This is an optimization exercise on Yosys and OpenROAD, whose aim is small area, not a production implementation.
Where RTL was checked, it was by simulation tests only, not by an equivalence proof against the original.
Not every run is shown, and edits may drop behaviour that the tests do not exercise.
Function not checked in runs 2 to 7: the RTL went through the layout flow alone.

File: flow/run.sh
#!/bin/bash
# synth_recipe.tcl (not shown) runs the flow's synth.tcl, then flattens the netlist and writes it again
# the make line also repeats each setting of config.mk as NAME=value (left out here)
make -C /OpenROAD-flow-scripts/flow DESIGN_CONFIG=/design/flow/config.mk WORK_HOME=/design/flow/orfs CLKGATE_MAP_FILE= SYNTH_SCRIPT=/design/flow/synth_recipe.tcl finish
File: flow/config.mk
export PLATFORM = sky130hd
export DESIGN_NAME = rgb_to_ycrcb_converter
export DESIGN_NICKNAME = rgb_to_ycrcb_converter
export VERILOG_FILES = /design/flow/design.v
export SDC_FILE = /design/flow/constraint.sdc
export NUM_CORES = 4
export LEC_CHECK = 0
export CAP_MARGIN = 20
export CORE_MARGIN = 2
export CORE_UTILIZATION = 40
export SLEW_MARGIN = 20
File: flow/constraint.sdc
create_clock -name core_clock -period 10.0 [get_ports {clk}]
set_input_delay 2.0000 -clock core_clock [delete_from_list [all_inputs] [get_ports {clk}]]
set_output_delay 2.0000 -clock core_clock [all_outputs]
set_load 0.01 [all_outputs]
File: flow/design.v
module rgb_to_ycrcb_converter
#(
	parameter DATAIN_WIDTH 	= 32,
	parameter DATAOUT_WIDTH = 32
)
(
	input		clk		,
	input		rst		,
	input      	[DATAIN_WIDTH-1:0]	datain	,
	input             		datain_valid	,
	output	reg		datain_ready			,
	output  reg    	[DATAOUT_WIDTH-1:0]	dataout			,
	output  reg           		dataout_valid ,
	input				dataout_ready						
);
	localparam	YOFFSET	= 16'b0000000000000000;  
	localparam	COFFSET = 16'b0000000010000000;
	localparam	CA = 16'b0100110010001011;
	localparam	CB = 16'b0001110100101111;
	localparam	CC = 16'b1110000010010101;
	localparam	CD = 16'b0111110111111010;
	reg  [7:0]	Y;
	reg  [7:0]	Cr;
	reg  [7:0]	Cb;
	reg	[23:0]	result1;
	reg	[23:0]	result2;
	reg	[23:0]	result3;
	reg	[23:0]	result4;
	reg	[DATAIN_WIDTH-1:0]    datain_reg1;
	reg	[DATAIN_WIDTH-1:0]	 datain_reg2;
	reg	[7:0]	Y_reg1;
	reg	[7:0]	Y_reg2;
	reg	valid_reg1;
	reg	valid_reg2;
	reg	valid_reg3;
	reg	valid_reg4;
always @(posedge clk)
begin
	if(rst)
	begin
		datain_ready <= 1'b0;
		dataout_valid <= 1'b0;
		valid_reg1 <= 1'b0;
		valid_reg2 <= 1'b0;
		valid_reg3 <= 1'b0;
		valid_reg4 <= 1'b0;
	end
	else
	begin
		datain_ready <= dataout_ready;
		valid_reg1 <= datain_valid;
		valid_reg2 <= valid_reg1;
		valid_reg3 <= valid_reg2;
		valid_reg4 <= valid_reg3;
		dataout_valid <= valid_reg4;
		result1 <= CA * (datain[15:8] - datain[23:16]);
 		result2 <= CB * (datain[31:24] - datain[23:16]);
		datain_reg1 <= datain;
 		Y <= result1[23:16] + datain_reg1[23:16] + result2[23:16] + YOFFSET[7:0];
		datain_reg2 <= datain_reg1;
		Y_reg1 <= Y;
 		result3 <= CC * (datain_reg2[15:8] - Y) ;
		result4 <= CD *(datain_reg2[31:24] - Y);
 		Cr <= result3[23:16] + COFFSET[7:0];
	 	Cb <= result4[23:16] + COFFSET[7:0];
		Y_reg2 <= Y_reg1;
		dataout <= {Y_reg2, Cr, Cb, 8'b0};
	end
end
endmodule
run_1/gates.png
Scale bar: 50 um.
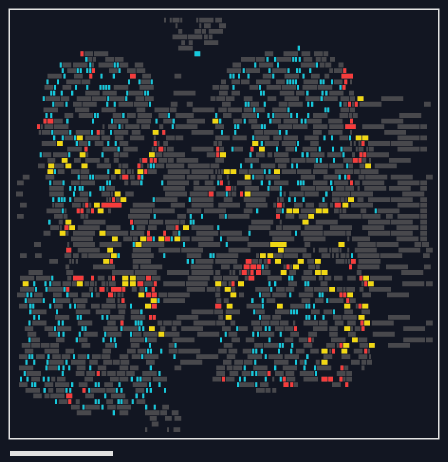
Key: xor and xnor cells = yellow [cells 95]; inv cells = cyan [cells 424]; aoi and oai cells = red [cells 119]
commonest non-fill, non-tap cell in the layout: inv_1
multi-input logic portion of the cell area: 58.4%
fin cells: 2144

run_1/routed.png
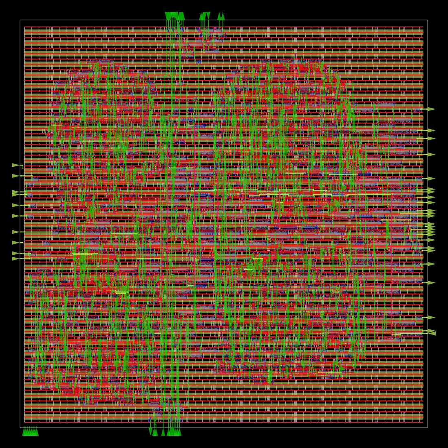
M1 WL: 13500 um
final WL: 29000 um
Wirelength per Cell: 13.5 um

==> flow_summary.json, run 1 <==
{
  "netlist.area_leader.share_pct": 24.6,
  "ys_seq_elements": 142,
  "clk_pin_slew_worst_paths_ns": 0.07,
  "postSynthAreaPerCell_um2": 10.9,
  "synth_flop_cell": "edfxtp_1",
  "synth-edff-count": 136,
  "drv_slew": 0,
  "cts_sinks": 142,
  "rsz0062_at_grt": "no",
  "status": "finished clean",
  "postRouteAntennaNets": 0,
  "clk_latency_ns": 0.42,
  "initial_utilization_pct": 40.6,
  "place_ws_ns": 0.371,
  "ctsHoldBuffers": 0,
  "synth_area_leaders": "edfxtp_1, fa_1, ha_1",
  "hpwl_um": 24700,
  "n_all_inverters": 424,
  "endpoint_kind": "flip-flop",
  "worst_pin_slew_ns": 0.937,
  "cp_max_fo": 6,
  "cts_resized": 0,
  "ioPinCount": 70,
  "synth_commonest_cells": "inv_1, ha_1, fa_1",
  "clock_buffers": 18,
  "multiInputGateArea_um2": 10700,
  "top_area_cell_class": "multi-input gates",
  "yosysMostFrequentCell": "inv_1",
  "synth_area_um2": 16600,
  "relSlewSlack_pct": 37.5,
  "grt_max_degree": 72,
  "drive_gt1_share_pct": 3.85,
  "ys_warn_count": 1,
  "tns_ns": 0,
  "whs_ns": 0.407,
  "tapCellCount": 532,
  "r2r-start": "Y[0]",
  "max_freq_mhz": 110,
  "setup_viol": 0,
  "finalCriticalPeriod_ns": 9.12,
  "yosysTopAreaCell": "edfxtp_1",
  "nNetsFinal": 2136,
  "gp_routability_congestion": 0.826,
  "die_area_um2": 43100,
  "seq_area_frac_synth_pct": 25.4,
  "port_buffers": 53,
  "placed_area_um2": 17800,
  "rr_worst_depth": 31,
  "post_cts_buffers": 0,
  "synthArstFlopShare_pct": 0,
  "grt_pass1_vias": 10700,
  "die_h_um": 208,
  "viasPerCell": 4.67,
  "synth_cell_types": 66,
  "seq_area_share_pct": 22.9,
  "grt_pass1_wl_um": 51500,
  "rows": 74,
  "hold_path.startpoint": "Cr[6]",
  "diodes": 0,
  "startpoint": "datain[17]",
  "final_util_pct": 45.0,
  "nFillCells": 3820,
  "cts-root-buf": "clkbuf_16",
  "clock-skew-final_ns": 0.0105,
  "cts_tree": "done",
  "fp.dieW_um": 208,
  "buffer_area_share_pct": 3.26,
  "antenna_found_initial": 0,
  "worstSetupStartpointType": "primary input",
  "hold_violations": 0,
  "seq_cell_count": 142,
  "critPathKind": "primary input to flip-flop",
  "first_iter_violations": 317,
  "synth_cells": 1522,
  "hold_depth": 0,
  "num_vias": 10000,
  "drt_first_pass_iters": 4,
  "htreeDepth": 4,
  "min_path_type": "flip-flop to flip-flop",
  "clk_share_pct": 3.13,
  "cap_violations": 0,
  "ff_latch_area_um2": 4200,
  "dp_cells": 2112,
  "cts.path.max_buffers": 2,
  "drc_errors": 0,
  "track_usage_pct": 14.6,
  "grt_overflow": 0,
  "cts_made_buffers": 17,
  "fin_crit_sh_pct": 91.2,
  "required_ns": 10.17,
  "core_area_um2": 40800,
  "multi_input_gates": 952,
  "cp.arrival_ns": 9.29
}
run_1/sizing.png
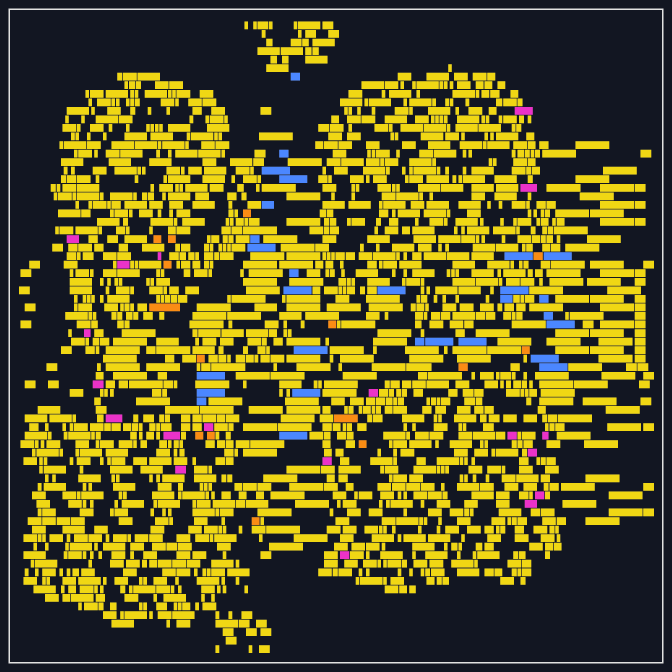
Key: x3 and x4 = orange [cells 15, share 0.93%, most used buf_4]; x6 and larger = blue [cells 28, share 1.7%, most used clkbuf_16]; x2 = magenta [cells 19, share 1.2%, most used a31o_2]; x1 and smaller = yellow [cells 1550, share 96%, most used inv_1]
nonclk buf count: 62
Area growth, synth to finish: 10.8%
final worst-path setup slack: 0.882 ns
fin area: 18400 um^2

-- run 1: registers in the layout, indices dropped and copies added, names as in the netlist, 8 cells and up --
name         count
datain_reg1     24
dataout         24
datain_reg2     16
Cb               8
Cr               8
Y                8
Y_reg1           8
Y_reg2           8
result1          8
result2          8
result3          8
result4          8
-- run 1: cell families (layout without fill, tap and decap cells) --
group           count (synthesis)  in the layout  share of synthesized area, %
simple gates                  156            156                          4.64
compound gates                177            177                          7.40
mux                            12             12                         0.747
buf+inv                       437            518                          10.1
flops                         142            142                          25.4
xor+xnor                       95             95                          5.10
other cells                     2             11                        0.0453
fa+ha+maj                     501            501                          46.6
-- run 1: per-layer routing --
layer  share of wire (%)  wire length, um  GRT usage [%]
met1                  47            13500           19.1
met2                  50            14600           26.1
met3                 1.8              518           1.63
met4                 1.4              409           3.33
met5                   0                0              0
-- run 1: cells in the final DEF, fill, tap and decap left out, types with 8 or more instances in the layout --
cell type,n
o21ai_1,8
clkdlybuf4s50_1,53
nor2_1,44
o21ai_0,26
buf_4,9
a21oi_1,45
fa_1,193
xnor2_1,68
mux2i_1,9
clkbuf_16,17
edfxtp_1,136
nand3_1,8
inv_1,421
conb_1,11
nor3_1,10
xor2_1,26
a21o_1,39
inv_6,8
nor2b_1,20
nand2_1,38
ha_1,308
-- run 1: path summary, 6_finish.rpt --
path,slack [ns],end
max,0.88,result2[23]
min,0.41,dataout[22]
max reg2reg,1.81,result4[21]
min reg2reg,0.41,dataout[22]
-- run 1: critical path: stages --
cell	delay (ns)
clkdlybuf4s50_1	0.55
inv_1	0.10
buf_4	0.18
fa_1	0.47
nand2_1	0.08
nand2_1	0.05
a21oi_1	0.20
o21ai_0	0.11
a21oi_1	0.21
xnor2_1	0.43
fa_1	0.61
fa_1	0.43
ha_1	0.28
inv_1	0.08
fa_1	0.49
fa_1	0.49
inv_1	0.04
ha_1	0.17
a2111oi_0	0.63
o21ai_1	0.13
a21oi_1	0.23
o21ai_1	0.20
o41ai_4	0.31
o21ai_1	0.16
or3_1	0.35
a31oi_1	0.21
xnor2_1	0.08
run_1/congestion_map.png
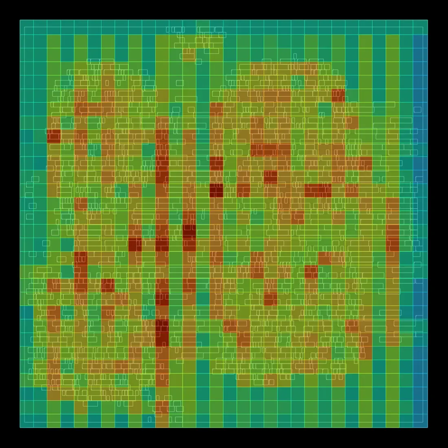

## Run 2: files that changed since run 1, shown whole
removed: flow/run.sh
==> flow/design.v <==
module rgb_to_ycrcb_converter
#(
	parameter DATAIN_WIDTH 	= 32,
	parameter DATAOUT_WIDTH = 32
)
(
	input		clk		,
	input		rst		,
	input      	[DATAIN_WIDTH-1:0]	datain	,
	input             		datain_valid	,
	output	reg		datain_ready			,
	output      	[DATAOUT_WIDTH-1:0]	dataout			,
	output  reg           		dataout_valid ,
	input				dataout_ready
);
	reg [7:0] R0, G0, B0;
	reg [7:0] Y2;
	reg [8:0] Q3;
	reg [8:0] Q4;
	reg v1;
	wire s0 = G0[0] ^ R0[0];
	wire c1 = ~G0[0] | R0[0];
	wire s2, c3;
	rgb_fa u4 (.a(~G0[1]), .b(R0[1]), .c(c1), .s(s2), .co(c3));
	wire s5, c6;
	rgb_fa u7 (.a(~G0[2]), .b(R0[2]), .c(c3), .s(s5), .co(c6));
	wire s8, c9;
	rgb_fa u10 (.a(~G0[3]), .b(R0[3]), .c(c6), .s(s8), .co(c9));
	wire s11, c12;
	rgb_fa u13 (.a(~G0[4]), .b(R0[4]), .c(c9), .s(s11), .co(c12));
	wire s14, c15;
	rgb_fa u16 (.a(~G0[5]), .b(R0[5]), .c(c12), .s(s14), .co(c15));
	wire s17, c18;
	rgb_fa u19 (.a(~G0[6]), .b(R0[6]), .c(c15), .s(s17), .co(c18));
	wire s20, c21;
	rgb_fa u22 (.a(~G0[7]), .b(R0[7]), .c(c18), .s(s20), .co(c21));
	wire s23 = B0[0] ^ G0[0];
	wire c24 = B0[0] | ~G0[0];
	wire s25, c26;
	rgb_fa u27 (.a(B0[1]), .b(~G0[1]), .c(c24), .s(s25), .co(c26));
	wire s28, c29;
	rgb_fa u30 (.a(B0[2]), .b(~G0[2]), .c(c26), .s(s28), .co(c29));
	wire s31, c32;
	rgb_fa u33 (.a(B0[3]), .b(~G0[3]), .c(c29), .s(s31), .co(c32));
	wire s34, c35;
	rgb_fa u36 (.a(B0[4]), .b(~G0[4]), .c(c32), .s(s34), .co(c35));
	wire s37, c38;
	rgb_fa u39 (.a(B0[5]), .b(~G0[5]), .c(c35), .s(s37), .co(c38));
	wire s40, c41;
	rgb_fa u42 (.a(B0[6]), .b(~G0[6]), .c(c38), .s(s40), .co(c41));
	wire s43, c44;
	rgb_fa u45 (.a(B0[7]), .b(~G0[7]), .c(c41), .s(s43), .co(c44));
	wire s46 = s0 ^ s20;
	wire c47 = ~s0 & s20;
	wire s48, c49;
	rgb_fa u50 (.a(~s2), .b(s11), .c(c21), .s(s48), .co(c49));
	wire s51, c52;
	assign c52 = c47 & s48;
	wire s54, c55;
	rgb_fa u56 (.a(s0), .b(~s5), .c(s14), .s(s54), .co(c55));
	wire s57, c58;
	assign c58 = (s54 & c49) | (s54 & c52) | (c49 & c52);
	wire s60, c61;
	rgb_fa u62 (.a(s2), .b(c55), .c(s17), .s(s60), .co(c61));
	wire s63, c64;
	assign c64 = (~s8 & s60) | (~s8 & c58) | (s60 & c58);
	wire s66, c67;
	rgb_fa u68 (.a(s0), .b(s5), .c(~s11), .s(s66), .co(c67));
	wire s69, c70;
	rgb_fa u71 (.a(s66), .b(c61), .c(s20), .s(s69), .co(c70));
	wire s72, c73;
	assign c73 = s69 & c64;
	wire s75, c76;
	rgb_fa u77 (.a(s2), .b(s8), .c(c67), .s(s75), .co(c76));
	wire s78, c79;
	rgb_fa u80 (.a(~s14), .b(s75), .c(c21), .s(s78), .co(c79));
	wire s81, c82;
	rgb_fa u83 (.a(c70), .b(s78), .c(c73), .s(s81), .co(c82));
	wire s84, c85;
	rgb_fa u86 (.a(~s31), .b(s37), .c(s37), .s(s84), .co(c85));
	wire s87, c88;
	rgb_fa u89 (.a(~s28), .b(c85), .c(s40), .s(s87), .co(c88));
	wire s90 = s84 ^ s87;
	wire c91 = ~s84 & ~s87;
	wire s92, c93;
	rgb_fa u94 (.a(s25), .b(~s31), .c(~s37), .s(s92), .co(c93));
	wire s95, c96;
	rgb_fa u97 (.a(s92), .b(c88), .c(s43), .s(s95), .co(c96));
	wire s98 = c91 ^ s95;
	wire c99 = c91 | ~s95;
	wire s100, c101;
	rgb_fa u102 (.a(~s28), .b(s34), .c(~c93), .s(s100), .co(c101));
	wire s103, c104;
	rgb_fa u105 (.a(s40), .b(~c44), .c(s100), .s(s103), .co(c104));
	wire s106, c107;
	rgb_fa u108 (.a(~c96), .b(s103), .c(c99), .s(s106), .co(c107));
	wire s109, c110;
	rgb_fa u111 (.a(s23), .b(~s31), .c(s37), .s(s109), .co(c110));
	wire s112, c113;
	rgb_fa u114 (.a(s109), .b(c101), .c(s43), .s(s112), .co(c113));
	wire s115, c116;
	rgb_fa u117 (.a(c104), .b(s112), .c(c107), .s(s115), .co(c116));
	wire s118 = s106 ^ s115;
	wire c119 = s106 | s115;
	wire s120, c121;
	rgb_fa u122 (.a(s25), .b(c110), .c(s40), .s(s120), .co(c121));
	wire s123, c124;
	rgb_fa u125 (.a(~s34), .b(c44), .c(s120), .s(s123), .co(c124));
	wire s126, c127;
	rgb_fa u128 (.a(c113), .b(s123), .c(c116), .s(s126), .co(c127));
	wire s129, c130;
	assign c130 = c119 & s126;
	wire s132, c133;
	rgb_fa u134 (.a(s28), .b(c121), .c(s43), .s(s132), .co(c133));
	wire s135, c136;
	rgb_fa u137 (.a(~s37), .b(c124), .c(s132), .s(s135), .co(c136));
	wire s138, c139;
	rgb_fa u140 (.a(s135), .b(c127), .c(c130), .s(s138), .co(c139));
	wire s141, c142;
	rgb_fa u143 (.a(G0[0]), .b(s5), .c(s31), .s(s141), .co(c142));
	wire s144, c145;
	rgb_fa u146 (.a(s11), .b(s141), .c(c76), .s(s144), .co(c145));
	wire s147, c148;
	rgb_fa u149 (.a(s17), .b(s40), .c(~c44), .s(s147), .co(c148));
	wire s150, c151;
	rgb_fa u152 (.a(s144), .b(c79), .c(c133), .s(s150), .co(c151));
	wire s153, c154;
	rgb_fa u155 (.a(~s147), .b(c136), .c(s150), .s(s153), .co(c154));
	wire s156, c157;
	rgb_fa u158 (.a(s153), .b(c82), .c(s81), .s(s156), .co(c157));
	wire s159, c160;
	rgb_fa u161 (.a(c139), .b(s156), .c(s138), .s(s159), .co(c160));
	wire s162, c163;
	rgb_fa u164 (.a(G0[1]), .b(s8), .c(c142), .s(s162), .co(c163));
	wire s165, c166;
	rgb_fa u167 (.a(s34), .b(s14), .c(s162), .s(s165), .co(c166));
	wire s168, c169;
	rgb_fa u170 (.a(s165), .b(~s20), .c(~s43), .s(s168), .co(c169));
	wire s171, c172;
	rgb_fa u173 (.a(c145), .b(~c148), .c(s168), .s(s171), .co(c172));
	wire s174, c175;
	rgb_fa u176 (.a(c151), .b(s171), .c(c154), .s(s174), .co(c175));
	wire s177, c178;
	rgb_fa u179 (.a(s174), .b(c157), .c(c160), .s(s177), .co(c178));
	wire s180, c181;
	rgb_ha u182 (.a(s159), .b(s177), .s(s180), .co(c181));
	wire s183, c184;
	rgb_fa u185 (.a(G0[2]), .b(s11), .c(c163), .s(s183), .co(c184));
	wire s186, c187;
	rgb_fa u188 (.a(s37), .b(s17), .c(c166), .s(s186), .co(c187));
	wire s189, c190;
	rgb_fa u191 (.a(s183), .b(~c21), .c(~c44), .s(s189), .co(c190));
	wire s192, c193;
	rgb_fa u194 (.a(s186), .b(c169), .c(s189), .s(s192), .co(c193));
	wire s195, c196;
	rgb_fa u197 (.a(c172), .b(s192), .c(c175), .s(s195), .co(c196));
	wire s198, c199;
	rgb_fa u200 (.a(s195), .b(c178), .c(c181), .s(s198), .co(c199));
	wire s201, c202;
	rgb_fa u203 (.a(G0[3]), .b(s14), .c(c184), .s(s201), .co(c202));
	wire s204, c205;
	rgb_fa u206 (.a(s40), .b(s20), .c(c187), .s(s204), .co(c205));
	wire s207, c208;
	rgb_fa u209 (.a(s201), .b(c190), .c(s204), .s(s207), .co(c208));
	wire s210, c211;
	rgb_fa u212 (.a(c193), .b(s207), .c(c196), .s(s210), .co(c211));
	wire s213, c214;
	rgb_fa u215 (.a(s210), .b(c199), .c(s198), .s(s213), .co(c214));
	wire s216, c217;
	rgb_fa u218 (.a(G0[4]), .b(s17), .c(c21), .s(s216), .co(c217));
	wire s219, c220;
	rgb_fa u221 (.a(c202), .b(s43), .c(s216), .s(s219), .co(c220));
	wire s222, c223;
	rgb_fa u224 (.a(c205), .b(s219), .c(c208), .s(s222), .co(c223));
	wire s225, c226;
	rgb_fa u227 (.a(s222), .b(c211), .c(c214), .s(s225), .co(c226));
	wire s228, c229;
	rgb_fa u230 (.a(G0[5]), .b(c44), .c(s20), .s(s228), .co(c229));
	wire s231, c232;
	rgb_fa u233 (.a(c217), .b(s228), .c(c220), .s(s231), .co(c232));
	wire s234, c235;
	rgb_fa u236 (.a(s231), .b(c223), .c(c226), .s(s234), .co(c235));
	wire s237, c238;
	rgb_fa u239 (.a(G0[6]), .b(c21), .c(c229), .s(s237), .co(c238));
	wire s240, c241;
	rgb_fa u242 (.a(s237), .b(c232), .c(c235), .s(s240), .co(c241));
	wire s243 = G0[7] ^ c238 ^ c241;
	wire s244 = R0[0] ^ s159;
	wire c245 = R0[0] | s159;
	wire s246, c247;
	rgb_fa u248 (.a(R0[1]), .b(c245), .c(~s180), .s(s246), .co(c247));
	wire s249, c250;
	rgb_fa u251 (.a(R0[2]), .b(s198), .c(c247), .s(s249), .co(c250));
	wire s252, c253;
	rgb_fa u254 (.a(R0[3]), .b(~s213), .c(c250), .s(s252), .co(c253));
	wire s255, c256;
	rgb_fa u257 (.a(R0[4]), .b(~s225), .c(c253), .s(s255), .co(c256));
	wire s258, c259;
	rgb_fa u260 (.a(R0[5]), .b(~s234), .c(c256), .s(s258), .co(c259));
	wire s261, c262;
	rgb_fa u263 (.a(Q3[6]), .b(Q3[7]), .c(~Y2[6]), .s(s261), .co(c262));
	wire s264, c265;
	rgb_fa u266 (.a(Q3[8]), .b(Y2[7]), .c(c262), .s(s264), .co(c265));
	wire s267, c268;
	rgb_ha u269 (.a(B0[0]), .b(s159), .s(s267), .co(c268));
	wire s270, c271;
	rgb_fa u272 (.a(B0[1]), .b(c268), .c(~s180), .s(s270), .co(c271));
	wire s273, c274;
	rgb_fa u275 (.a(B0[2]), .b(s198), .c(c271), .s(s273), .co(c274));
	wire s276, c277;
	rgb_fa u278 (.a(B0[3]), .b(~s213), .c(c274), .s(s276), .co(c277));
	wire s279, c280;
	rgb_fa u281 (.a(B0[4]), .b(~s225), .c(c277), .s(s279), .co(c280));
	wire s282, c283;
	rgb_fa u284 (.a(B0[5]), .b(~s234), .c(c280), .s(s282), .co(c283));
	wire s285, c286;
	rgb_fa u287 (.a(Q4[6]), .b(Q4[7]), .c(~Y2[6]), .s(s285), .co(c286));
	wire s288, c289;
	rgb_fa u290 (.a(Q4[8]), .b(Y2[7]), .c(c286), .s(s288), .co(c289));
	wire s291, c292;
	rgb_fa u293 (.a(Q3[4]), .b(c265), .c(s264), .s(s291), .co(c292));
	wire s294, c295;
	rgb_fa u296 (.a(s264), .b(c292), .c(s291), .s(s294), .co(c295));
	wire s297, c298;
	rgb_fa u299 (.a(Q3[3]), .b(s261), .c(c265), .s(s297), .co(c298));
	wire s300, c301;
	rgb_fa u302 (.a(s297), .b(c295), .c(s294), .s(s300), .co(c301));
	wire s303, c304;
	rgb_fa u305 (.a(Q3[4]), .b(s264), .c(c298), .s(s303), .co(c304));
	wire s306, c307;
	rgb_fa u308 (.a(s303), .b(c301), .c(s300), .s(s306), .co(c307));
	wire s309, c310;
	rgb_fa u311 (.a(Q3[5]), .b(c265), .c(c304), .s(s309), .co(c310));
	wire s312, c313;
	assign c313 = (s309 & c307) | (s309 & s306) | (c307 & s306);
	wire s315, c316;
	rgb_fa u317 (.a(Q3[0]), .b(s261), .c(c310), .s(s315), .co(c316));
	wire s318, c319;
	assign c319 = s315 & c313;
	wire s321, c322;
	rgb_fa u323 (.a(~Q3[1]), .b(s264), .c(c316), .s(s321), .co(c322));
	wire s324, c325;
	assign c325 = s321 & c319;
	wire s327, c328;
	rgb_fa u329 (.a(~Q3[2]), .b(c265), .c(c322), .s(s327), .co(c328));
	wire s330 = s327 ^ c325;
	wire c331 = s327 | c325;
	wire s332, c333;
	rgb_fa u334 (.a(Q3[0]), .b(Q3[3]), .c(~c328), .s(s332), .co(c333));
	wire s335 = c331 ^ s332;
	wire c336 = c331 | ~s332;
	wire s337, c338;
	rgb_fa u339 (.a(~Q3[1]), .b(Q3[4]), .c(c333), .s(s337), .co(c338));
	wire s340 = c336 ^ s337;
	wire c341 = c336 | ~s337;
	wire s342, c343;
	rgb_fa u344 (.a(~Q3[2]), .b(Q3[5]), .c(c338), .s(s342), .co(c343));
	wire s345 = c341 ^ s342;
	wire c346 = c341 | ~s342;
	wire s347, c348;
	rgb_fa u349 (.a(~Q3[3]), .b(s261), .c(c343), .s(s347), .co(c348));
	wire s350 = c346 ^ s347;
	wire c351 = c346 | ~s347;
	wire s352, c353;
	rgb_fa u354 (.a(~Q3[4]), .b(s264), .c(c348), .s(s352), .co(c353));
	wire s355 = c351 ^ s352;
	wire c356 = c351 | ~s352;
	wire s357, c358;
	rgb_fa u359 (.a(~Q3[5]), .b(c265), .c(c353), .s(s357), .co(c358));
	wire s360 = c356 ^ s357;
	wire c361 = c356 & ~s357;
	wire s362, c363;
	rgb_fa u364 (.a(s261), .b(~c358), .c(c361), .s(s362), .co(c363));
	wire s365 = s264 ^ c363 ^ s362;
	wire s366 = Q4[0] ^ Q4[5];
	wire c367 = ~Q4[0] & Q4[5];
	wire s368, c369;
	assign c369 = (Q4[1] & ~c367) | (Q4[1] & s288) | (~c367 & s288);
	wire s371, c372;
	rgb_fa u373 (.a(Q4[2]), .b(c289), .c(c369), .s(s371), .co(c372));
	wire s374, c375;
	rgb_fa u376 (.a(Q4[3]), .b(c372), .c(s371), .s(s374), .co(c375));
	wire s377, c378;
	rgb_fa u379 (.a(Q4[4]), .b(c375), .c(s374), .s(s377), .co(c378));
	wire s380, c381;
	rgb_fa u382 (.a(Q4[5]), .b(c378), .c(s377), .s(s380), .co(c381));
	wire s383, c384;
	rgb_fa u385 (.a(~Q4[0]), .b(s285), .c(c381), .s(s383), .co(c384));
	wire s386 = s380 ^ s383;
	wire c387 = ~s380 & ~s383;
	wire s388, c389;
	rgb_fa u390 (.a(~Q4[1]), .b(s288), .c(c384), .s(s388), .co(c389));
	wire s391 = c387 ^ s388;
	wire c392 = c387 & ~s388;
	wire s393, c394;
	rgb_fa u395 (.a(~Q4[2]), .b(c289), .c(c389), .s(s393), .co(c394));
	wire s396 = c392 ^ s393;
	wire c397 = c392 | ~s393;
	wire s398, c399;
	rgb_fa u400 (.a(Q4[3]), .b(~c394), .c(c397), .s(s398), .co(c399));
	wire s401, c402;
	rgb_fa u403 (.a(Q4[4]), .b(c399), .c(s398), .s(s401), .co(c402));
	wire s404, c405;
	rgb_fa u406 (.a(Q4[5]), .b(c402), .c(s401), .s(s404), .co(c405));
	wire s407, c408;
	rgb_fa u409 (.a(s285), .b(c405), .c(s404), .s(s407), .co(c408));
	wire s410, c411;
	rgb_fa u412 (.a(s288), .b(c408), .c(s407), .s(s410), .co(c411));
	wire s413 = c289 ^ c411 ^ s410;
	always @(posedge clk) begin
		R0 <= datain[15:8]; G0 <= datain[23:16]; B0 <= datain[31:24];
		Y2 <= {s243, s240, s234, s225, s213, s198, s180, s159};
		Q3 <= {R0[7], R0[6], c259, s258, s255, s252, s249, s246, s244};
		Q4 <= {B0[7], B0[6], c283, s282, s279, s276, s273, s270, s267};
		if (rst) begin
			datain_ready <= 1'b0; v1 <= 1'b0; dataout_valid <= 1'b0;
		end else begin
			datain_ready <= dataout_ready; v1 <= datain_valid; dataout_valid <= v1;
		end
	end
	assign dataout = {Y2 ^ 8'b10000101, {s365, s362, s360, s355, s350, s345, s340, s335} ^ 8'b01100000, {s413, s410, s407, s404, s401, s398, s396, s391} ^ 8'b11111101, 8'h00};
endmodule
module rgb_fa (input a, input b, input c, output s, output co);
	assign s = a ^ b ^ c;
	assign co = (a & b) | (a & c) | (b & c);
endmodule
module rgb_ha (input a, input b, output s, output co);
	assign s = a ^ b;
	assign co = a & b;
endmodule
==> flow/flow/run.sh <==
#!/bin/bash
set -euo pipefail
export BUFFER_PORTS_ARGS="-buffer_cell sky130_fd_sc_hd__buf_1"
bash standard.sh finish > standard_flow.log 2>&1
==> flow/standard.sh <==
#!/bin/bash
# synth_recipe.tcl (not shown) runs the flow's synth.tcl, then flattens the netlist and writes it again
# the make line also repeats each setting of config.mk as NAME=value (left out here)
make -C /OpenROAD-flow-scripts/flow DESIGN_CONFIG=/design/flow/config.mk WORK_HOME=/design/flow/orfs CLKGATE_MAP_FILE= SYNTH_SCRIPT=/design/flow/synth_recipe.tcl "${@:-finish}"
==> flow/config.mk <==
export PLATFORM = sky130hd
export DESIGN_NAME = rgb_to_ycrcb_converter
export DESIGN_NICKNAME = rgb_to_ycrcb_converter
export VERILOG_FILES = /design/flow/design.v
export SDC_FILE = /design/flow/constraint.sdc
export NUM_CORES = 4
export LEC_CHECK = 0
export CAP_MARGIN = 20
export CORE_MARGIN = 2
export CORE_UTILIZATION = 40
export SLEW_MARGIN = 20
export SYNTH_HIERARCHICAL = 1
run_2/congestion_map.png
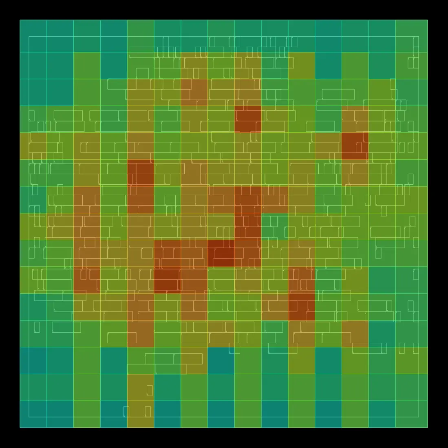
GR Util met1: 19.9%
Finished Core Util: 46.5%
met2 global-route usage: 22.8%
GRT Overall Usage: 14.2%

run_2/pinout.png
Pins as bars across the die edge, other pins in grey.
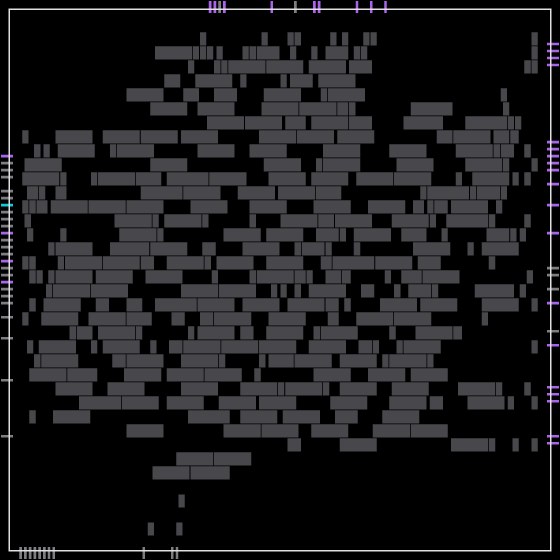
Key: dataout = purple [pins 32, direction output, edge 19 east, 9 north, 4 west]; rst = cyan [pins 1, direction input, edge west]

run_2/sizing.png
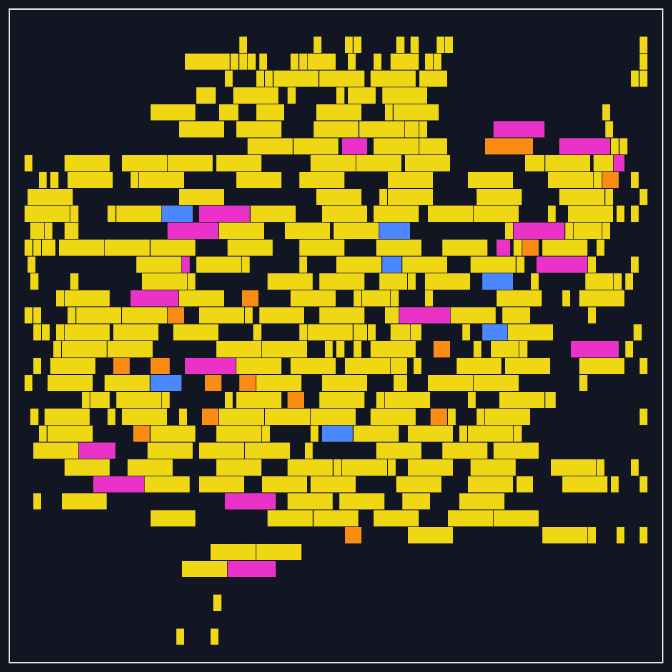
Key: x2 = magenta [cells 18, share 5.1%, most used fa_2]; x3 and x4 = orange [cells 15, share 4.3%, most used buf_4]; x1 and smaller = yellow [cells 312, share 89%, most used fa_1]; x6 and larger = blue [cells 7, share 2.0%, most used clkbuf_8]

run_2/gates.png
Scale bar: 20 um.
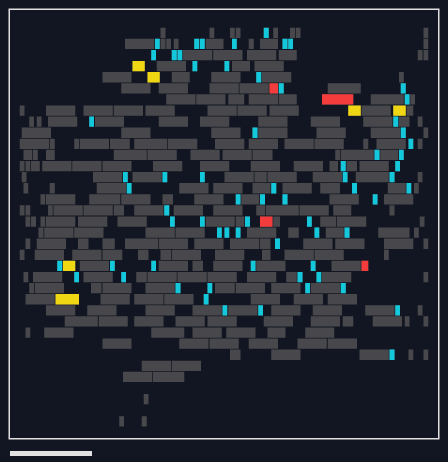
Key: aoi and oai cells = red [cells 4]; xor and xnor cells = yellow [cells 6]; inv cells = cyan [cells 67]

==> run 2 against run 1 <==
Via count shrank 79%. Synthesized cell count shrank 81%. First-iteration DRC count shrank 77%. Count of clock-buffer cells in the layout shrank 13. Cell count shrank 77%. Synthesized area shrank 75%. Highest routed layer unchanged.
==> flow_summary.json, run 2 <==
{
  "clk_pin_slew_worst_paths_ns": 0.10,
  "synth-edff-count": 0,
  "yosysTopAreaCell": "fa_1",
  "required_ns": 8.00,
  "num_vias": 2072,
  "cap_violations": 0,
  "min_path_type": "flip-flop to flip-flop",
  "wl_per_cell_um": 14.1,
  "initial_utilization_pct": 41.5,
  "dp_cells": 473,
  "postRouteAntennaNets": 0,
  "endpoint_kind": "output pin",
  "clk_latency_ns": 0.32,
  "viasPerCell": 4.27,
  "path_buf_inv": 4,
  "synth_flop_cell": "dfxtp_1",
  "yosysMostFrequentCell": "fa_1",
  "status": "finished clean",
  "max_freq_mhz": 102,
  "synth_commonest_cells": "fa_1, inv_1, dfxtp_1",
  "gp_routability_congestion": 0.813,
  "regToRegSetupSlack_ns": 0.39,
  "slowest_stage": "fa_2",
  "crit_family": "adder cells",
  "cts.path.max_buffers": 2,
  "ctsHoldBuffers": 0,
  "core_area_um2": 9820,
  "ys_warn_count": 7,
  "routed_wl_um": 6850,
  "finalCriticalPeriod_ns": 9.84,
  "die_h_um": 105,
  "slowest_delay_ns": 0.59,
  "drc_errors": 0,
  "rows": 36,
  "clock-skew-final_ns": 0.0126,
  "rsz0062_at_grt": "yes",
  "whs_ns": 0.393,
  "drt_first_pass_iters": 4,
  "synth_area_um2": 4070,
  "instances_no_fill": 485,
  "die_area_um2": 11000,
  "nFillCells": 934,
  "cts_tree": "done",
  "htreeDepth": 2,
  "setup_viol": 0,
  "cts_made_buffers": 5,
  "cp_max_fo": 3,
  "final_common_cell": "fa_1",
  "grt_pass1_vias": 2400,
  "path_common_cell": "fa_1",
  "synth_area_leaders": "fa_1, dfxtp_1, inv_1",
  "reg_top3": "Q3 (9), Q4 (9)",
  "first_iter_violations": 72,
  "worstSetupStartpointType": "flip-flop",
  "antenna_found_initial": 0,
  "postSynthAreaPerCell_um2": 14.0,
  "ioPinCount": 70,
  "grt_max_degree": 20,
  "critPathKind": "flip-flop to output pin",
  "ys_seq_elements": 53,
  "synth_cell_types": 20,
  "path_cells": "inv_2, fa_2, fa_2, nor2_1, a31oi_4, fa_1, fa_1, fa_1, fa_2, fa_2, fa_2, fa_1, ha_1, inv_1, fa_1, fa_1, fa_1, fa_1, fa_2, inv_1, xnor2_1, buf_2",
  "netlist.area_leader.share_pct": 56.1,
  "nNetsFinal": 514,
  "seq_area_frac_synth_pct": 26.1,
  "port_buffers": 53,
  "cts-root-buf": "clkbuf_8",
  "synthArstFlopShare_pct": 0,
  "cts_sinks": 53,
  "grt_pass1_wl_um": 11700,
  "hold_violations": 0,
  "drive_gt1_share_pct": 11.4,
  "fp.dieW_um": 105,
  "diodes": 0,
  "fin_crit_sh_pct": 98.4,
  "hpwl_um": 6270,
  "drv_slew": 0,
  "grt_overflow": 0,
  "synth_cells": 291,
  "cp.arrival_ns": 7.84,
  "final_cell_mix": "fa_1, inv_1, buf_1",
  "syn_to_final_growth_pct": 12.1
}
run 2: through the flow:
step	setup WS (ns)	TNS, ns	area [um^2]
global placement	0.267	0	4380
finish	0.155	0	4560
detailed placement	0.156	0	4380
CTS	-0.0241	-0.0241	4510
floorplan	0.525	0	4100
global route	-0.109	-0.109	4560
run 2: worst paths after layout:
check             start  cells after the start          end
setup / recovery  Y2[6]                     22  dataout[15]
hold / removal    B0[7]                      0        Q4[8]
setup reg to reg  B0[0]                     27        Q4[5]
hold reg to reg   B0[7]                      0        Q4[8]
run 2: layout make-up:
| type | count | area, um^2 | share of cell area, % |
|---|---|---|---|
| clock inverters | 3 | 28.8 | 0.631 |
| clock buffers | 5 | 68.8 | 1.51 |
| well taps | 133 | 166 | 3.65 |
| repair buffers | 66 | 298 | 6.53 |
| flip-flops and latches | 53 | 1060 | 23.3 |
| inverters | 67 | 251 | 5.51 |
| multi-input cells | 158 | 2680 | 58.8 |
run 2: what timing repair did:
action	in CTS	in global routing
pin swaps	8	10
resized for setup	10	9
setup endpoints to repair	2	7
buffers inserted	1	3
run 2: modules after synthesis, one instance, submodules excluded:
module | cells | area (um^2) | times used
rgb_to_ycrcb_converter | 175 | 1760 | 1
rgb_fa | 1 | 20.0 | 114
rgb_ha | 1 | 12.5 | 2
run 2: cell families after synthesis:
kind of cell	Yosys count	synth area share (%)
AO/OA/AOI/OAI	5	0.830
adder cells (fa/ha/maj)	128	60.3
AND/OR/NAND/NOR	11	1.51
XOR/XNOR	6	1.29
flip-flops	53	26.1
buffers and inverters	87	9.87
other	1	0.0921
run 2: routing by layer:
| metal | part of all wire [%] | up-vias | global-route usage, % |
|---|---|---|---|
| met5 | 0 | - | 0 |
| met4 | 0.89 | 0 | 3.71 |
| met3 | 6.6 | 4 | 3.12 |
| met2 | 49 | 65 | 22.8 |
| met1 | 43 | 1077 | 19.9 |
| li1 | - | 926 | - |
run 2: worst reg2reg max path: cells and delay by family (launching register included):
| kind | cells | cell delay [ns] |
|---|---|---|
| compound gates | 1 | 0.13 |
| fa+ha+maj | 21 | 8.67 |
| buf+inv | 5 | 0.37 |
| flops | 1 | 0.33 |
run_2/m1.png
Scale bar: 20 um. Supply wires on this layer in grey.
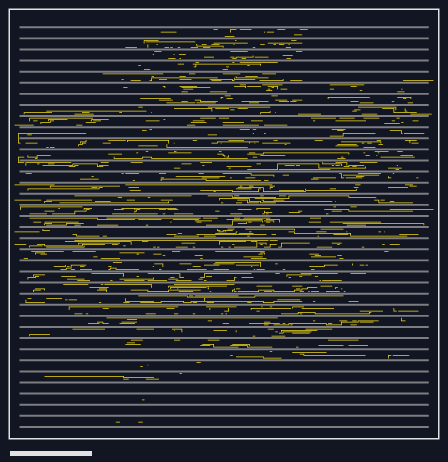

==> run 2 -> run 3 <==
==> flow/flow/run.sh (replaced) <==
#!/bin/bash
set -euo pipefail
export BUFFER_PORTS_ARGS="-buffer_cell sky130_fd_sc_hd__buf_1"
export REMOVE_ABC_BUFFERS=1
bash standard.sh finish > standard_flow.log 2>&1
--- a/flow/config.mk
+++ b/flow/config.mk
@@ -9,4 +9,5 @@
 export CORE_MARGIN = 2
 export CORE_UTILIZATION = 40
+export GPL_TIMING_DRIVEN = 0
 export SLEW_MARGIN = 20
 export SYNTH_HIERARCHICAL = 1
run_3/m1.png
Scale bar: 20 um. Supply wires on this layer in grey.
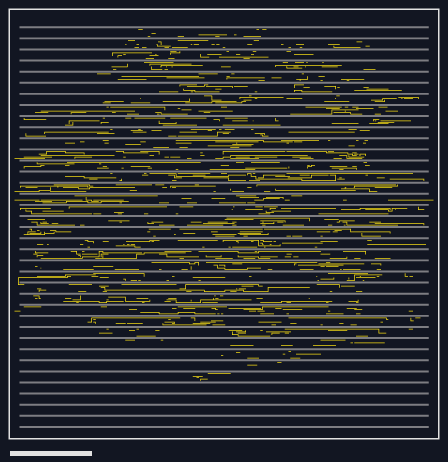
The wires run mostly horizontal. The layer holds 44% of the routed length.

run_3/pinout.png
Pins as bars across the die edge, other pins in grey.
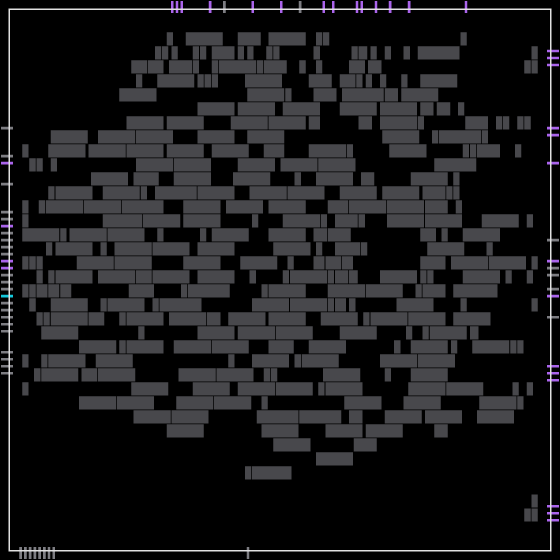
Key: rst = cyan [pins 1, direction input, edge west]; dataout = purple [pins 32, direction output, edge 14 east, 14 north, 4 west]
All pins by edge: 26 west, 19 east, 16 north, 9 south.
height of the chip: 105 um
I/O Buffers: 53
die width: 105 um

run_3/gates.png
Scale bar: 20 um.
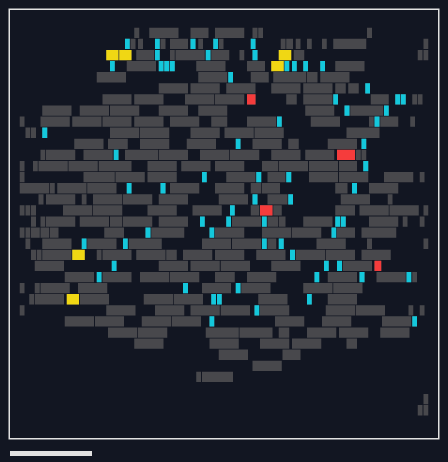
Key: inv cells = cyan [cells 67]; aoi and oai cells = red [cells 4]; xor and xnor cells = yellow [cells 6]

run_3/routed.png
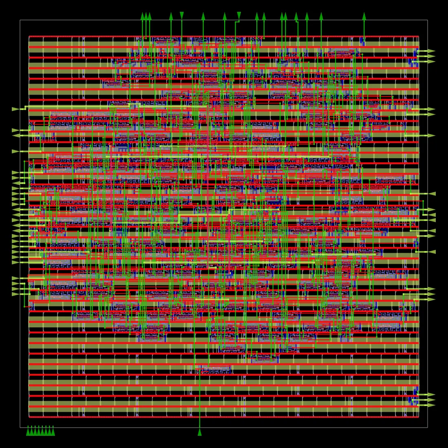
met3 WL: 437 um
met2 WL: 3320 um

==> run 3 against run 2 <==
Via count shrank 2.0%. Die area stayed put. Setup slack got worse by 0.014 ns. Hold slack better by 0.0016 ns. Largest cell class unchanged. Global-route usage about the same. Sequential share of layout area increased by 0.29 points. First-iteration DRC count shrank 44%.
==> flow_summary.json, run 3 <==
{
  "reg_top3": "Q3 (9), Q4 (9)",
  "drt_first_pass_iters": 4,
  "synth_area_um2": 4070,
  "critPathKind": "flip-flop to output pin",
  "rows": 36,
  "antenna_found_initial": 0,
  "routed_wl_um": 6810,
  "whs_ns": 0.395,
  "setup_viol": 0,
  "postSynthAreaPerCell_um2": 14.0,
  "netlist.area_leader.share_pct": 56.1,
  "num_vias": 2030,
  "synth_commonest_cells": "fa_1, inv_1, dfxtp_1",
  "cts_sinks": 53,
  "grt_overflow": 0,
  "postRouteAntennaNets": 0,
  "clock-skew-final_ns": 0.0137,
  "hpwl_um": 6190,
  "ys_warn_count": 7,
  "placed_area_um2": 4310,
  "diodes": 0,
  "drc_errors": 0,
  "nNetsFinal": 510,
  "final_area_um2": 4520,
  "ys_seq_elements": 53,
  "worstSetupStartpointType": "flip-flop",
  "hold_violations": 0,
  "synthArstFlopShare_pct": 0,
  "syn_to_final_growth_pct": 10.9,
  "final_cell_mix": "fa_1, inv_1, buf_1",
  "dp_cells": 464,
  "gp_routability_congestion": 0.803,
  "path_cells": "inv_2, fa_2, fa_2, nand2_1, a31oi_2, fa_1, fa_1, fa_1, fa_2, fa_2, fa_2, fa_1, ha_1, inv_1, fa_1, fa_1, fa_1, fa_1, fa_2, inv_1, xnor2_1, buf_2",
  "htreeDepth": 2,
  "drv_slew": 0,
  "clk_latency_ns": 0.32,
  "required_ns": 8.00,
  "ctsHoldBuffers": 0,
  "yosysTopAreaCell": "fa_1",
  "clk_pin_slew_worst_paths_ns": 0.10,
  "finalCriticalPeriod_ns": 9.86,
  "endpoint_kind": "output pin",
  "drive_gt1_share_pct": 10.1,
  "fin_crit_sh_pct": 98.6,
  "grt_max_degree": 20,
  "synth_flop_cell": "dfxtp_1",
  "seq_area_frac_synth_pct": 26.1,
  "synth-edff-count": 0,
  "track_usage_pct": 14.3,
  "instances_no_fill": 481,
  "slowest_stage": "fa_2",
  "synth_cell_types": 20,
  "cts_made_buffers": 5,
  "final_common_cell": "fa_1",
  "cap_violations": 0,
  "tns_ns": 0,
  "rsz0062_at_grt": "yes",
  "cts.path.max_buffers": 2,
  "grt_pass1_vias": 2355,
  "wl_per_cell_um": 14.2,
  "min_path_type": "flip-flop to flip-flop",
  "place_ws_ns": -0.156,
  "synth_cells": 291,
  "cp.arrival_ns": 7.86,
  "core_area_um2": 9820,
  "initial_utilization_pct": 41.5,
  "max_freq_mhz": 101,
  "final_util_pct": 46.0,
  "ioPinCount": 70,
  "viasPerCell": 4.22,
  "hold_depth": 0,
  "cts_tree": "done",
  "yosysMostFrequentCell": "fa_1",
  "cts-root-buf": "clkbuf_8",
  "slowest_delay_ns": 0.59,
  "cp_max_fo": 3,
  "path_common_cell": "fa_1",
  "first_iter_violations": 40,
  "rr_worst_depth": 26,
  "status": "finished clean",
  "synth_area_leaders": "fa_1, dfxtp_1, inv_1",
  "grt_pass1_wl_um": 11800,
  "die_area_um2": 11000,
  "timing.final.ws_setup_ns": 0.142
}
-- run 3: cell counts after synthesis --
No cell type changed its count.
-- run 3: worst max-delay path: cells and delay by family (launching register included) --
kind | cells | cell delay, ns
adders and majority gates | 15 | 6.55
and+or+nand+nor | 1 | 0.08
xor gates and xnor gates | 1 | 0.13
AOI/OAI and AO/OA | 1 | 0.14
DFF | 1 | 0.35
buffers and inverters | 4 | 0.29
-- run 3: layout make-up --
type                            count  area (um^2)
Inverter                           67          251
Timing Repair Buffer               62          268
Clock buffer                        5         68.8
Multi-Input combinational cell    158         2670
Sequential cell                    53         1070
Clock inverter                      3         28.8
Tap cell                          133          166
Fill cell                         908         5300
-- run 3: logic make-up (layout without fill, tap and decap cells) --
group           count (synthesis)  count (layout)  share of synthesized area [%]
flops                          53              53                           26.1
simple gates                   11              11                           1.51
other cells                     1               8                         0.0921
compound gates                  5               5                          0.830
xor+xnor                        6               6                           1.29
fa+ha+maj                     128             128                           60.3
buf+inv                        87             137                           9.87
-- run 3: per-module statistics from Yosys, one instance, submodules excluded --
module                  times used  flops+latches
rgb_fa                         114              0
rgb_ha                           2              0
rgb_to_ycrcb_converter           1             53
-- run 3: worst paths after layout --
check / slack (ns) / endpoint / from
min reg2reg: 0.39 / Q3[7] / R0[6]
max: 0.14 / dataout[15] / Y2[6]
min: 0.39 / Q3[7] / R0[6]
max reg2reg: 0.35 / Q4[5] / G0[0]
-- run 3: timing repair --
item | 4_1_cts | 5_1_grt
buffers inserted | 4 | 5
pin swaps | 8 | 9
endpoints found under the setup margin | 7 | 7
gates resized for setup | 13 | 5
-- run 3: layer usage --
layer | global-route usage [%] | vias to the layer above | wire, um
met1 | 19.2 | 1037 | 2980
met2 | 23.4 | 64 | 3320
li1 | - | 922 | -
met5 | 0 | - | 0
met3 | 3.62 | 7 | 437
met4 | 3.43 | 0 | 78
run_3/sizing.png
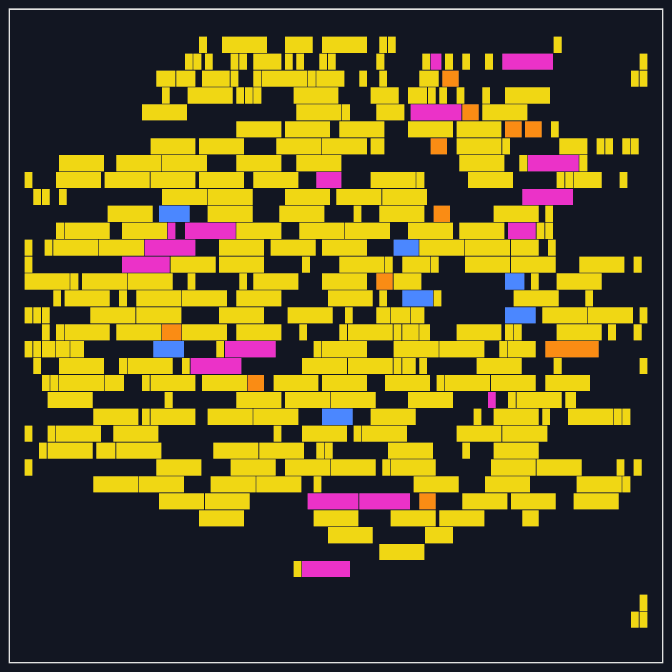

==> run 3 -> run 4 <==
--- a/flow/design.v
+++ b/flow/design.v
@@ -215,7 +215,7 @@
 	rgb_fa u284 (.a(B0[5]), .b(~s234), .c(c280), .s(s282), .co(c283));
 	wire s285, c286;
-	rgb_fa u287 (.a(Q4[6]), .b(Q4[7]), .c(~Y2[6]), .s(s285), .co(c286));
+	rgb_fa u287 (.a(B0[6]), .b(~s240), .c(c283), .s(s285), .co(c286));
 	wire s288, c289;
-	rgb_fa u290 (.a(Q4[8]), .b(Y2[7]), .c(c286), .s(s288), .co(c289));
+	rgb_fa u290 (.a(Q4[7]), .b(Q4[8]), .c(Y2[7]), .s(s288), .co(c289));
 	wire s291, c292;
 	rgb_fa u293 (.a(Q3[4]), .b(c265), .c(s264), .s(s291), .co(c292));
@@ -286,5 +286,5 @@
 	rgb_fa u382 (.a(Q4[5]), .b(c378), .c(s377), .s(s380), .co(c381));
 	wire s383, c384;
-	rgb_fa u385 (.a(~Q4[0]), .b(s285), .c(c381), .s(s383), .co(c384));
+	rgb_fa u385 (.a(~Q4[0]), .b(Q4[6]), .c(c381), .s(s383), .co(c384));
 	wire s386 = s380 ^ s383;
 	wire c387 = ~s380 & ~s383;
@@ -304,5 +304,5 @@
 	rgb_fa u406 (.a(Q4[5]), .b(c402), .c(s401), .s(s404), .co(c405));
 	wire s407, c408;
-	rgb_fa u409 (.a(s285), .b(c405), .c(s404), .s(s407), .co(c408));
+	rgb_fa u409 (.a(Q4[6]), .b(c405), .c(s404), .s(s407), .co(c408));
 	wire s410, c411;
 	rgb_fa u412 (.a(s288), .b(c408), .c(s407), .s(s410), .co(c411));
@@ -312,5 +312,5 @@
 		Y2 <= {s243, s240, s234, s225, s213, s198, s180, s159};
 		Q3 <= {R0[7], R0[6], c259, s258, s255, s252, s249, s246, s244};
-		Q4 <= {B0[7], B0[6], c283, s282, s279, s276, s273, s270, s267};
+		Q4 <= {B0[7], c286, s285, s282, s279, s276, s273, s270, s267};
 		if (rst) begin
 			datain_ready <= 1'b0; v1 <= 1'b0; dataout_valid <= 1'b0;
==> flow/flow/run.sh (replaced) <==
#!/bin/bash
set -euo pipefail
export BUFFER_PORTS_ARGS="-buffer_cell sky130_fd_sc_hd__buf_1"
bash standard.sh finish > standard_flow.log 2>&1
--- a/flow/config.mk
+++ b/flow/config.mk
@@ -9,5 +9,4 @@
 export CORE_MARGIN = 2
 export CORE_UTILIZATION = 40
-export GPL_TIMING_DRIVEN = 0
 export SLEW_MARGIN = 20
 export SYNTH_HIERARCHICAL = 1
run_4/sizing.png
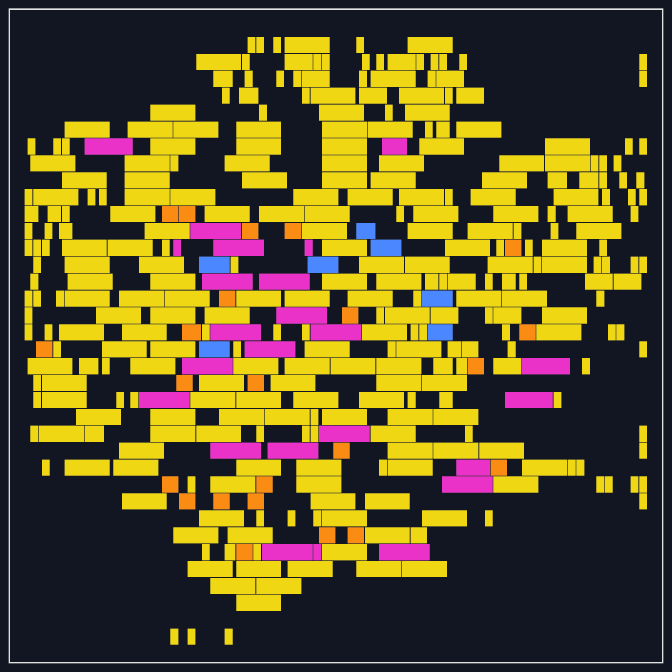
Key: x2 = magenta [cells 24, share 6.6%, most used fa_2]; x1 and smaller = yellow [cells 308, share 85%, most used fa_1]; x3 and x4 = orange [cells 23, share 6.4%, most used buf_4]; x6 and larger = blue [cells 7, share 1.9%, most used clkbuf_8]

run_4/pinout.png
Pins as bars across the die edge, other pins in grey.
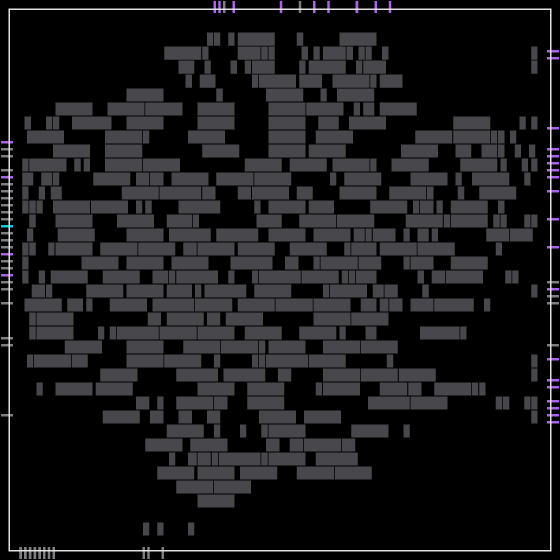
Key: rst = cyan [pins 1, direction input, edge west]; dataout = purple [pins 32, direction output, edge 19 east, 9 north, 4 west]
All pins by edge: 25 west, 23 east, 11 south, 11 north.

==> run 4 against run 3 <==
Flip-flop and latch count unchanged. Via count grew 3.7%. Global-route usage decreased by 0.10 points. Setup slack improved by 0.13 ns. Register-to-register slack got worse by 0.07 ns. Maximum frequency grew 1.4%. First-iteration DRC count rose by 48%. Hold slack worse by 0.0043 ns. Core utilization rose by 1.1 points. Non-clock buffer count grew 13.
==> flow_summary.json, run 4 <==
{
  "wl_per_cell_um": 14.1,
  "initial_utilization_pct": 41.5,
  "cts_tree": "done",
  "viasPerCell": 4.25,
  "status": "finished clean",
  "core_area_um2": 9820,
  "setup_viol": 0,
  "grt_pass1_wl_um": 12100,
  "track_usage_pct": 14.2,
  "netlist.area_leader.share_pct": 56.0,
  "slowest_stage": "fa_2",
  "cp.arrival_ns": 9.91,
  "ys_warn_count": 7,
  "synth_area_leaders": "fa_1, dfxtp_1, inv_1",
  "postSynthAreaPerCell_um2": 14.0,
  "cts-root-buf": "clkbuf_8",
  "first_iter_violations": 59,
  "multiInputGateArea_um2": 2680,
  "reg_top3": "Q3 (9), Q4 (9)",
  "htreeDepth": 2,
  "die_h_um": 105,
  "slowest_delay_ns": 0.62,
  "final_common_cell": "fa_1",
  "path_buf_inv": 5,
  "final_cell_mix": "fa_1, inv_1, buf_1",
  "crit_family": "adder cells",
  "port_buffers": 53,
  "grt_max_degree": 20,
  "critPathKind": "flip-flop to flip-flop",
  "synthArstFlopShare_pct": 0,
  "min_path_type": "flip-flop to flip-flop",
  "ys_seq_elements": 53,
  "die_area_um2": 11000,
  "rows": 36,
  "synth_commonest_cells": "fa_1, inv_1, dfxtp_1",
  "clock-skew-final_ns": 0.0119,
  "hpwl_um": 6500,
  "final_area_um2": 4620,
  "clk_latency_ns": 0.31,
  "dp_cells": 481,
  "drt_first_pass_iters": 4,
  "synth_cell_types": 20,
  "cap_violations": 0,
  "ctsHoldBuffers": 0,
  "num_vias": 2105,
  "finalCriticalPeriod_ns": 9.72,
  "syn_to_final_growth_pct": 13.5,
  "hold_violations": 0,
  "antenna_found_initial": 0,
  "gp_routability_congestion": 0.825,
  "drive_gt1_share_pct": 14.9,
  "fp.dieW_um": 105,
  "required_ns": 10.18,
  "synth_area_um2": 4070,
  "yosysMostFrequentCell": "fa_1",
  "cts_sinks": 53,
  "synth_cells": 292,
  "nNetsFinal": 524,
  "cts_made_buffers": 5,
  "whs_ns": 0.390,
  "instances_no_fill": 495,
  "grt_overflow": 0,
  "ff_latch_area_um2": 1060,
  "diodes": 0,
  "synth_flop_cell": "dfxtp_1",
  "endpoint_kind": "flip-flop",
  "fin_crit_sh_pct": 97.2,
  "path_common_cell": "fa_2",
  "cts.path.max_buffers": 2,
  "ioPinCount": 70,
  "worstSetupStartpointType": "flip-flop",
  "seq_area_frac_synth_pct": 26.0,
  "clk_pin_slew_worst_paths_ns": 0.11,
  "place_ws_ns": -0.165,
  "rsz0062_at_grt": "no",
  "max_freq_mhz": 103,
  "nFillCells": 910,
  "synth-edff-count": 0,
  "yosysTopAreaCell": "fa_1",
  "cp_max_fo": 5,
  "grt_pass1_vias": 2476,
  "drc_errors": 0,
  "placed_area_um2": 4440,
  "drv_slew": 0,
  "timing.final.ws_setup_ns": 0.276,
  "postRouteAntennaNets": 0
}
run_4/routed.png
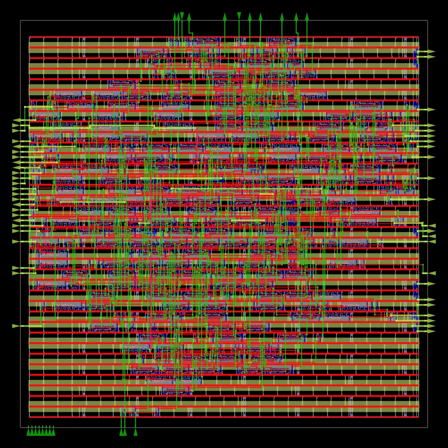
final WL: 6980 um
M1 WL: 3150 um
met2 WL: 3440 um

run_4/gates.png
Scale bar: 20 um.
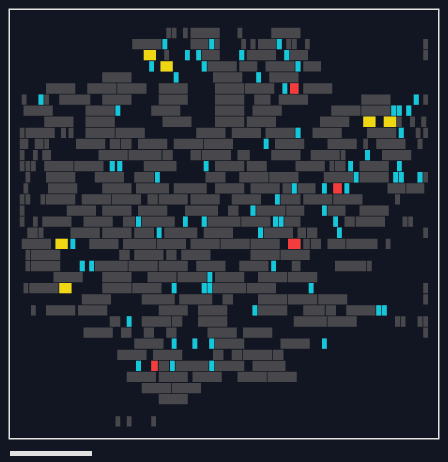
Key: xor and xnor cells = yellow [cells 6]; aoi and oai cells = red [cells 4]; inv cells = cyan [cells 68, where all over the die]

==> run 4: changes by cell type after synthesis, sizes merged <==
| cell | previous run | this run |
|---|---|---|
| inv | 67 | 68 |
==> run 4: final timing paths <==
| check | start | end | slack (ns) | depth (start not counted) |
|---|---|---|---|---|
| setup / recovery | B0[0] | Q4[6] | 0.28 | 28 |
| hold / removal | B0[7] | Q4[8] | 0.39 | 0 |
| setup reg to reg | B0[0] | Q4[6] | 0.28 | 28 |
| hold reg to reg | B0[7] | Q4[8] | 0.39 | 0 |
==> run 4: what timing repair did <==
item                       CTS  global route
pin swaps                    3            13
setup buffers                2             4
resized for setup            5            18
setup endpoints to repair    2             3
==> run 4: area by class of cell <==
type	count	share of cell area, %
multi-input combinational	158	57.9
clock buffer	5	1.49
tap	133	3.60
inverter	68	5.52
clock inverter	3	0.622
timing repair buffer	75	7.87
sequential	53	23.0
==> run 4: layer usage <==
layer	part of all wire (%)	wire length [um]	global-route usage [%]
met5	0	0	0
met4	0.63	44	1.81
met3	4.8	338	2.68
met2	49	3440	23.8
met1	45	3150	19.8
==> run 4: kinds of logic (layout without fill, tap and decap cells) <==
family | after synthesis | count (layout) | share of synthesized area (%)
compound gates | 5 | 5 | 0.829
flops | 53 | 53 | 26.0
simple gates | 11 | 11 | 1.51
xor+xnor | 6 | 6 | 1.29
other cells | 1 | 8 | 0.0920
buf+inv | 88 | 151 | 9.95
fa+ha+maj | 128 | 128 | 60.3
==> run 4: modules after synthesis, one instance, submodules excluded <==
module                  cells inside  copies in the design  flip-flops and latches  cell area, um^2
rgb_to_ycrcb_converter           176                     1                      53             1770
rgb_ha                             1                     2                       0             12.5
rgb_fa                             1                   114                       0             20.0
==> run 4: per-stage QoR <==
| step | setup TNS [ns] | util [%] |
|---|---|---|
| 2_1_floorplan | 0 | - |
| 3_3_place_gp | -0.0745 | 45.2 |
| 3_5_place_dp | -0.202 | 45.2 |
| 4_1_cts | 0 | 46.4 |
| 5_1_grt | 0 | 47.1 |
| 6_report | 0 | 47.1 |
run_4/m1.png
Scale bar: 20 um. Supply wires on this layer in grey.
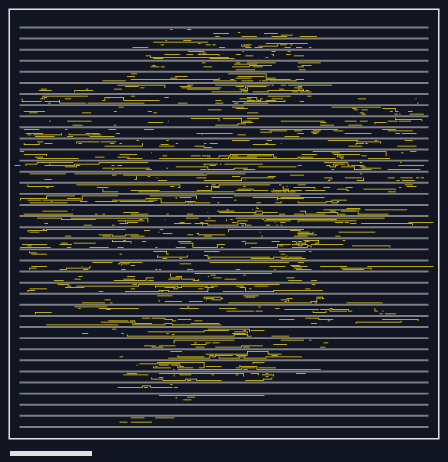

==> run 4 -> run 5 <==
--- a/flow/design.v
+++ b/flow/design.v
@@ -199,7 +199,7 @@
 	rgb_fa u260 (.a(R0[5]), .b(~s234), .c(c256), .s(s258), .co(c259));
 	wire s261, c262;
-	rgb_fa u263 (.a(Q3[6]), .b(Q3[7]), .c(~Y2[6]), .s(s261), .co(c262));
+	rgb_fa u263 (.a(R0[6]), .b(~s240), .c(c259), .s(s261), .co(c262));
 	wire s264, c265;
-	rgb_fa u266 (.a(Q3[8]), .b(Y2[7]), .c(c262), .s(s264), .co(c265));
+	rgb_fa u266 (.a(Q3[7]), .b(Q3[8]), .c(Y2[7]), .s(s264), .co(c265));
 	wire s267, c268;
 	rgb_ha u269 (.a(B0[0]), .b(s159), .s(s267), .co(c268));
@@ -223,5 +223,5 @@
 	rgb_fa u296 (.a(s264), .b(c292), .c(s291), .s(s294), .co(c295));
 	wire s297, c298;
-	rgb_fa u299 (.a(Q3[3]), .b(s261), .c(c265), .s(s297), .co(c298));
+	rgb_fa u299 (.a(Q3[3]), .b(Q3[6]), .c(c265), .s(s297), .co(c298));
 	wire s300, c301;
 	rgb_fa u302 (.a(s297), .b(c295), .c(s294), .s(s300), .co(c301));
@@ -235,5 +235,5 @@
 	assign c313 = (s309 & c307) | (s309 & s306) | (c307 & s306);
 	wire s315, c316;
-	rgb_fa u317 (.a(Q3[0]), .b(s261), .c(c310), .s(s315), .co(c316));
+	rgb_fa u317 (.a(Q3[0]), .b(Q3[6]), .c(c310), .s(s315), .co(c316));
 	wire s318, c319;
 	assign c319 = s315 & c313;
@@ -259,5 +259,5 @@
 	wire c346 = c341 | ~s342;
 	wire s347, c348;
-	rgb_fa u349 (.a(~Q3[3]), .b(s261), .c(c343), .s(s347), .co(c348));
+	rgb_fa u349 (.a(~Q3[3]), .b(Q3[6]), .c(c343), .s(s347), .co(c348));
 	wire s350 = c346 ^ s347;
 	wire c351 = c346 | ~s347;
@@ -271,5 +271,5 @@
 	wire c361 = c356 & ~s357;
 	wire s362, c363;
-	rgb_fa u364 (.a(s261), .b(~c358), .c(c361), .s(s362), .co(c363));
+	rgb_fa u364 (.a(Q3[6]), .b(~c358), .c(c361), .s(s362), .co(c363));
 	wire s365 = s264 ^ c363 ^ s362;
 	wire s366 = Q4[0] ^ Q4[5];
@@ -311,5 +311,5 @@
 		R0 <= datain[15:8]; G0 <= datain[23:16]; B0 <= datain[31:24];
 		Y2 <= {s243, s240, s234, s225, s213, s198, s180, s159};
-		Q3 <= {R0[7], R0[6], c259, s258, s255, s252, s249, s246, s244};
+		Q3 <= {R0[7], c262, s261, s258, s255, s252, s249, s246, s244};
 		Q4 <= {B0[7], c286, s285, s282, s279, s276, s273, s270, s267};
 		if (rst) begin
run_5/m1.png
Scale bar: 20 um. Supply wires on this layer in grey.
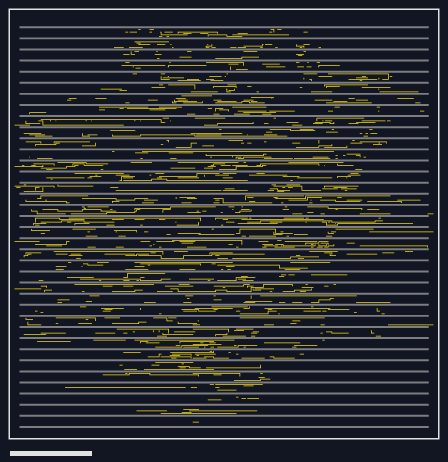
The layer holds 45% of the routed length. The wires run mostly horizontal.
GR Util met1: 19.9%
via count: 2059

run_5/gates.png
Scale bar: 20 um.
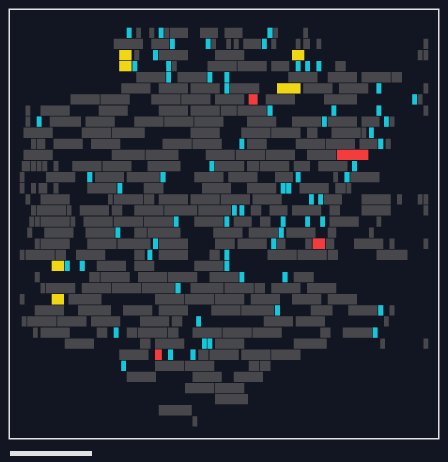
Key: aoi and oai cells = red [cells 4]; inv cells = cyan [cells 67]; xor and xnor cells = yellow [cells 6]

==> run 5 against run 4 <==
Highest routed layer unchanged. Setup slack gained 0.0061 ns. Flip-flop and latch count stayed put. Still clean. Count of clock-buffer cells in the layout stayed put.
==> flow_summary.json, run 5 <==
{
  "postRouteAntennaNets": 0,
  "clock-skew-final_ns": 0.0124,
  "worstSetupStartpointType": "flip-flop",
  "routed_wl_um": 7050,
  "tns_ns": 0,
  "slowest_delay_ns": 0.64,
  "hold_violations": 0,
  "synth_cells": 291,
  "htreeDepth": 2,
  "path_cells": "fa_2, nand2_1, a31oi_4, fa_1, fa_1, fa_1, fa_1, fa_2, fa_1, fa_1, ha_1, inv_1, fa_1, fa_1, fa_1, fa_1, fa_1, xnor2_2, xnor2_1, clkbuf_2",
  "viasPerCell": 4.17,
  "min_path_type": "flip-flop to flip-flop",
  "placed_area_um2": 4430,
  "max_freq_mhz": 103,
  "netlist.area_leader.share_pct": 56.1,
  "synth_area_um2": 4070,
  "path_buf_inv": 2,
  "core_area_um2": 9820,
  "die_area_um2": 11000,
  "clk_pin_slew_worst_paths_ns": 0.11,
  "synth_flop_cell": "dfxtp_1",
  "place_ws_ns": -0.240,
  "synth_area_leaders": "fa_1, dfxtp_1, inv_1",
  "setup_viol": 0,
  "cp_max_fo": 4,
  "drc_errors": 0,
  "hpwl_um": 6460,
  "fin_crit_sh_pct": 97.2,
  "endpoint_kind": "output pin",
  "port_buffers": 53,
  "required_ns": 8.00,
  "dp_cells": 480,
  "synth_commonest_cells": "fa_1, inv_1, dfxtp_1",
  "grt_max_degree": 20,
  "path_common_cell": "fa_1",
  "nNetsFinal": 523,
  "slowest_stage": "fa_2",
  "crit_family": "adder cells",
  "synthArstFlopShare_pct": 0,
  "cts-root-buf": "clkbuf_8",
  "ys_seq_elements": 53,
  "die_h_um": 105,
  "instances_no_fill": 494,
  "drive_gt1_share_pct": 16.1,
  "yosysTopAreaCell": "fa_1",
  "timing.final.ws_setup_ns": 0.282,
  "yosysMostFrequentCell": "fa_1",
  "final_common_cell": "fa_1",
  "drv_slew": 0,
  "synth_cell_types": 20,
  "cap_violations": 0,
  "ioPinCount": 70,
  "final_util_pct": 47.3,
  "cts_sinks": 53,
  "rows": 36,
  "regToRegSetupSlack_ns": 0.29,
  "status": "finished clean",
  "cp.arrival_ns": 7.72,
  "clk_latency_ns": 0.32,
  "cts.path.max_buffers": 2,
  "drt_first_pass_iters": 4,
  "grt_pass1_wl_um": 12100,
  "cts_tree": "done",
  "cts_made_buffers": 5,
  "gp_routability_congestion": 0.780,
  "seq_area_frac_synth_pct": 26.1,
  "initial_utilization_pct": 41.5,
  "final_cell_mix": "fa_1, inv_1, buf_1",
  "diodes": 0,
  "critPathKind": "flip-flop to output pin",
  "reg_top3": "Q3 (9), Q4 (9)",
  "grt_pass1_vias": 2413,
  "synth-edff-count": 0,
  "rsz0062_at_grt": "no",
  "syn_to_final_growth_pct": 14.2,
  "postSynthAreaPerCell_um2": 14.0,
  "antenna_found_initial": 0,
  "grt_overflow": 0
}
run_5/congestion_map.png
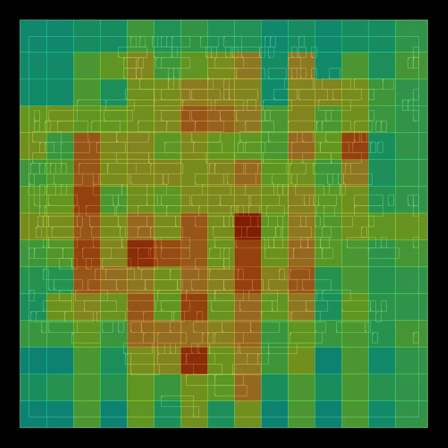
met2 global-route usage: 23.3%
Wirelength per Cell: 14.3 um

run_5/routed.png
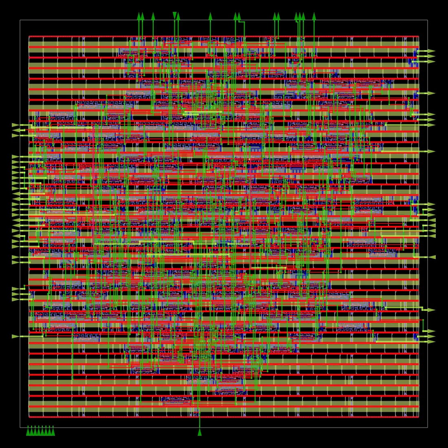
met3 WL: 333 um
met2 WL: 3510 um
GRT Overall Usage: 14.4%
M1 WL: 3150 um
Max Used Layer: met4

run 5: changes by cell type after synthesis, sizes merged:
cell / change
inv: -1
run 5: layout make-up:
| class | instances | area (um^2) |
|---|---|---|
| clock inverter | 3 | 28.8 |
| inverter | 67 | 251 |
| tap | 133 | 166 |
| multi-input combinational | 158 | 2700 |
| timing repair buffer | 75 | 365 |
| fill | 918 | 5170 |
| sequential | 53 | 1060 |
| clock buffer | 5 | 68.8 |
run 5: worst paths after layout:
path	to	cells after the start	start
worst min register to register	Q3[8]	0	R0[7]
worst min-delay path	Q3[8]	0	R0[7]
worst max register to register	Q4[6]	28	B0[0]
worst max-delay path	dataout[15]	20	Y2[7]
run 5: Yosys stat by module (local to each module, per instance):
module / cells / flip-flops and latches / times used / cell area [um^2]
rgb_to_ycrcb_converter: 175 / 53 / 1 / 1760
rgb_fa: 1 / 0 / 114 / 20.0
rgb_ha: 1 / 0 / 2 / 12.5
run 5: cells by family (layout without fill, tap and decap cells):
logic type	after synthesis	count (layout)	synth area share (%)
AND/OR/NAND/NOR	11	11	1.51
flip-flops	53	53	26.1
XOR/XNOR	6	6	1.29
buffers and inverters	87	150	9.87
AO/OA/AOI/OAI	5	5	0.830
other	1	8	0.0921
adder cells (fa/ha/maj)	128	128	60.3
run 5: routing by layer:
metal / global-route usage (%) / wire length (um) / vias up
li1: - / - / 946
met1: 19.9 / 3150 / 1052
met2: 23.3 / 3510 / 56
met3: 3.24 / 333 / 5
met4: 3.52 / 57 / 0
met5: 0 / 0 / -
run 5: metrics by stage:
step / hold slack, ns
final: 0.402
after detailed placement: 0.399
after global placement: 0.395
after global routing: 0.418
after CTS: 0.416
after floorplan: 0.359
run 5: what timing repair did:
action | CTS | global route
endpoints found under the setup margin | 4 | 5
hold buffers | 0 | 0
pin swaps | 7 | 12
buffers inserted | 2 | 4
cloned | 0 | 0
endpoints found under the hold margin | 0 | 0
resized for setup | 9 | 19
run_5/sizing.png
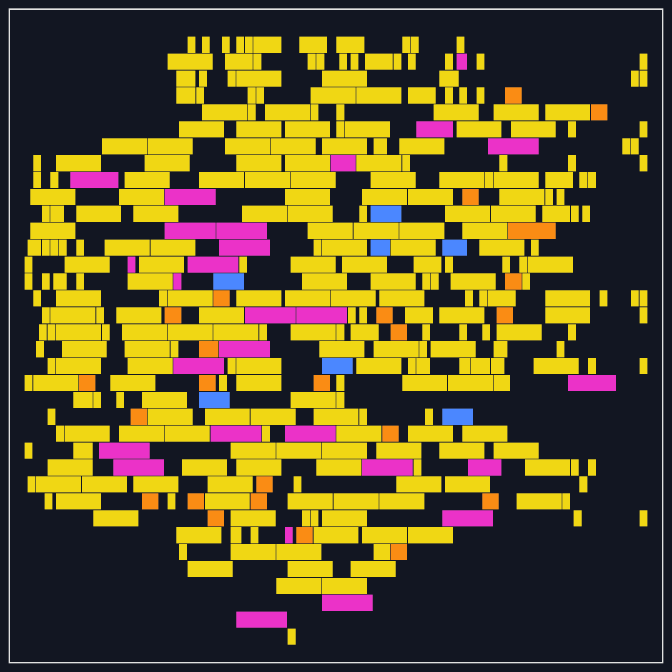

--- run 6 (changed files replaced; the others as in run 5) ---
==> flow/design.v <==
module rgb_to_ycrcb_converter
#(
	parameter DATAIN_WIDTH 	= 32,
	parameter DATAOUT_WIDTH = 32
)
(
	input		clk		,
	input		rst		,
	input      	[DATAIN_WIDTH-1:0]	datain	,
	input             		datain_valid	,
	output	reg		datain_ready			,
	output      	[DATAOUT_WIDTH-1:0]	dataout			,
	output  reg           		dataout_valid ,
	input				dataout_ready
);
	reg [7:0] G0;
	reg [8:0] D1;
	reg [8:0] D2;
	reg [7:0] Y2;
	reg [8:0] Q3;
	reg [8:0] Q4;
	reg v1;
	wire s0 = datain[16] ^ datain[8];
	wire c1 = ~datain[16] | datain[8];
	wire s2, c3;
	rgb_fa u4 (.a(~datain[17]), .b(datain[9]), .c(c1), .s(s2), .co(c3));
	wire s5, c6;
	rgb_fa u7 (.a(datain[10]), .b(~datain[18]), .c(c3), .s(s5), .co(c6));
	wire s8, c9;
	rgb_fa u10 (.a(datain[11]), .b(~datain[19]), .c(c6), .s(s8), .co(c9));
	wire s11, c12;
	rgb_fa u13 (.a(datain[12]), .b(~datain[20]), .c(c9), .s(s11), .co(c12));
	wire s14, c15;
	rgb_fa u16 (.a(datain[13]), .b(~datain[21]), .c(c12), .s(s14), .co(c15));
	wire s17, c18;
	rgb_fa u19 (.a(datain[14]), .b(~datain[22]), .c(c15), .s(s17), .co(c18));
	wire s20, c21;
	rgb_fa u22 (.a(datain[15]), .b(~datain[23]), .c(c18), .s(s20), .co(c21));
	wire s23 = datain[16] ^ datain[24];
	wire c24 = ~datain[16] | datain[24];
	wire s25, c26;
	rgb_fa u27 (.a(~datain[17]), .b(datain[25]), .c(c24), .s(s25), .co(c26));
	wire s28, c29;
	rgb_fa u30 (.a(~datain[18]), .b(datain[26]), .c(c26), .s(s28), .co(c29));
	wire s31, c32;
	rgb_fa u33 (.a(~datain[19]), .b(datain[27]), .c(c29), .s(s31), .co(c32));
	wire s34, c35;
	rgb_fa u36 (.a(~datain[20]), .b(datain[28]), .c(c32), .s(s34), .co(c35));
	wire s37, c38;
	rgb_fa u39 (.a(~datain[21]), .b(datain[29]), .c(c35), .s(s37), .co(c38));
	wire s40, c41;
	rgb_fa u42 (.a(~datain[22]), .b(datain[30]), .c(c38), .s(s40), .co(c41));
	wire s43, c44;
	rgb_fa u45 (.a(~datain[23]), .b(datain[31]), .c(c41), .s(s43), .co(c44));
	wire s46 = D1[0] ^ D1[7];
	wire c47 = ~D1[0] & D1[7];
	wire s48, c49;
	rgb_fa u50 (.a(~D1[1]), .b(D1[4]), .c(D1[8]), .s(s48), .co(c49));
	wire s51, c52;
	assign c52 = c47 & s48;
	wire s54, c55;
	rgb_fa u56 (.a(D1[0]), .b(~D1[2]), .c(D1[5]), .s(s54), .co(c55));
	wire s57, c58;
	assign c58 = (c49 & s54) | (c49 & c52) | (s54 & c52);
	wire s60, c61;
	rgb_fa u62 (.a(D1[1]), .b(~D1[3]), .c(D1[6]), .s(s60), .co(c61));
	wire s63, c64;
	assign c64 = (c55 & s60) | (c55 & c58) | (s60 & c58);
	wire s66, c67;
	rgb_fa u68 (.a(D1[0]), .b(D1[2]), .c(D1[7]), .s(s66), .co(c67));
	wire s69, c70;
	rgb_fa u71 (.a(~D1[4]), .b(s66), .c(c61), .s(s69), .co(c70));
	wire s72, c73;
	assign c73 = s69 & c64;
	wire s75, c76;
	rgb_fa u77 (.a(D1[1]), .b(D1[3]), .c(D1[8]), .s(s75), .co(c76));
	wire s78, c79;
	rgb_fa u80 (.a(~D1[5]), .b(c67), .c(s75), .s(s78), .co(c79));
	wire s81, c82;
	rgb_fa u83 (.a(c70), .b(s78), .c(c73), .s(s81), .co(c82));
	wire s84, c85;
	rgb_fa u86 (.a(~D2[3]), .b(D2[5]), .c(D2[5]), .s(s84), .co(c85));
	wire s87, c88;
	rgb_fa u89 (.a(~D2[2]), .b(D2[6]), .c(c85), .s(s87), .co(c88));
	wire s90 = s84 ^ s87;
	wire c91 = ~s84 & ~s87;
	wire s92, c93;
	rgb_fa u94 (.a(D2[1]), .b(~D2[3]), .c(~D2[5]), .s(s92), .co(c93));
	wire s95, c96;
	rgb_fa u97 (.a(D2[7]), .b(s92), .c(c88), .s(s95), .co(c96));
	wire s98 = c91 ^ s95;
	wire c99 = c91 | ~s95;
	wire s100, c101;
	rgb_fa u102 (.a(~D2[2]), .b(D2[4]), .c(D2[6]), .s(s100), .co(c101));
	wire s103, c104;
	rgb_fa u105 (.a(~D2[8]), .b(~c93), .c(s100), .s(s103), .co(c104));
	wire s106, c107;
	rgb_fa u108 (.a(s103), .b(~c96), .c(c99), .s(s106), .co(c107));
	wire s109, c110;
	rgb_fa u111 (.a(D2[0]), .b(D2[5]), .c(D2[7]), .s(s109), .co(c110));
	wire s112, c113;
	rgb_fa u114 (.a(~D2[3]), .b(s109), .c(c101), .s(s112), .co(c113));
	wire s115, c116;
	rgb_fa u117 (.a(c104), .b(s112), .c(c107), .s(s115), .co(c116));
	wire s118 = s106 ^ s115;
	wire c119 = s106 | s115;
	wire s120, c121;
	rgb_fa u122 (.a(D2[1]), .b(D2[6]), .c(D2[8]), .s(s120), .co(c121));
	wire s123, c124;
	rgb_fa u125 (.a(~D2[4]), .b(c110), .c(s120), .s(s123), .co(c124));
	wire s126, c127;
	rgb_fa u128 (.a(c113), .b(s123), .c(c116), .s(s126), .co(c127));
	wire s129, c130;
	assign c130 = c119 & s126;
	wire s132, c133;
	rgb_fa u134 (.a(D2[2]), .b(~D2[5]), .c(D2[7]), .s(s132), .co(c133));
	wire s135, c136;
	rgb_fa u137 (.a(c121), .b(s132), .c(c124), .s(s135), .co(c136));
	wire s138, c139;
	rgb_fa u140 (.a(s135), .b(c127), .c(c130), .s(s138), .co(c139));
	wire s141, c142;
	rgb_fa u143 (.a(D1[2]), .b(D1[4]), .c(D2[3]), .s(s141), .co(c142));
	wire s144, c145;
	rgb_fa u146 (.a(D1[6]), .b(D2[6]), .c(~D2[8]), .s(s144), .co(c145));
	wire s147, c148;
	rgb_fa u149 (.a(c76), .b(s141), .c(c133), .s(s147), .co(c148));
	wire s150, c151;
	rgb_fa u152 (.a(~s144), .b(c79), .c(s147), .s(s150), .co(c151));
	wire s153, c154;
	rgb_fa u155 (.a(c136), .b(s150), .c(c82), .s(s153), .co(c154));
	wire s156, c157;
	rgb_fa u158 (.a(s81), .b(s153), .c(c139), .s(s156), .co(c157));
	wire s159 = s138 ^ s156;
	wire c160 = s138 | s156;
	wire s161, c162;
	rgb_fa u163 (.a(D1[3]), .b(D1[5]), .c(D2[4]), .s(s161), .co(c162));
	wire s164, c165;
	rgb_fa u166 (.a(D1[7]), .b(D2[7]), .c(c145), .s(s164), .co(c165));
	wire s167, c168;
	rgb_fa u169 (.a(c142), .b(s161), .c(c148), .s(s167), .co(c168));
	wire s170, c171;
	rgb_fa u172 (.a(~s164), .b(s167), .c(c151), .s(s170), .co(c171));
	wire s173, c174;
	rgb_fa u175 (.a(s170), .b(c154), .c(c157), .s(s173), .co(c174));
	wire s176, c177;
	rgb_ha u178 (.a(c160), .b(s173), .s(s176), .co(c177));
	wire s179, c180;
	rgb_fa u181 (.a(D1[4]), .b(D1[6]), .c(D2[5]), .s(s179), .co(c180));
	wire s182, c183;
	rgb_fa u184 (.a(~D1[8]), .b(~D2[8]), .c(c162), .s(s182), .co(c183));
	wire s185, c186;
	rgb_fa u187 (.a(s179), .b(~c165), .c(s182), .s(s185), .co(c186));
	wire s188, c189;
	rgb_fa u190 (.a(c168), .b(s185), .c(c171), .s(s188), .co(c189));
	wire s191, c192;
	rgb_fa u193 (.a(s188), .b(c174), .c(c177), .s(s191), .co(c192));
	wire s194, c195;
	rgb_fa u196 (.a(D1[5]), .b(D1[7]), .c(D2[6]), .s(s194), .co(c195));
	wire s197, c198;
	rgb_fa u199 (.a(c180), .b(s194), .c(c183), .s(s197), .co(c198));
	wire s200, c201;
	rgb_fa u202 (.a(c186), .b(s197), .c(c189), .s(s200), .co(c201));
	wire s203, c204;
	rgb_fa u205 (.a(s200), .b(c192), .c(s191), .s(s203), .co(c204));
	wire s206, c207;
	rgb_fa u208 (.a(D1[6]), .b(D1[8]), .c(D2[7]), .s(s206), .co(c207));
	wire s209, c210;
	rgb_fa u211 (.a(c195), .b(s206), .c(c198), .s(s209), .co(c210));
	wire s212, c213;
	rgb_fa u214 (.a(s209), .b(c201), .c(c204), .s(s212), .co(c213));
	wire s215, c216;
	rgb_fa u217 (.a(D1[7]), .b(D2[8]), .c(c207), .s(s215), .co(c216));
	wire s218, c219;
	rgb_fa u220 (.a(s215), .b(c210), .c(c213), .s(s218), .co(c219));
	wire s221, c222;
	rgb_fa u223 (.a(D1[8]), .b(c216), .c(c219), .s(s221), .co(c222));
	wire s224 = G0[0] ^ s159;
	wire c225 = G0[0] & ~s159;
	wire s226, c227;
	rgb_fa u228 (.a(G0[1]), .b(c225), .c(s176), .s(s226), .co(c227));
	wire s229, c230;
	rgb_fa u231 (.a(G0[2]), .b(c227), .c(~s191), .s(s229), .co(c230));
	wire s232, c233;
	rgb_fa u234 (.a(G0[3]), .b(s203), .c(c230), .s(s232), .co(c233));
	wire s235, c236;
	rgb_fa u237 (.a(G0[4]), .b(s212), .c(c233), .s(s235), .co(c236));
	wire s238, c239;
	rgb_fa u240 (.a(G0[5]), .b(s218), .c(c236), .s(s238), .co(c239));
	wire s241, c242;
	rgb_fa u243 (.a(G0[6]), .b(s221), .c(c239), .s(s241), .co(c242));
	wire s244, c245;
	rgb_fa u246 (.a(G0[7]), .b(~c222), .c(c242), .s(s244), .co(c245));
	wire s247 = c222 ^ c245;
	wire s248 = D1[0] ^ s159;
	wire c249 = D1[0] | s159;
	wire s250, c251;
	rgb_fa u252 (.a(D1[1]), .b(c249), .c(~s176), .s(s250), .co(c251));
	wire s253, c254;
	rgb_fa u255 (.a(D1[2]), .b(s191), .c(c251), .s(s253), .co(c254));
	wire s256, c257;
	rgb_fa u258 (.a(D1[3]), .b(~s203), .c(c254), .s(s256), .co(c257));
	wire s259, c260;
	rgb_fa u261 (.a(D1[4]), .b(~s212), .c(c257), .s(s259), .co(c260));
	wire s262, c263;
	rgb_fa u264 (.a(D1[5]), .b(~s218), .c(c260), .s(s262), .co(c263));
	wire s265, c266;
	rgb_fa u267 (.a(D1[6]), .b(~s221), .c(c263), .s(s265), .co(c266));
	wire s268, c269;
	rgb_fa u270 (.a(D1[7]), .b(c222), .c(c266), .s(s268), .co(c269));
	wire s271 = D1[8] ^ c222 ^ c269;
	wire s272 = ~s271 ^ ~s247;
	wire s273, c274;
	rgb_ha u275 (.a(D2[0]), .b(s159), .s(s273), .co(c274));
	wire s276, c277;
	rgb_fa u278 (.a(D2[1]), .b(c274), .c(~s176), .s(s276), .co(c277));
	wire s279, c280;
	rgb_fa u281 (.a(D2[2]), .b(s191), .c(c277), .s(s279), .co(c280));
	wire s282, c283;
	rgb_fa u284 (.a(D2[3]), .b(~s203), .c(c280), .s(s282), .co(c283));
	wire s285, c286;
	rgb_fa u287 (.a(D2[4]), .b(~s212), .c(c283), .s(s285), .co(c286));
	wire s288, c289;
	rgb_fa u290 (.a(D2[5]), .b(~s218), .c(c286), .s(s288), .co(c289));
	wire s291, c292;
	rgb_fa u293 (.a(D2[6]), .b(~s221), .c(c289), .s(s291), .co(c292));
	wire s294, c295;
	rgb_fa u296 (.a(D2[7]), .b(c222), .c(c292), .s(s294), .co(c295));
	wire s297 = D2[8] ^ c222 ^ c295;
	wire s298 = ~s297 ^ ~s247;
	wire s299, c300;
	rgb_fa u301 (.a(Q3[4]), .b(Q3[7]), .c(~Q3[8]), .s(s299), .co(c300));
	wire s302, c303;
	rgb_fa u304 (.a(Q3[7]), .b(c300), .c(s299), .s(s302), .co(c303));
	wire s305, c306;
	rgb_fa u307 (.a(Q3[3]), .b(Q3[6]), .c(~Q3[8]), .s(s305), .co(c306));
	wire s308, c309;
	rgb_fa u310 (.a(s305), .b(c303), .c(s302), .s(s308), .co(c309));
	wire s311, c312;
	rgb_fa u313 (.a(Q3[4]), .b(Q3[7]), .c(c306), .s(s311), .co(c312));
	wire s314, c315;
	rgb_fa u316 (.a(s311), .b(c309), .c(s308), .s(s314), .co(c315));
	wire s317, c318;
	rgb_fa u319 (.a(Q3[5]), .b(~Q3[8]), .c(c312), .s(s317), .co(c318));
	wire s320, c321;
	assign c321 = (s317 & c315) | (s317 & s314) | (c315 & s314);
	wire s323, c324;
	rgb_fa u325 (.a(Q3[0]), .b(Q3[6]), .c(c318), .s(s323), .co(c324));
	wire s326, c327;
	assign c327 = s323 & c321;
	wire s329, c330;
	rgb_fa u331 (.a(~Q3[1]), .b(Q3[7]), .c(c324), .s(s329), .co(c330));
	wire s332, c333;
	assign c333 = s329 & c327;
	wire s335, c336;
	rgb_fa u337 (.a(Q3[2]), .b(Q3[8]), .c(~c330), .s(s335), .co(c336));
	wire s338 = s335 ^ c333;
	wire c339 = ~s335 | c333;
	wire s340, c341;
	rgb_fa u342 (.a(Q3[0]), .b(Q3[3]), .c(c336), .s(s340), .co(c341));
	wire s343 = c339 ^ s340;
	wire c344 = c339 | ~s340;
	wire s345, c346;
	rgb_fa u347 (.a(~Q3[1]), .b(Q3[4]), .c(c341), .s(s345), .co(c346));
	wire s348 = c344 ^ s345;
	wire c349 = c344 | ~s345;
	wire s350, c351;
	rgb_fa u352 (.a(~Q3[2]), .b(Q3[5]), .c(c346), .s(s350), .co(c351));
	wire s353 = c349 ^ s350;
	wire c354 = c349 | ~s350;
	wire s355, c356;
	rgb_fa u357 (.a(~Q3[3]), .b(Q3[6]), .c(c351), .s(s355), .co(c356));
	wire s358 = c354 ^ s355;
	wire c359 = c354 | ~s355;
	wire s360, c361;
	rgb_fa u362 (.a(~Q3[4]), .b(Q3[7]), .c(c356), .s(s360), .co(c361));
	wire s363 = c359 ^ s360;
	wire c364 = c359 | ~s360;
	wire s365, c366;
	rgb_fa u367 (.a(Q3[5]), .b(Q3[8]), .c(c364), .s(s365), .co(c366));
	wire s368 = c361 ^ s365;
	wire c369 = ~c361 & s365;
	wire s370, c371;
	rgb_fa u372 (.a(Q3[6]), .b(c366), .c(c369), .s(s370), .co(c371));
	wire s373 = Q3[7] ^ c371 ^ s370;
	wire s374 = Q4[0] ^ Q4[5];
	wire c375 = ~Q4[0] & Q4[5];
	wire s376, c377;
	assign c377 = (Q4[1] & Q4[7]) | (Q4[1] & ~c375) | (Q4[7] & ~c375);
	wire s379, c380;
	rgb_fa u381 (.a(Q4[2]), .b(~Q4[8]), .c(c377), .s(s379), .co(c380));
	wire s382, c383;
	rgb_fa u384 (.a(Q4[3]), .b(c380), .c(s379), .s(s382), .co(c383));
	wire s385, c386;
	rgb_fa u387 (.a(Q4[4]), .b(c383), .c(s382), .s(s385), .co(c386));
	wire s388, c389;
	rgb_fa u390 (.a(Q4[5]), .b(c386), .c(s385), .s(s388), .co(c389));
	wire s391, c392;
	rgb_fa u393 (.a(~Q4[0]), .b(Q4[6]), .c(c389), .s(s391), .co(c392));
	wire s394 = s388 ^ s391;
	wire c395 = ~s388 & ~s391;
	wire s396, c397;
	rgb_fa u398 (.a(~Q4[1]), .b(Q4[7]), .c(c392), .s(s396), .co(c397));
	wire s399 = c395 ^ s396;
	wire c400 = c395 & ~s396;
	wire s401, c402;
	rgb_fa u403 (.a(Q4[2]), .b(Q4[8]), .c(c400), .s(s401), .co(c402));
	wire s404 = c397 ^ s401;
	wire c405 = ~c397 | s401;
	wire s406, c407;
	rgb_fa u408 (.a(Q4[3]), .b(c402), .c(c405), .s(s406), .co(c407));
	wire s409, c410;
	rgb_fa u411 (.a(Q4[4]), .b(c407), .c(s406), .s(s409), .co(c410));
	wire s412, c413;
	rgb_fa u414 (.a(Q4[5]), .b(c410), .c(s409), .s(s412), .co(c413));
	wire s415, c416;
	rgb_fa u417 (.a(Q4[6]), .b(c413), .c(s412), .s(s415), .co(c416));
	wire s418, c419;
	rgb_fa u420 (.a(Q4[7]), .b(c416), .c(s415), .s(s418), .co(c419));
	wire s421 = Q4[8] ^ c419 ^ s418;
	always @(posedge clk) begin
		G0 <= {datain[23], datain[22], datain[21], datain[20], datain[19], datain[18], datain[17], datain[16]};
		D1 <= {c21, s20, s17, s14, s11, s8, s5, s2, s0};
		D2 <= {c44, s43, s40, s37, s34, s31, s28, s25, s23};
		Y2 <= {s244, s241, s238, s235, s232, s229, s226, s224};
		Q3 <= {s272, s268, s265, s262, s259, s256, s253, s250, s248};
		Q4 <= {s298, s294, s291, s288, s285, s282, s279, s276, s273};
		if (rst) begin
			datain_ready <= 1'b0; v1 <= 1'b0; dataout_valid <= 1'b0;
		end else begin
			datain_ready <= dataout_ready; v1 <= datain_valid; dataout_valid <= v1;
		end
	end
	assign dataout = {Y2 ^ 8'b00000001, {s373, s370, s368, s363, s358, s353, s348, s343} ^ 8'b01100000, {s421, s418, s415, s412, s409, s406, s404, s399} ^ 8'b01111101, 8'h00};
endmodule
module rgb_fa (input a, input b, input c, output s, output co);
	assign s = a ^ b ^ c;
	assign co = (a & b) | (a & c) | (b & c);
endmodule
module rgb_ha (input a, input b, output s, output co);
	assign s = a ^ b;
	assign co = a & b;
endmodule
run_6/sizing.png
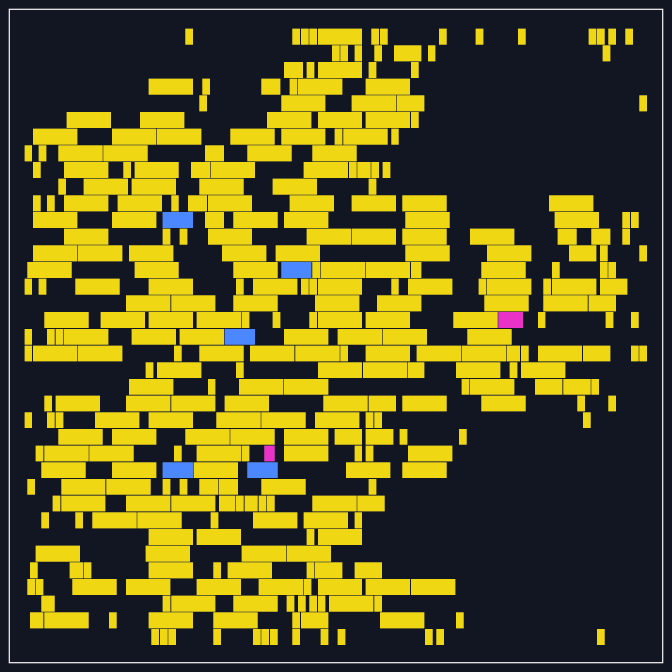
Key: x6 and larger = blue [cells 5, share 1.4%, most used clkbuf_8]; x1 and smaller = yellow [cells 342, share 98%, most used fa_1]; x2 = magenta [cells 2, share 0.57%]

run_6/gates.png
Scale bar: 20 um.
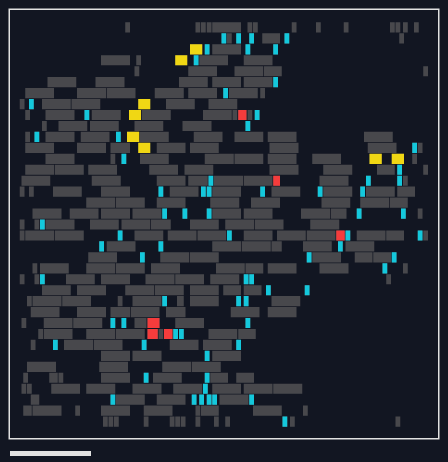
Key: aoi and oai cells = red [cells 6]; inv cells = cyan [cells 72]; xor and xnor cells = yellow [cells 8]
multi-input logic portion of the cell area: 59.5%
fin cells: 485
commonest non-fill, non-tap cell in the layout: fa_1

==> run 6 against run 5 <==
Still clean. Global-route usage is 1.8 points lower. Synthesized area is 2.9% higher. Sequential share of layout area up 1.6 points. Hold slack better by 0.043 ns. Critical path depth grew 2. Routed wire length is 13% lower. Final area fell by 3.3%. Critical path type unchanged.
==> flow_summary.json, run 6 <==
{
  "status": "finished clean",
  "required_ns": 8.00,
  "yosysMostFrequentCell": "fa_1",
  "die_h_um": 106,
  "place_ws_ns": 0.833,
  "drc_errors": 0,
  "drv_slew": 0,
  "first_iter_violations": 40,
  "synth_flop_cell": "dfxtp_1",
  "clk_latency_ns": 0.30,
  "htreeDepth": 2,
  "endpoint_kind": "output pin",
  "syn_to_final_growth_pct": 7.26,
  "max_freq_mhz": 106,
  "critPathKind": "flip-flop to output pin",
  "crit_end": "dataout[15]",
  "grt_pass1_wl_um": 11000,
  "port_buffers": 53,
  "post_cts_buffers": 0,
  "hold_depth": 1,
  "drt_first_pass_iters": 4,
  "postSynthAreaPerCell_um2": 13.8,
  "reg2reg_to": "Q3[8]",
  "die_area_um2": 11300,
  "slowest_stage": "fa_1",
  "synth_commonest_cells": "fa_1, inv_1, dfxtp_1",
  "synth-edff-count": 0,
  "grt_max_degree": 16,
  "whs_ns": 0.445,
  "rsz0062_at_grt": "no",
  "seq_area_frac_synth_pct": 26.3,
  "clk_pin_slew_worst_paths_ns": 0.09,
  "nNetsFinal": 513,
  "ys_seq_elements": 55,
  "ys_warn_count": 7,
  "cts.path.max_buffers": 2,
  "viasPerCell": 4.18,
  "cts-root-buf": "clkbuf_8",
  "path_common_cell": "fa_1",
  "ioPinCount": 70,
  "cts_resized": 0,
  "gp_routability_congestion": 0.802,
  "netlist.area_leader.share_pct": 54.5,
  "slowest_delay_ns": 0.54,
  "fin_crit_sh_pct": 94.6,
  "min_path_type": "flip-flop to flip-flop",
  "regToRegSetupSlack_ns": 1.36,
  "wl_per_cell_um": 12.6,
  "startpoint": "Q4[7]",
  "nFillCells": 964,
  "grt_pass1_vias": 2386,
  "postRouteAntennaNets": 0,
  "hpwl_um": 5630,
  "rr_worst_depth": 22,
  "finalCriticalPeriod_ns": 9.46,
  "timing.final.ws_setup_ns": 0.535,
  "synth_cell_types": 17,
  "cts_sinks": 55,
  "yosysTopAreaCell": "fa_1",
  "drive_gt1_share_pct": 2.01,
  "clock-skew-final_ns": 0.00837,
  "hold_path.startpoint": "v1",
  "rows": 37,
  "cp_max_fo": 4,
  "tns_ns": 0,
  "core_area_um2": 10200,
  "path_buf_inv": 4,
  "crit_family": "adder cells",
  "antenna_found_initial": 0,
  "diodes": 0,
  "synth_area_um2": 4190,
  "worstSetupStartpointType": "flip-flop",
  "cts_tree": "done",
  "path_cells": "nand2_1, a31oi_1, fa_1, fa_1, fa_1, fa_1, fa_1, fa_1, inv_1, ha_1, fa_1, inv_1, ha_1, inv_1, fa_1, fa_1, fa_1, fa_1, fa_1, xnor2_1, xnor2_1, buf_1",
  "track_usage_pct": 12.6,
  "fp.dieW_um": 106,
  "setup_viol": 0,
  "critical_path_depth": 22,
  "final_cell_mix": "fa_1, inv_1, dfxtp_1",
  "synth_area_leaders": "fa_1, dfxtp_1, inv_1",
  "synthArstFlopShare_pct": 0,
  "ctsHoldBuffers": 0,
  "cts_made_buffers": 5,
  "cp.arrival_ns": 7.46,
  "cap_violations": 0,
  "dp_cells": 477,
  "synth_cells": 304,
  "hold_violations": 0,
  "hold_end": "dataout_valid",
  "initial_utilization_pct": 40.9,
  "r2r-start": "D2[3]",
  "grt_overflow": 0
}
run_6/m1.png
Scale bar: 20 um. Supply wires on this layer in grey.
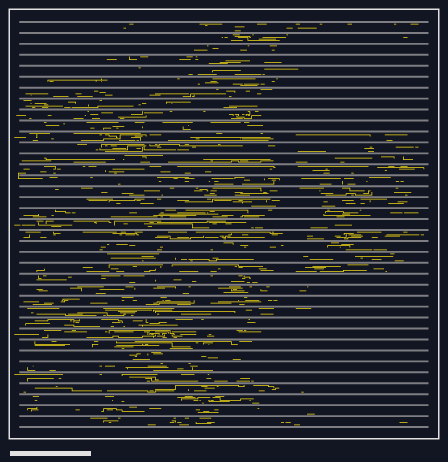
The layer holds 41% of the routed length. The layer carries 2510 um of wire. 448 nets have wire on it.
final WL: 6120 um
via count: 2027
GR Util met1: 15.4%

run_6/routed.png
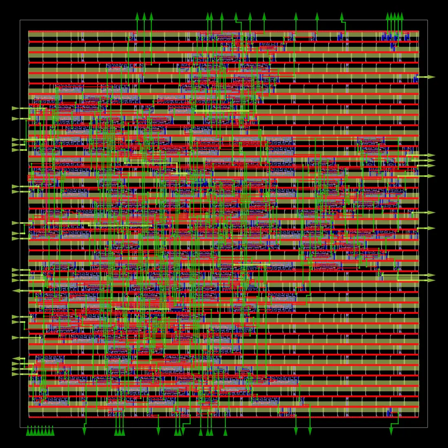
M1 WL: 2510 um
met2 WL: 3350 um

[run 6: cell types whose count changed after synthesis, moves of 2 or more]
cell	delta
buf_4	+3
dfxtp_1	+2
ha_1	+2
inv_1	+5
xnor2_1	+2
[run 6: worst reg2reg max path, stage by stage, from the launching register on]
cell	delay, ns
dfxtp_1	0.46
inv_1	0.17
fa_1	0.45
fa_1	0.39
fa_1	0.49
o21ai_0	0.10
fa_1	0.39
fa_1	0.39
fa_1	0.43
o21a_1	0.13
fa_1	0.38
fa_1	0.39
fa_1	0.46
ha_1	0.22
fa_1	0.68
fa_1	0.54
fa_1	0.44
fa_1	0.44
fa_1	0.40
fa_1	0.39
fa_1	0.43
xnor2_1	0.19
xnor2_1	0.17
[run 6: stage by stage]
step	utilization (%)	instance area (um^2)
2_1_floorplan	-	4220
3_3_place_gp	43.1	4410
3_5_place_dp	43.1	4410
4_1_cts	43.9	4490
5_1_grt	43.9	4490
6_report	43.9	4490
[run 6: area by class of cell]
cell class	count	area, um^2	area share [%]
sequential	55	1100	24.5
inverter	72	270	6.02
clock inverter	1	5.00	0.111
clock buffer	7	76.3	1.70
multi-input combinational	161	2670	59.5
timing repair buffer	53	199	4.43
tap	136	170	3.79
[run 6: logic make-up (layout without fill, tap and decap cells)]
logic type / after synthesis / after routing / share of synthesized area, %
and+or+nand+nor: 8 / 8 / 1.02
DFF: 55 / 55 / 26.3
AOI/OAI and AO/OA: 7 / 7 / 1.14
xor gates and xnor gates: 8 / 8 / 1.67
adders and majority gates: 130 / 130 / 59.2
buffers and inverters: 95 / 133 / 10.6
other: 1 / 8 / 0.0895
[run 6: per-module statistics from Yosys, one instance, submodules excluded]
module,flops+latches,area [um^2]
rgb_ha,0,12.5
rgb_fa,0,20.0
rgb_to_ycrcb_converter,55,1880
[run 6: layer usage]
metal / share of wire (%) / wire [um] / GRT usage [%] / vias up
met1: 41 / 2510 / 15.4 / 1051
met4: 1.1 / 65 / 3.10 / 0
li1: - / - / - / 931
met5: 0 / 0 / 0 / -
met3: 3.2 / 196 / 1.96 / 5
met2: 55 / 3350 / 23.2 / 40
run_6/congestion_map.png
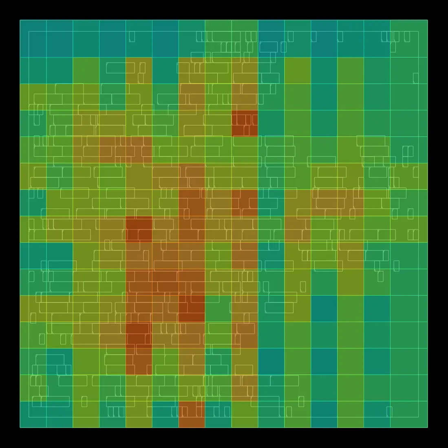

--- run 7: outline of the changes from run 6 ---
flow/design.v: 342 -> 337 lines; modules unchanged: 2
  rgb_to_ycrcb_converter: edited, 334 -> 326 lines
  rgb_x2: new, 3 lines
==> module rgb_x2 as of run 7 <==
module rgb_x2 (input a, input b, output y);
	assign y = a ^ b;
endmodule
==> flow/flow/run.sh (replaced) <==
#!/bin/bash
set -euo pipefail
export BUFFER_PORTS_ARGS="-buffer_cell sky130_fd_sc_hd__buf_1"
export REMOVE_ABC_BUFFERS=1
export CTS_ARGS="-sink_clustering_enable -repair_clock_nets -dont_use_dummy_load"
bash standard.sh finish > standard_flow.log 2>&1
run_7/congestion_map.png
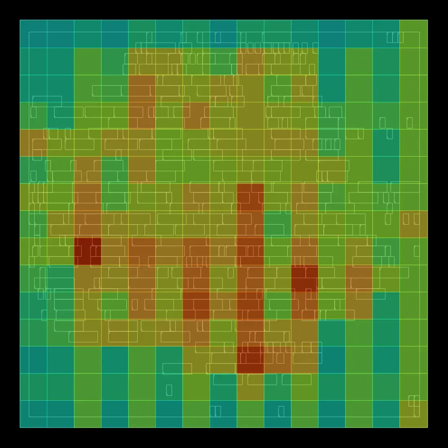
met2 global-route usage: 23.9%
GR Util met1: 19.1%
met3 global-route usage: 3.52%
Finished Core Util: 45.0%
GRT Overall Usage: 14.3%

run_7/m1.png
Scale bar: 20 um. Supply wires on this layer in grey.
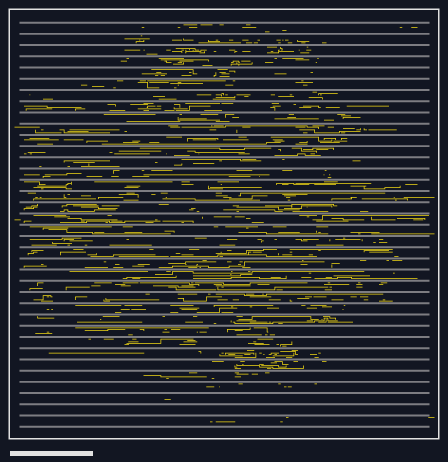
The longest straight run is 39.8 um. The layer holds 43% of the routed length. 413 nets have wire on it. The layer carries 2890 um of wire. The wires run mostly horizontal.

==> run 7 against run 6 <==
Still clean on timing, DRC and antenna. Setup slack got worse by 0.45 ns. Cell count down 2.7%. Routed wire length grew 8.6%. Via count fell by 1.1%. Maximum frequency decreased by 4.6%. Clock skew up 0.026 ns. First-iteration DRC count rose by 80%. Critical path type unchanged.
==> flow_summary.json, run 7 <==
{
  "timing.final.ws_setup_ns": 0.0807,
  "wl_met1_um": 2890,
  "yosysMostFrequentCell": "fa_1",
  "hold_violations": 0,
  "regToRegSetupSlack_ns": 0.43,
  "placed_area_um2": 4250,
  "status": "finished clean",
  "grt_pass1_wl_um": 11800,
  "die_area_um2": 10800,
  "synth_area_um2": 3980,
  "reg2reg_to": "Q4[5]",
  "wl_per_cell_um": 14.1,
  "final_common_cell": "fa_1",
  "max_freq_mhz": 101,
  "die_h_um": 104,
  "synth_cells": 286,
  "syn_to_final_growth_pct": 10.1,
  "fin_crit_sh_pct": 99.2,
  "routed_wl_um": 6650,
  "required_ns": 8.00,
  "ys_warn_count": 7,
  "rsz0062_at_grt": "yes",
  "met2_wirelength_um": 3360,
  "first_iter_violations": 72,
  "cap_violations": 0,
  "cp.arrival_ns": 7.92,
  "clk_pin_slew_worst_paths_ns": 0.11,
  "reg_top3": "Q3 (9), Q4 (9)",
  "drv_slew": 0,
  "synth-edff-count": 0,
  "port_buffers": 53,
  "drc_errors": 0,
  "netlist.area_leader.share_pct": 54.9,
  "crit_end": "dataout[15]",
  "postSynthAreaPerCell_um2": 13.9,
  "cts-root-buf": "clkbuf_8",
  "drt_first_pass_iters": 4,
  "antenna_found_initial": 0,
  "grt_pass1_vias": 2404,
  "num_vias": 2004,
  "hold_path.startpoint": "B0[6]",
  "ys_seq_elements": 53,
  "instances_no_fill": 472,
  "rows": 36,
  "critPathKind": "flip-flop to output pin",
  "clk_latency_ns": 0.32,
  "initial_utilization_pct": 40.9,
  "startpoint": "Y2[6]",
  "synth_area_leaders": "fa_1, dfxtp_1, inv_1",
  "endpoint_kind": "output pin",
  "synth_cell_types": 24,
  "hpwl_um": 6110,
  "core_area_um2": 9730,
  "cts_made_buffers": 5,
  "cp_max_fo": 3,
  "synth_flop_cell": "dfxtp_1",
  "setup_viol": 0,
  "grt_max_degree": 20,
  "dp_cells": 463,
  "worstSetupStartpointType": "flip-flop",
  "gp_routability_congestion": 0.819,
  "final_area_um2": 4380,
  "htreeDepth": 2,
  "cts_sinks": 53,
  "nNetsFinal": 488,
  "postRouteAntennaNets": 0,
  "yosysTopAreaCell": "fa_1",
  "rr_worst_depth": 23,
  "place_ws_ns": 0.0486,
  "grt_overflow": 0,
  "ioPinCount": 70,
  "clock-skew-final_ns": 0.0348,
  "synth_commonest_cells": "fa_1, dfxtp_1, inv_1",
  "drive_gt1_share_pct": 7.96,
  "cts_tree": "done",
  "r2r-start": "B0[0]",
  "viasPerCell": 4.25,
  "top_layer_used": "met4",
  "wl_met3_um": 339,
  "final_cell_mix": "fa_1, dfxtp_1, inv_1, buf_1, xor2_1",
  "min_path_type": "flip-flop to flip-flop",
  "ctsHoldBuffers": 0,
  "fp.dieW_um": 104,
  "cts.path.max_buffers": 2,
  "nFillCells": 927,
  "synthArstFlopShare_pct": 0,
  "hold_depth": 0,
  "tns_ns": 0,
  "diodes": 0,
  "finalCriticalPeriod_ns": 9.92,
  "seq_area_frac_synth_pct": 26.7,
  "hold_end": "Q4[7]"
}
run_7/pinout.png
Pins as bars across the die edge, other pins in grey.
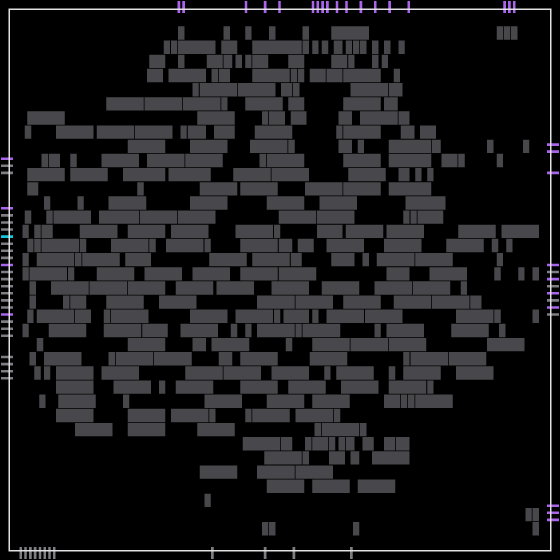
Key: rst = cyan [pins 1, direction input, edge west]; dataout = purple [pins 32, direction output, edge 18 north, 10 east, 4 west]
All pins by edge: 26 west, 18 north, 14 east, 12 south.

run_7/sizing.png
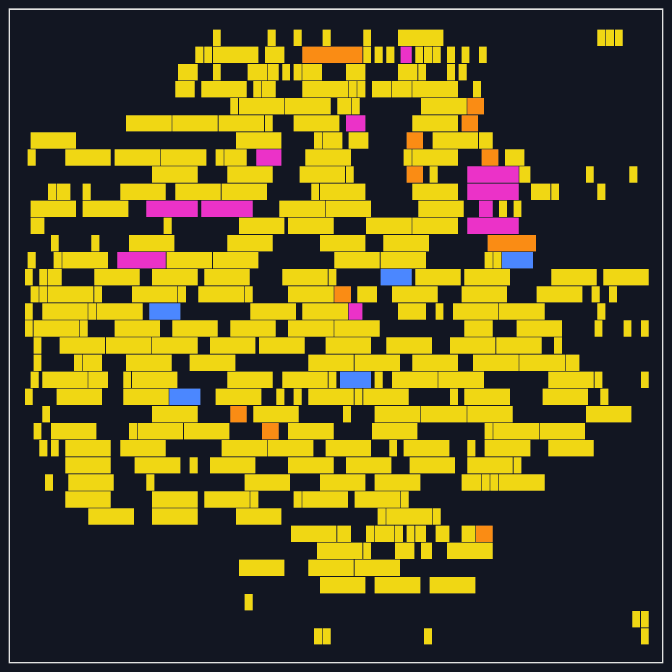
Key: x2 = magenta [cells 11, share 3.2%, most used fa_2]; x6 and larger = blue [cells 5, share 1.5%, most used clkbuf_8]; x3 and x4 = orange [cells 11, share 3.2%, most used buf_4]; x1 and smaller = yellow [cells 312, share 92%, most used fa_1]

==> run 7: cells by family (layout without fill, tap and decap cells) <==
logic type	count (synthesis)	after routing	synth area share, %
adders and majority gates	113	113	56.0
buffers and inverters	73	119	8.87
DFF	53	53	26.7
and+or+nand+nor	21	21	2.80
xor gates and xnor gates	17	17	3.74
AOI/OAI and AO/OA	8	8	1.76
other	1	8	0.0943
==> run 7: timing repair <==
action                     CTS  global route
gates resized for setup      8             2
setup buffers                3             1
pin swaps                    9             6
setup endpoints to repair    2             2
==> run 7: per-layer routing <==
metal | vias up | GRT usage, %
li1 | 909 | -
met1 | 1037 | 19.1
met2 | 52 | 23.9
met3 | 6 | 3.52
met4 | 0 | 3.09
met5 | - | 0
==> run 7: per-module statistics from Yosys (local to each module, per instance) <==
module	cell area [um^2]	cells inside	times used	flops+latches
rgb_fa	20.0	1	109	0
rgb_ha	12.5	1	2	0
rgb_to_ycrcb_converter	1670	164	1	53
rgb_x2	8.76	1	11	0
==> run 7: cell type report <==
type | instances | area, um^2 | share of cell area, %
clock buffers | 5 | 68.8 | 1.57
inverters | 52 | 195 | 4.46
multi-input cells | 167 | 2620 | 59.8
flip-flops and latches | 53 | 1060 | 24.3
well taps | 133 | 166 | 3.80
repair buffers | 62 | 268 | 6.11
==> run 7: metrics by stage <==
step                utilization, %  hold WS (ns)
finish                        45.0         0.397
global placement              43.7         0.391
global route                  45.0         0.408
floorplan                        -         0.359
detailed placement            43.7         0.389
CTS                           44.8         0.405
==> run 7: critical path, stage by stage, from the launching register on <==
cell	delay (ns)
dfxtp_2	0.34
inv_1	0.07
fa_2	0.34
fa_2	0.59
nor2_1	0.08
a31oi_4	0.17
fa_1	0.43
fa_1	0.51
fa_1	0.43
fa_2	0.36
fa_2	0.35
fa_2	0.35
fa_1	0.56
nand2b_1	0.07
fa_1	0.52
fa_1	0.45
fa_1	0.53
fa_1	0.46
fa_1	0.54
xor2_1	0.18
xnor2_1	0.13
buf_2	0.14
run_7/gates.png
Scale bar: 20 um.
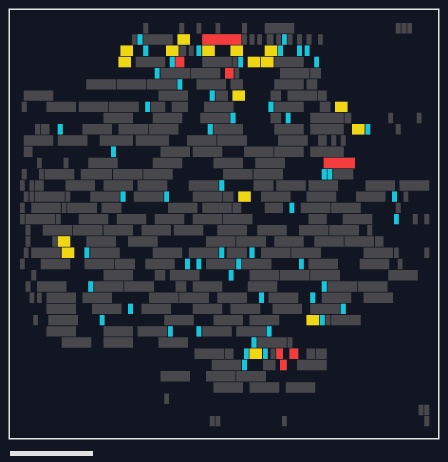

==> run 8: too many edits to list; what changed since run 7 <==
flow/design.v: 337 -> 349 lines; modules unchanged: 2
  rgb_to_ycrcb_converter: edited, 326 -> 341 lines
  removed: rgb_x2
==> flow/flow/run.sh (replaced) <==
#!/bin/bash
set -euo pipefail
export BUFFER_PORTS_ARGS="-buffer_cell sky130_fd_sc_hd__buf_1"
bash standard.sh finish > standard_flow.log 2>&1
run_8/gates.png
Scale bar: 20 um.
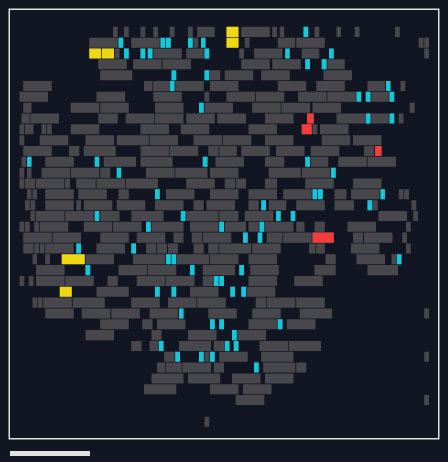
Key: xor and xnor cells = yellow [cells 6]; aoi and oai cells = red [cells 4]; inv cells = cyan [cells 71]

run_8/sizing.png
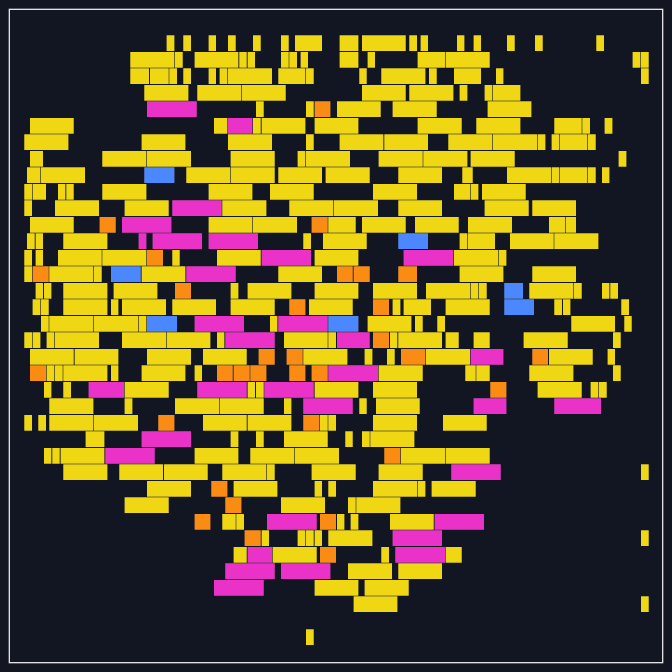
Key: x1 and smaller = yellow [cells 315, share 81%, most used fa_1]; x3 and x4 = orange [cells 32, share 8.3%, most used buf_4]; x6 and larger = blue [cells 7, share 1.8%, most used clkbuf_8]; x2 = magenta [cells 33, share 8.5%, most used fa_2]

==> run 8 against run 7 <==
Core utilization grew 2.8 points. Routed wire length grew 9.7%. Synthesized area grew 7.7%. Maximum frequency grew 2.0%. Hold slack gained 0.065 ns. Critical path type is now flip-flop to flip-flop. Critical endpoint is now D3[7].
==> flow_summary.json, run 8 <==
{
  "initial_utilization_pct": 41.3,
  "cts_tree": "done",
  "drc_errors": 0,
  "ys_warn_count": 7,
  "die_area_um2": 11600,
  "clk_latency_ns": 0.31,
  "yosysTopAreaCell": "fa_1",
  "cts-root-buf": "clkbuf_8",
  "drive_gt1_share_pct": 18.6,
  "endpoint_kind": "flip-flop",
  "cap_violations": 0,
  "instances_no_fill": 523,
  "grt_overflow": 0,
  "clock_buffers": 6,
  "cp_max_fo": 2,
  "grt_max_degree": 18,
  "diodes": 0,
  "first_iter_violations": 62,
  "top_area_cell_class": "multi-input gates",
  "r2r-start": "G0[0]",
  "seq_cell_count": 53,
  "synth_flop_cell": "dfxtp_1",
  "status": "finished clean",
  "hold_violations": 0,
  "ff_latch_area_um2": 1060,
  "final_common_cell": "fa_1",
  "cts_made_buffers": 5,
  "drv_slew": 0,
  "hold_path.startpoint": "v1",
  "antenna_found_initial": 0,
  "rsz0062_at_grt": "no",
  "buffer_area_share_pct": 8.55,
  "slowest_stage": "fa_2",
  "syn_to_final_growth_pct": 15.8,
  "track_usage_pct": 15.1,
  "synth_area_um2": 4280,
  "final_cell_mix": "fa_1, inv_1, buf_1",
  "finalCriticalPeriod_ns": 9.72,
  "cts_resized": 26,
  "required_ns": 10.18,
  "synth_commonest_cells": "fa_1, inv_1, dfxtp_1",
  "setup_viol": 0,
  "synthAdderAreaFrac_pct": 61.8,
  "cts_sinks": 53,
  "synth_top_family_by_area": "adder cells",
  "clk_pin_slew_worst_paths_ns": 0.09,
  "multiInputGateArea_um2": 2940,
  "htreeDepth": 2,
  "critPathKind": "flip-flop to flip-flop",
  "postRouteAntennaNets": 0,
  "netlist.area_leader.share_pct": 57.5
}
run_8/m1.png
Scale bar: 20 um. Supply wires on this layer in grey.
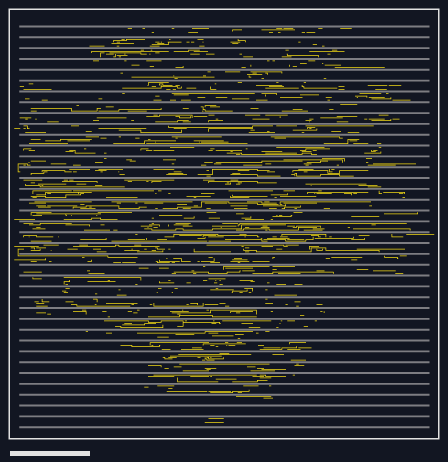
The layer carries 3150 um of wire. The layer holds 43% of the routed length. The wires run mostly horizontal. The longest straight run is 41.9 um. 484 nets have wire on it.

run_8/congestion_map.png
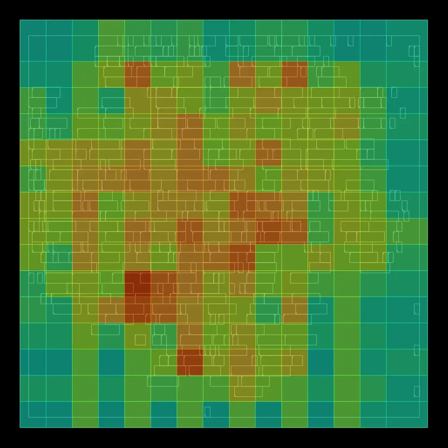
Wirelength per Cell: 13.9 um
Finished Core Util: 47.8%
met2 global-route usage: 25.3%

## run 8: changes by cell type in the layout (fill, tap and decap cells not counted), moves of 2 or more
cell,delta
buf_4,+21
fa_2,+20
inv_1,+18
xor2_1,-11
ha_1,+9
fa_1,-6
nand2_1,-6
a31oi_1,-3
a21o_1,+2
ha_2,+2
## run 8: routing by layer
| layer | global-route usage (%) | share of wire, % |
|---|---|---|
| met1 | 20.6 | 43 |
| met2 | 25.3 | 50 |
| met3 | 4.18 | 6.4 |
| met4 | 1.56 | 0.16 |
| met5 | 0 | 0 |
## run 8: worst paths after layout
| kind | endpoint | slack [ns] | cells past startpoint |
|---|---|---|---|
| setup / recovery | D3[7] | 0.28 | 26 |
| hold / removal | dataout_valid | 0.46 | 1 |
| setup reg to reg | D3[7] | 0.28 | 26 |
| hold reg to reg | dataout_valid | 0.46 | 1 |
## run 8: through the flow
| stage | cell area, um^2 | setup WS, ns | utilization, % |
|---|---|---|---|
| 2_1_floorplan | 4310 | 0.0270 | - |
| 3_5_place_dp | 4750 | -0.335 | 45.8 |
| 6_report | 4960 | 0.279 | 47.8 |
| 5_1_grt | 4960 | 0.0109 | 47.8 |
| 4_1_cts | 4950 | 0.00867 | 47.8 |
| 3_3_place_gp | 4750 | -0.290 | 45.8 |
## run 8: kinds of logic (layout without fill, tap and decap cells)
group / after synthesis / after routing
AO/OA/AOI/OAI: 6 / 6
flip-flops: 53 / 53
buffers and inverters: 87 / 162
XOR/XNOR: 6 / 6
adder cells (fa/ha/maj): 138 / 138
AND/OR/NAND/NOR: 14 / 14
other: 1 / 8
## run 8: Yosys stat by module, one instance, submodules excluded
| module | cell area [um^2] | times used | cells | flops+latches |
|---|---|---|---|---|
| rgb_fa | 20.0 | 123 | 1 | 0 |
| rgb_ha | 12.5 | 3 | 1 | 0 |
| rgb_to_ycrcb_converter | 1780 | 1 | 179 | 53 |

==> gallery <==
I/O pins on the die edge.
Pins as bars across the die edge, other pins in grey.
picture 1
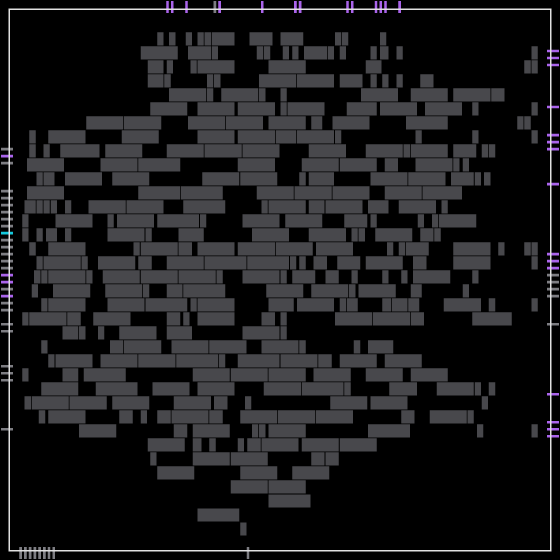
picture 2
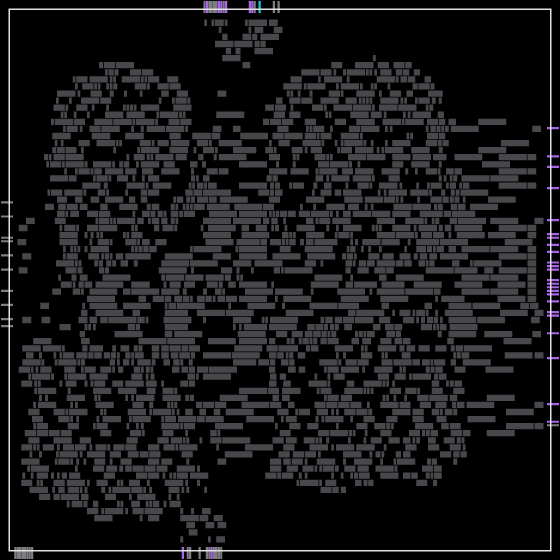
picture 3
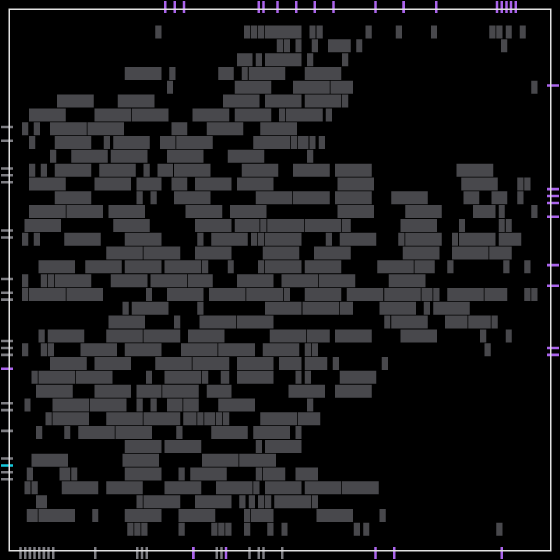
- picture 3 = run 6
- picture 2 = run 1
- picture 1 = run 5

static timing again, ports no longer ideal:
The results above use ideal ports. As a check the final layouts listed here were re-extracted and re-timed, cells and wires unchanged.
Step 1: set_driving_cell puts a clkbuf_16 on clk and a buf_2 on each other input, an assumption about the parent block.
Step 2 times the ports against the registers' clock, not the clock port: input delays grow and output delays shrink by t, the midpoint of the rising clock arrivals with the driver on.
Three values: ideal, step 1, step 2; two values: the first two.
run | shift t [ns] | setup slack, ns | clock arrival spread, ns
run 1 | 0.467 | 0.882 / 0.906 / 0.439 | 0.010 / 0.011
run 2 | 0.347 | 0.155 / 0.123 / 0.392 | 0.012 / 0.012
run 3 | 0.343 | 0.142 / 0.109 / 0.348 | 0.014 / 0.014
run 4 | 0.329 | 0.276 / 0.276 / 0.276 | 0.012 / 0.012
run 5 | 0.341 | 0.282 / 0.250 / 0.293 | 0.012 / 0.013
run 6 | 0.327 | 0.535 / 0.507 / 0.834 | 0.008 / 0.008
run 7 | 0.330 | 0.081 / 0.050 / 0.379 | 0.035 / 0.035
run 8 | 0.331 | 0.279 / 0.279 / 0.279 | 0.011 / 0.012
After both steps every run listed still meets setup and hold. The setup slack of run 1, which loses most, moves by +0.024 ns with the drivers and by -0.443 ns with both steps.
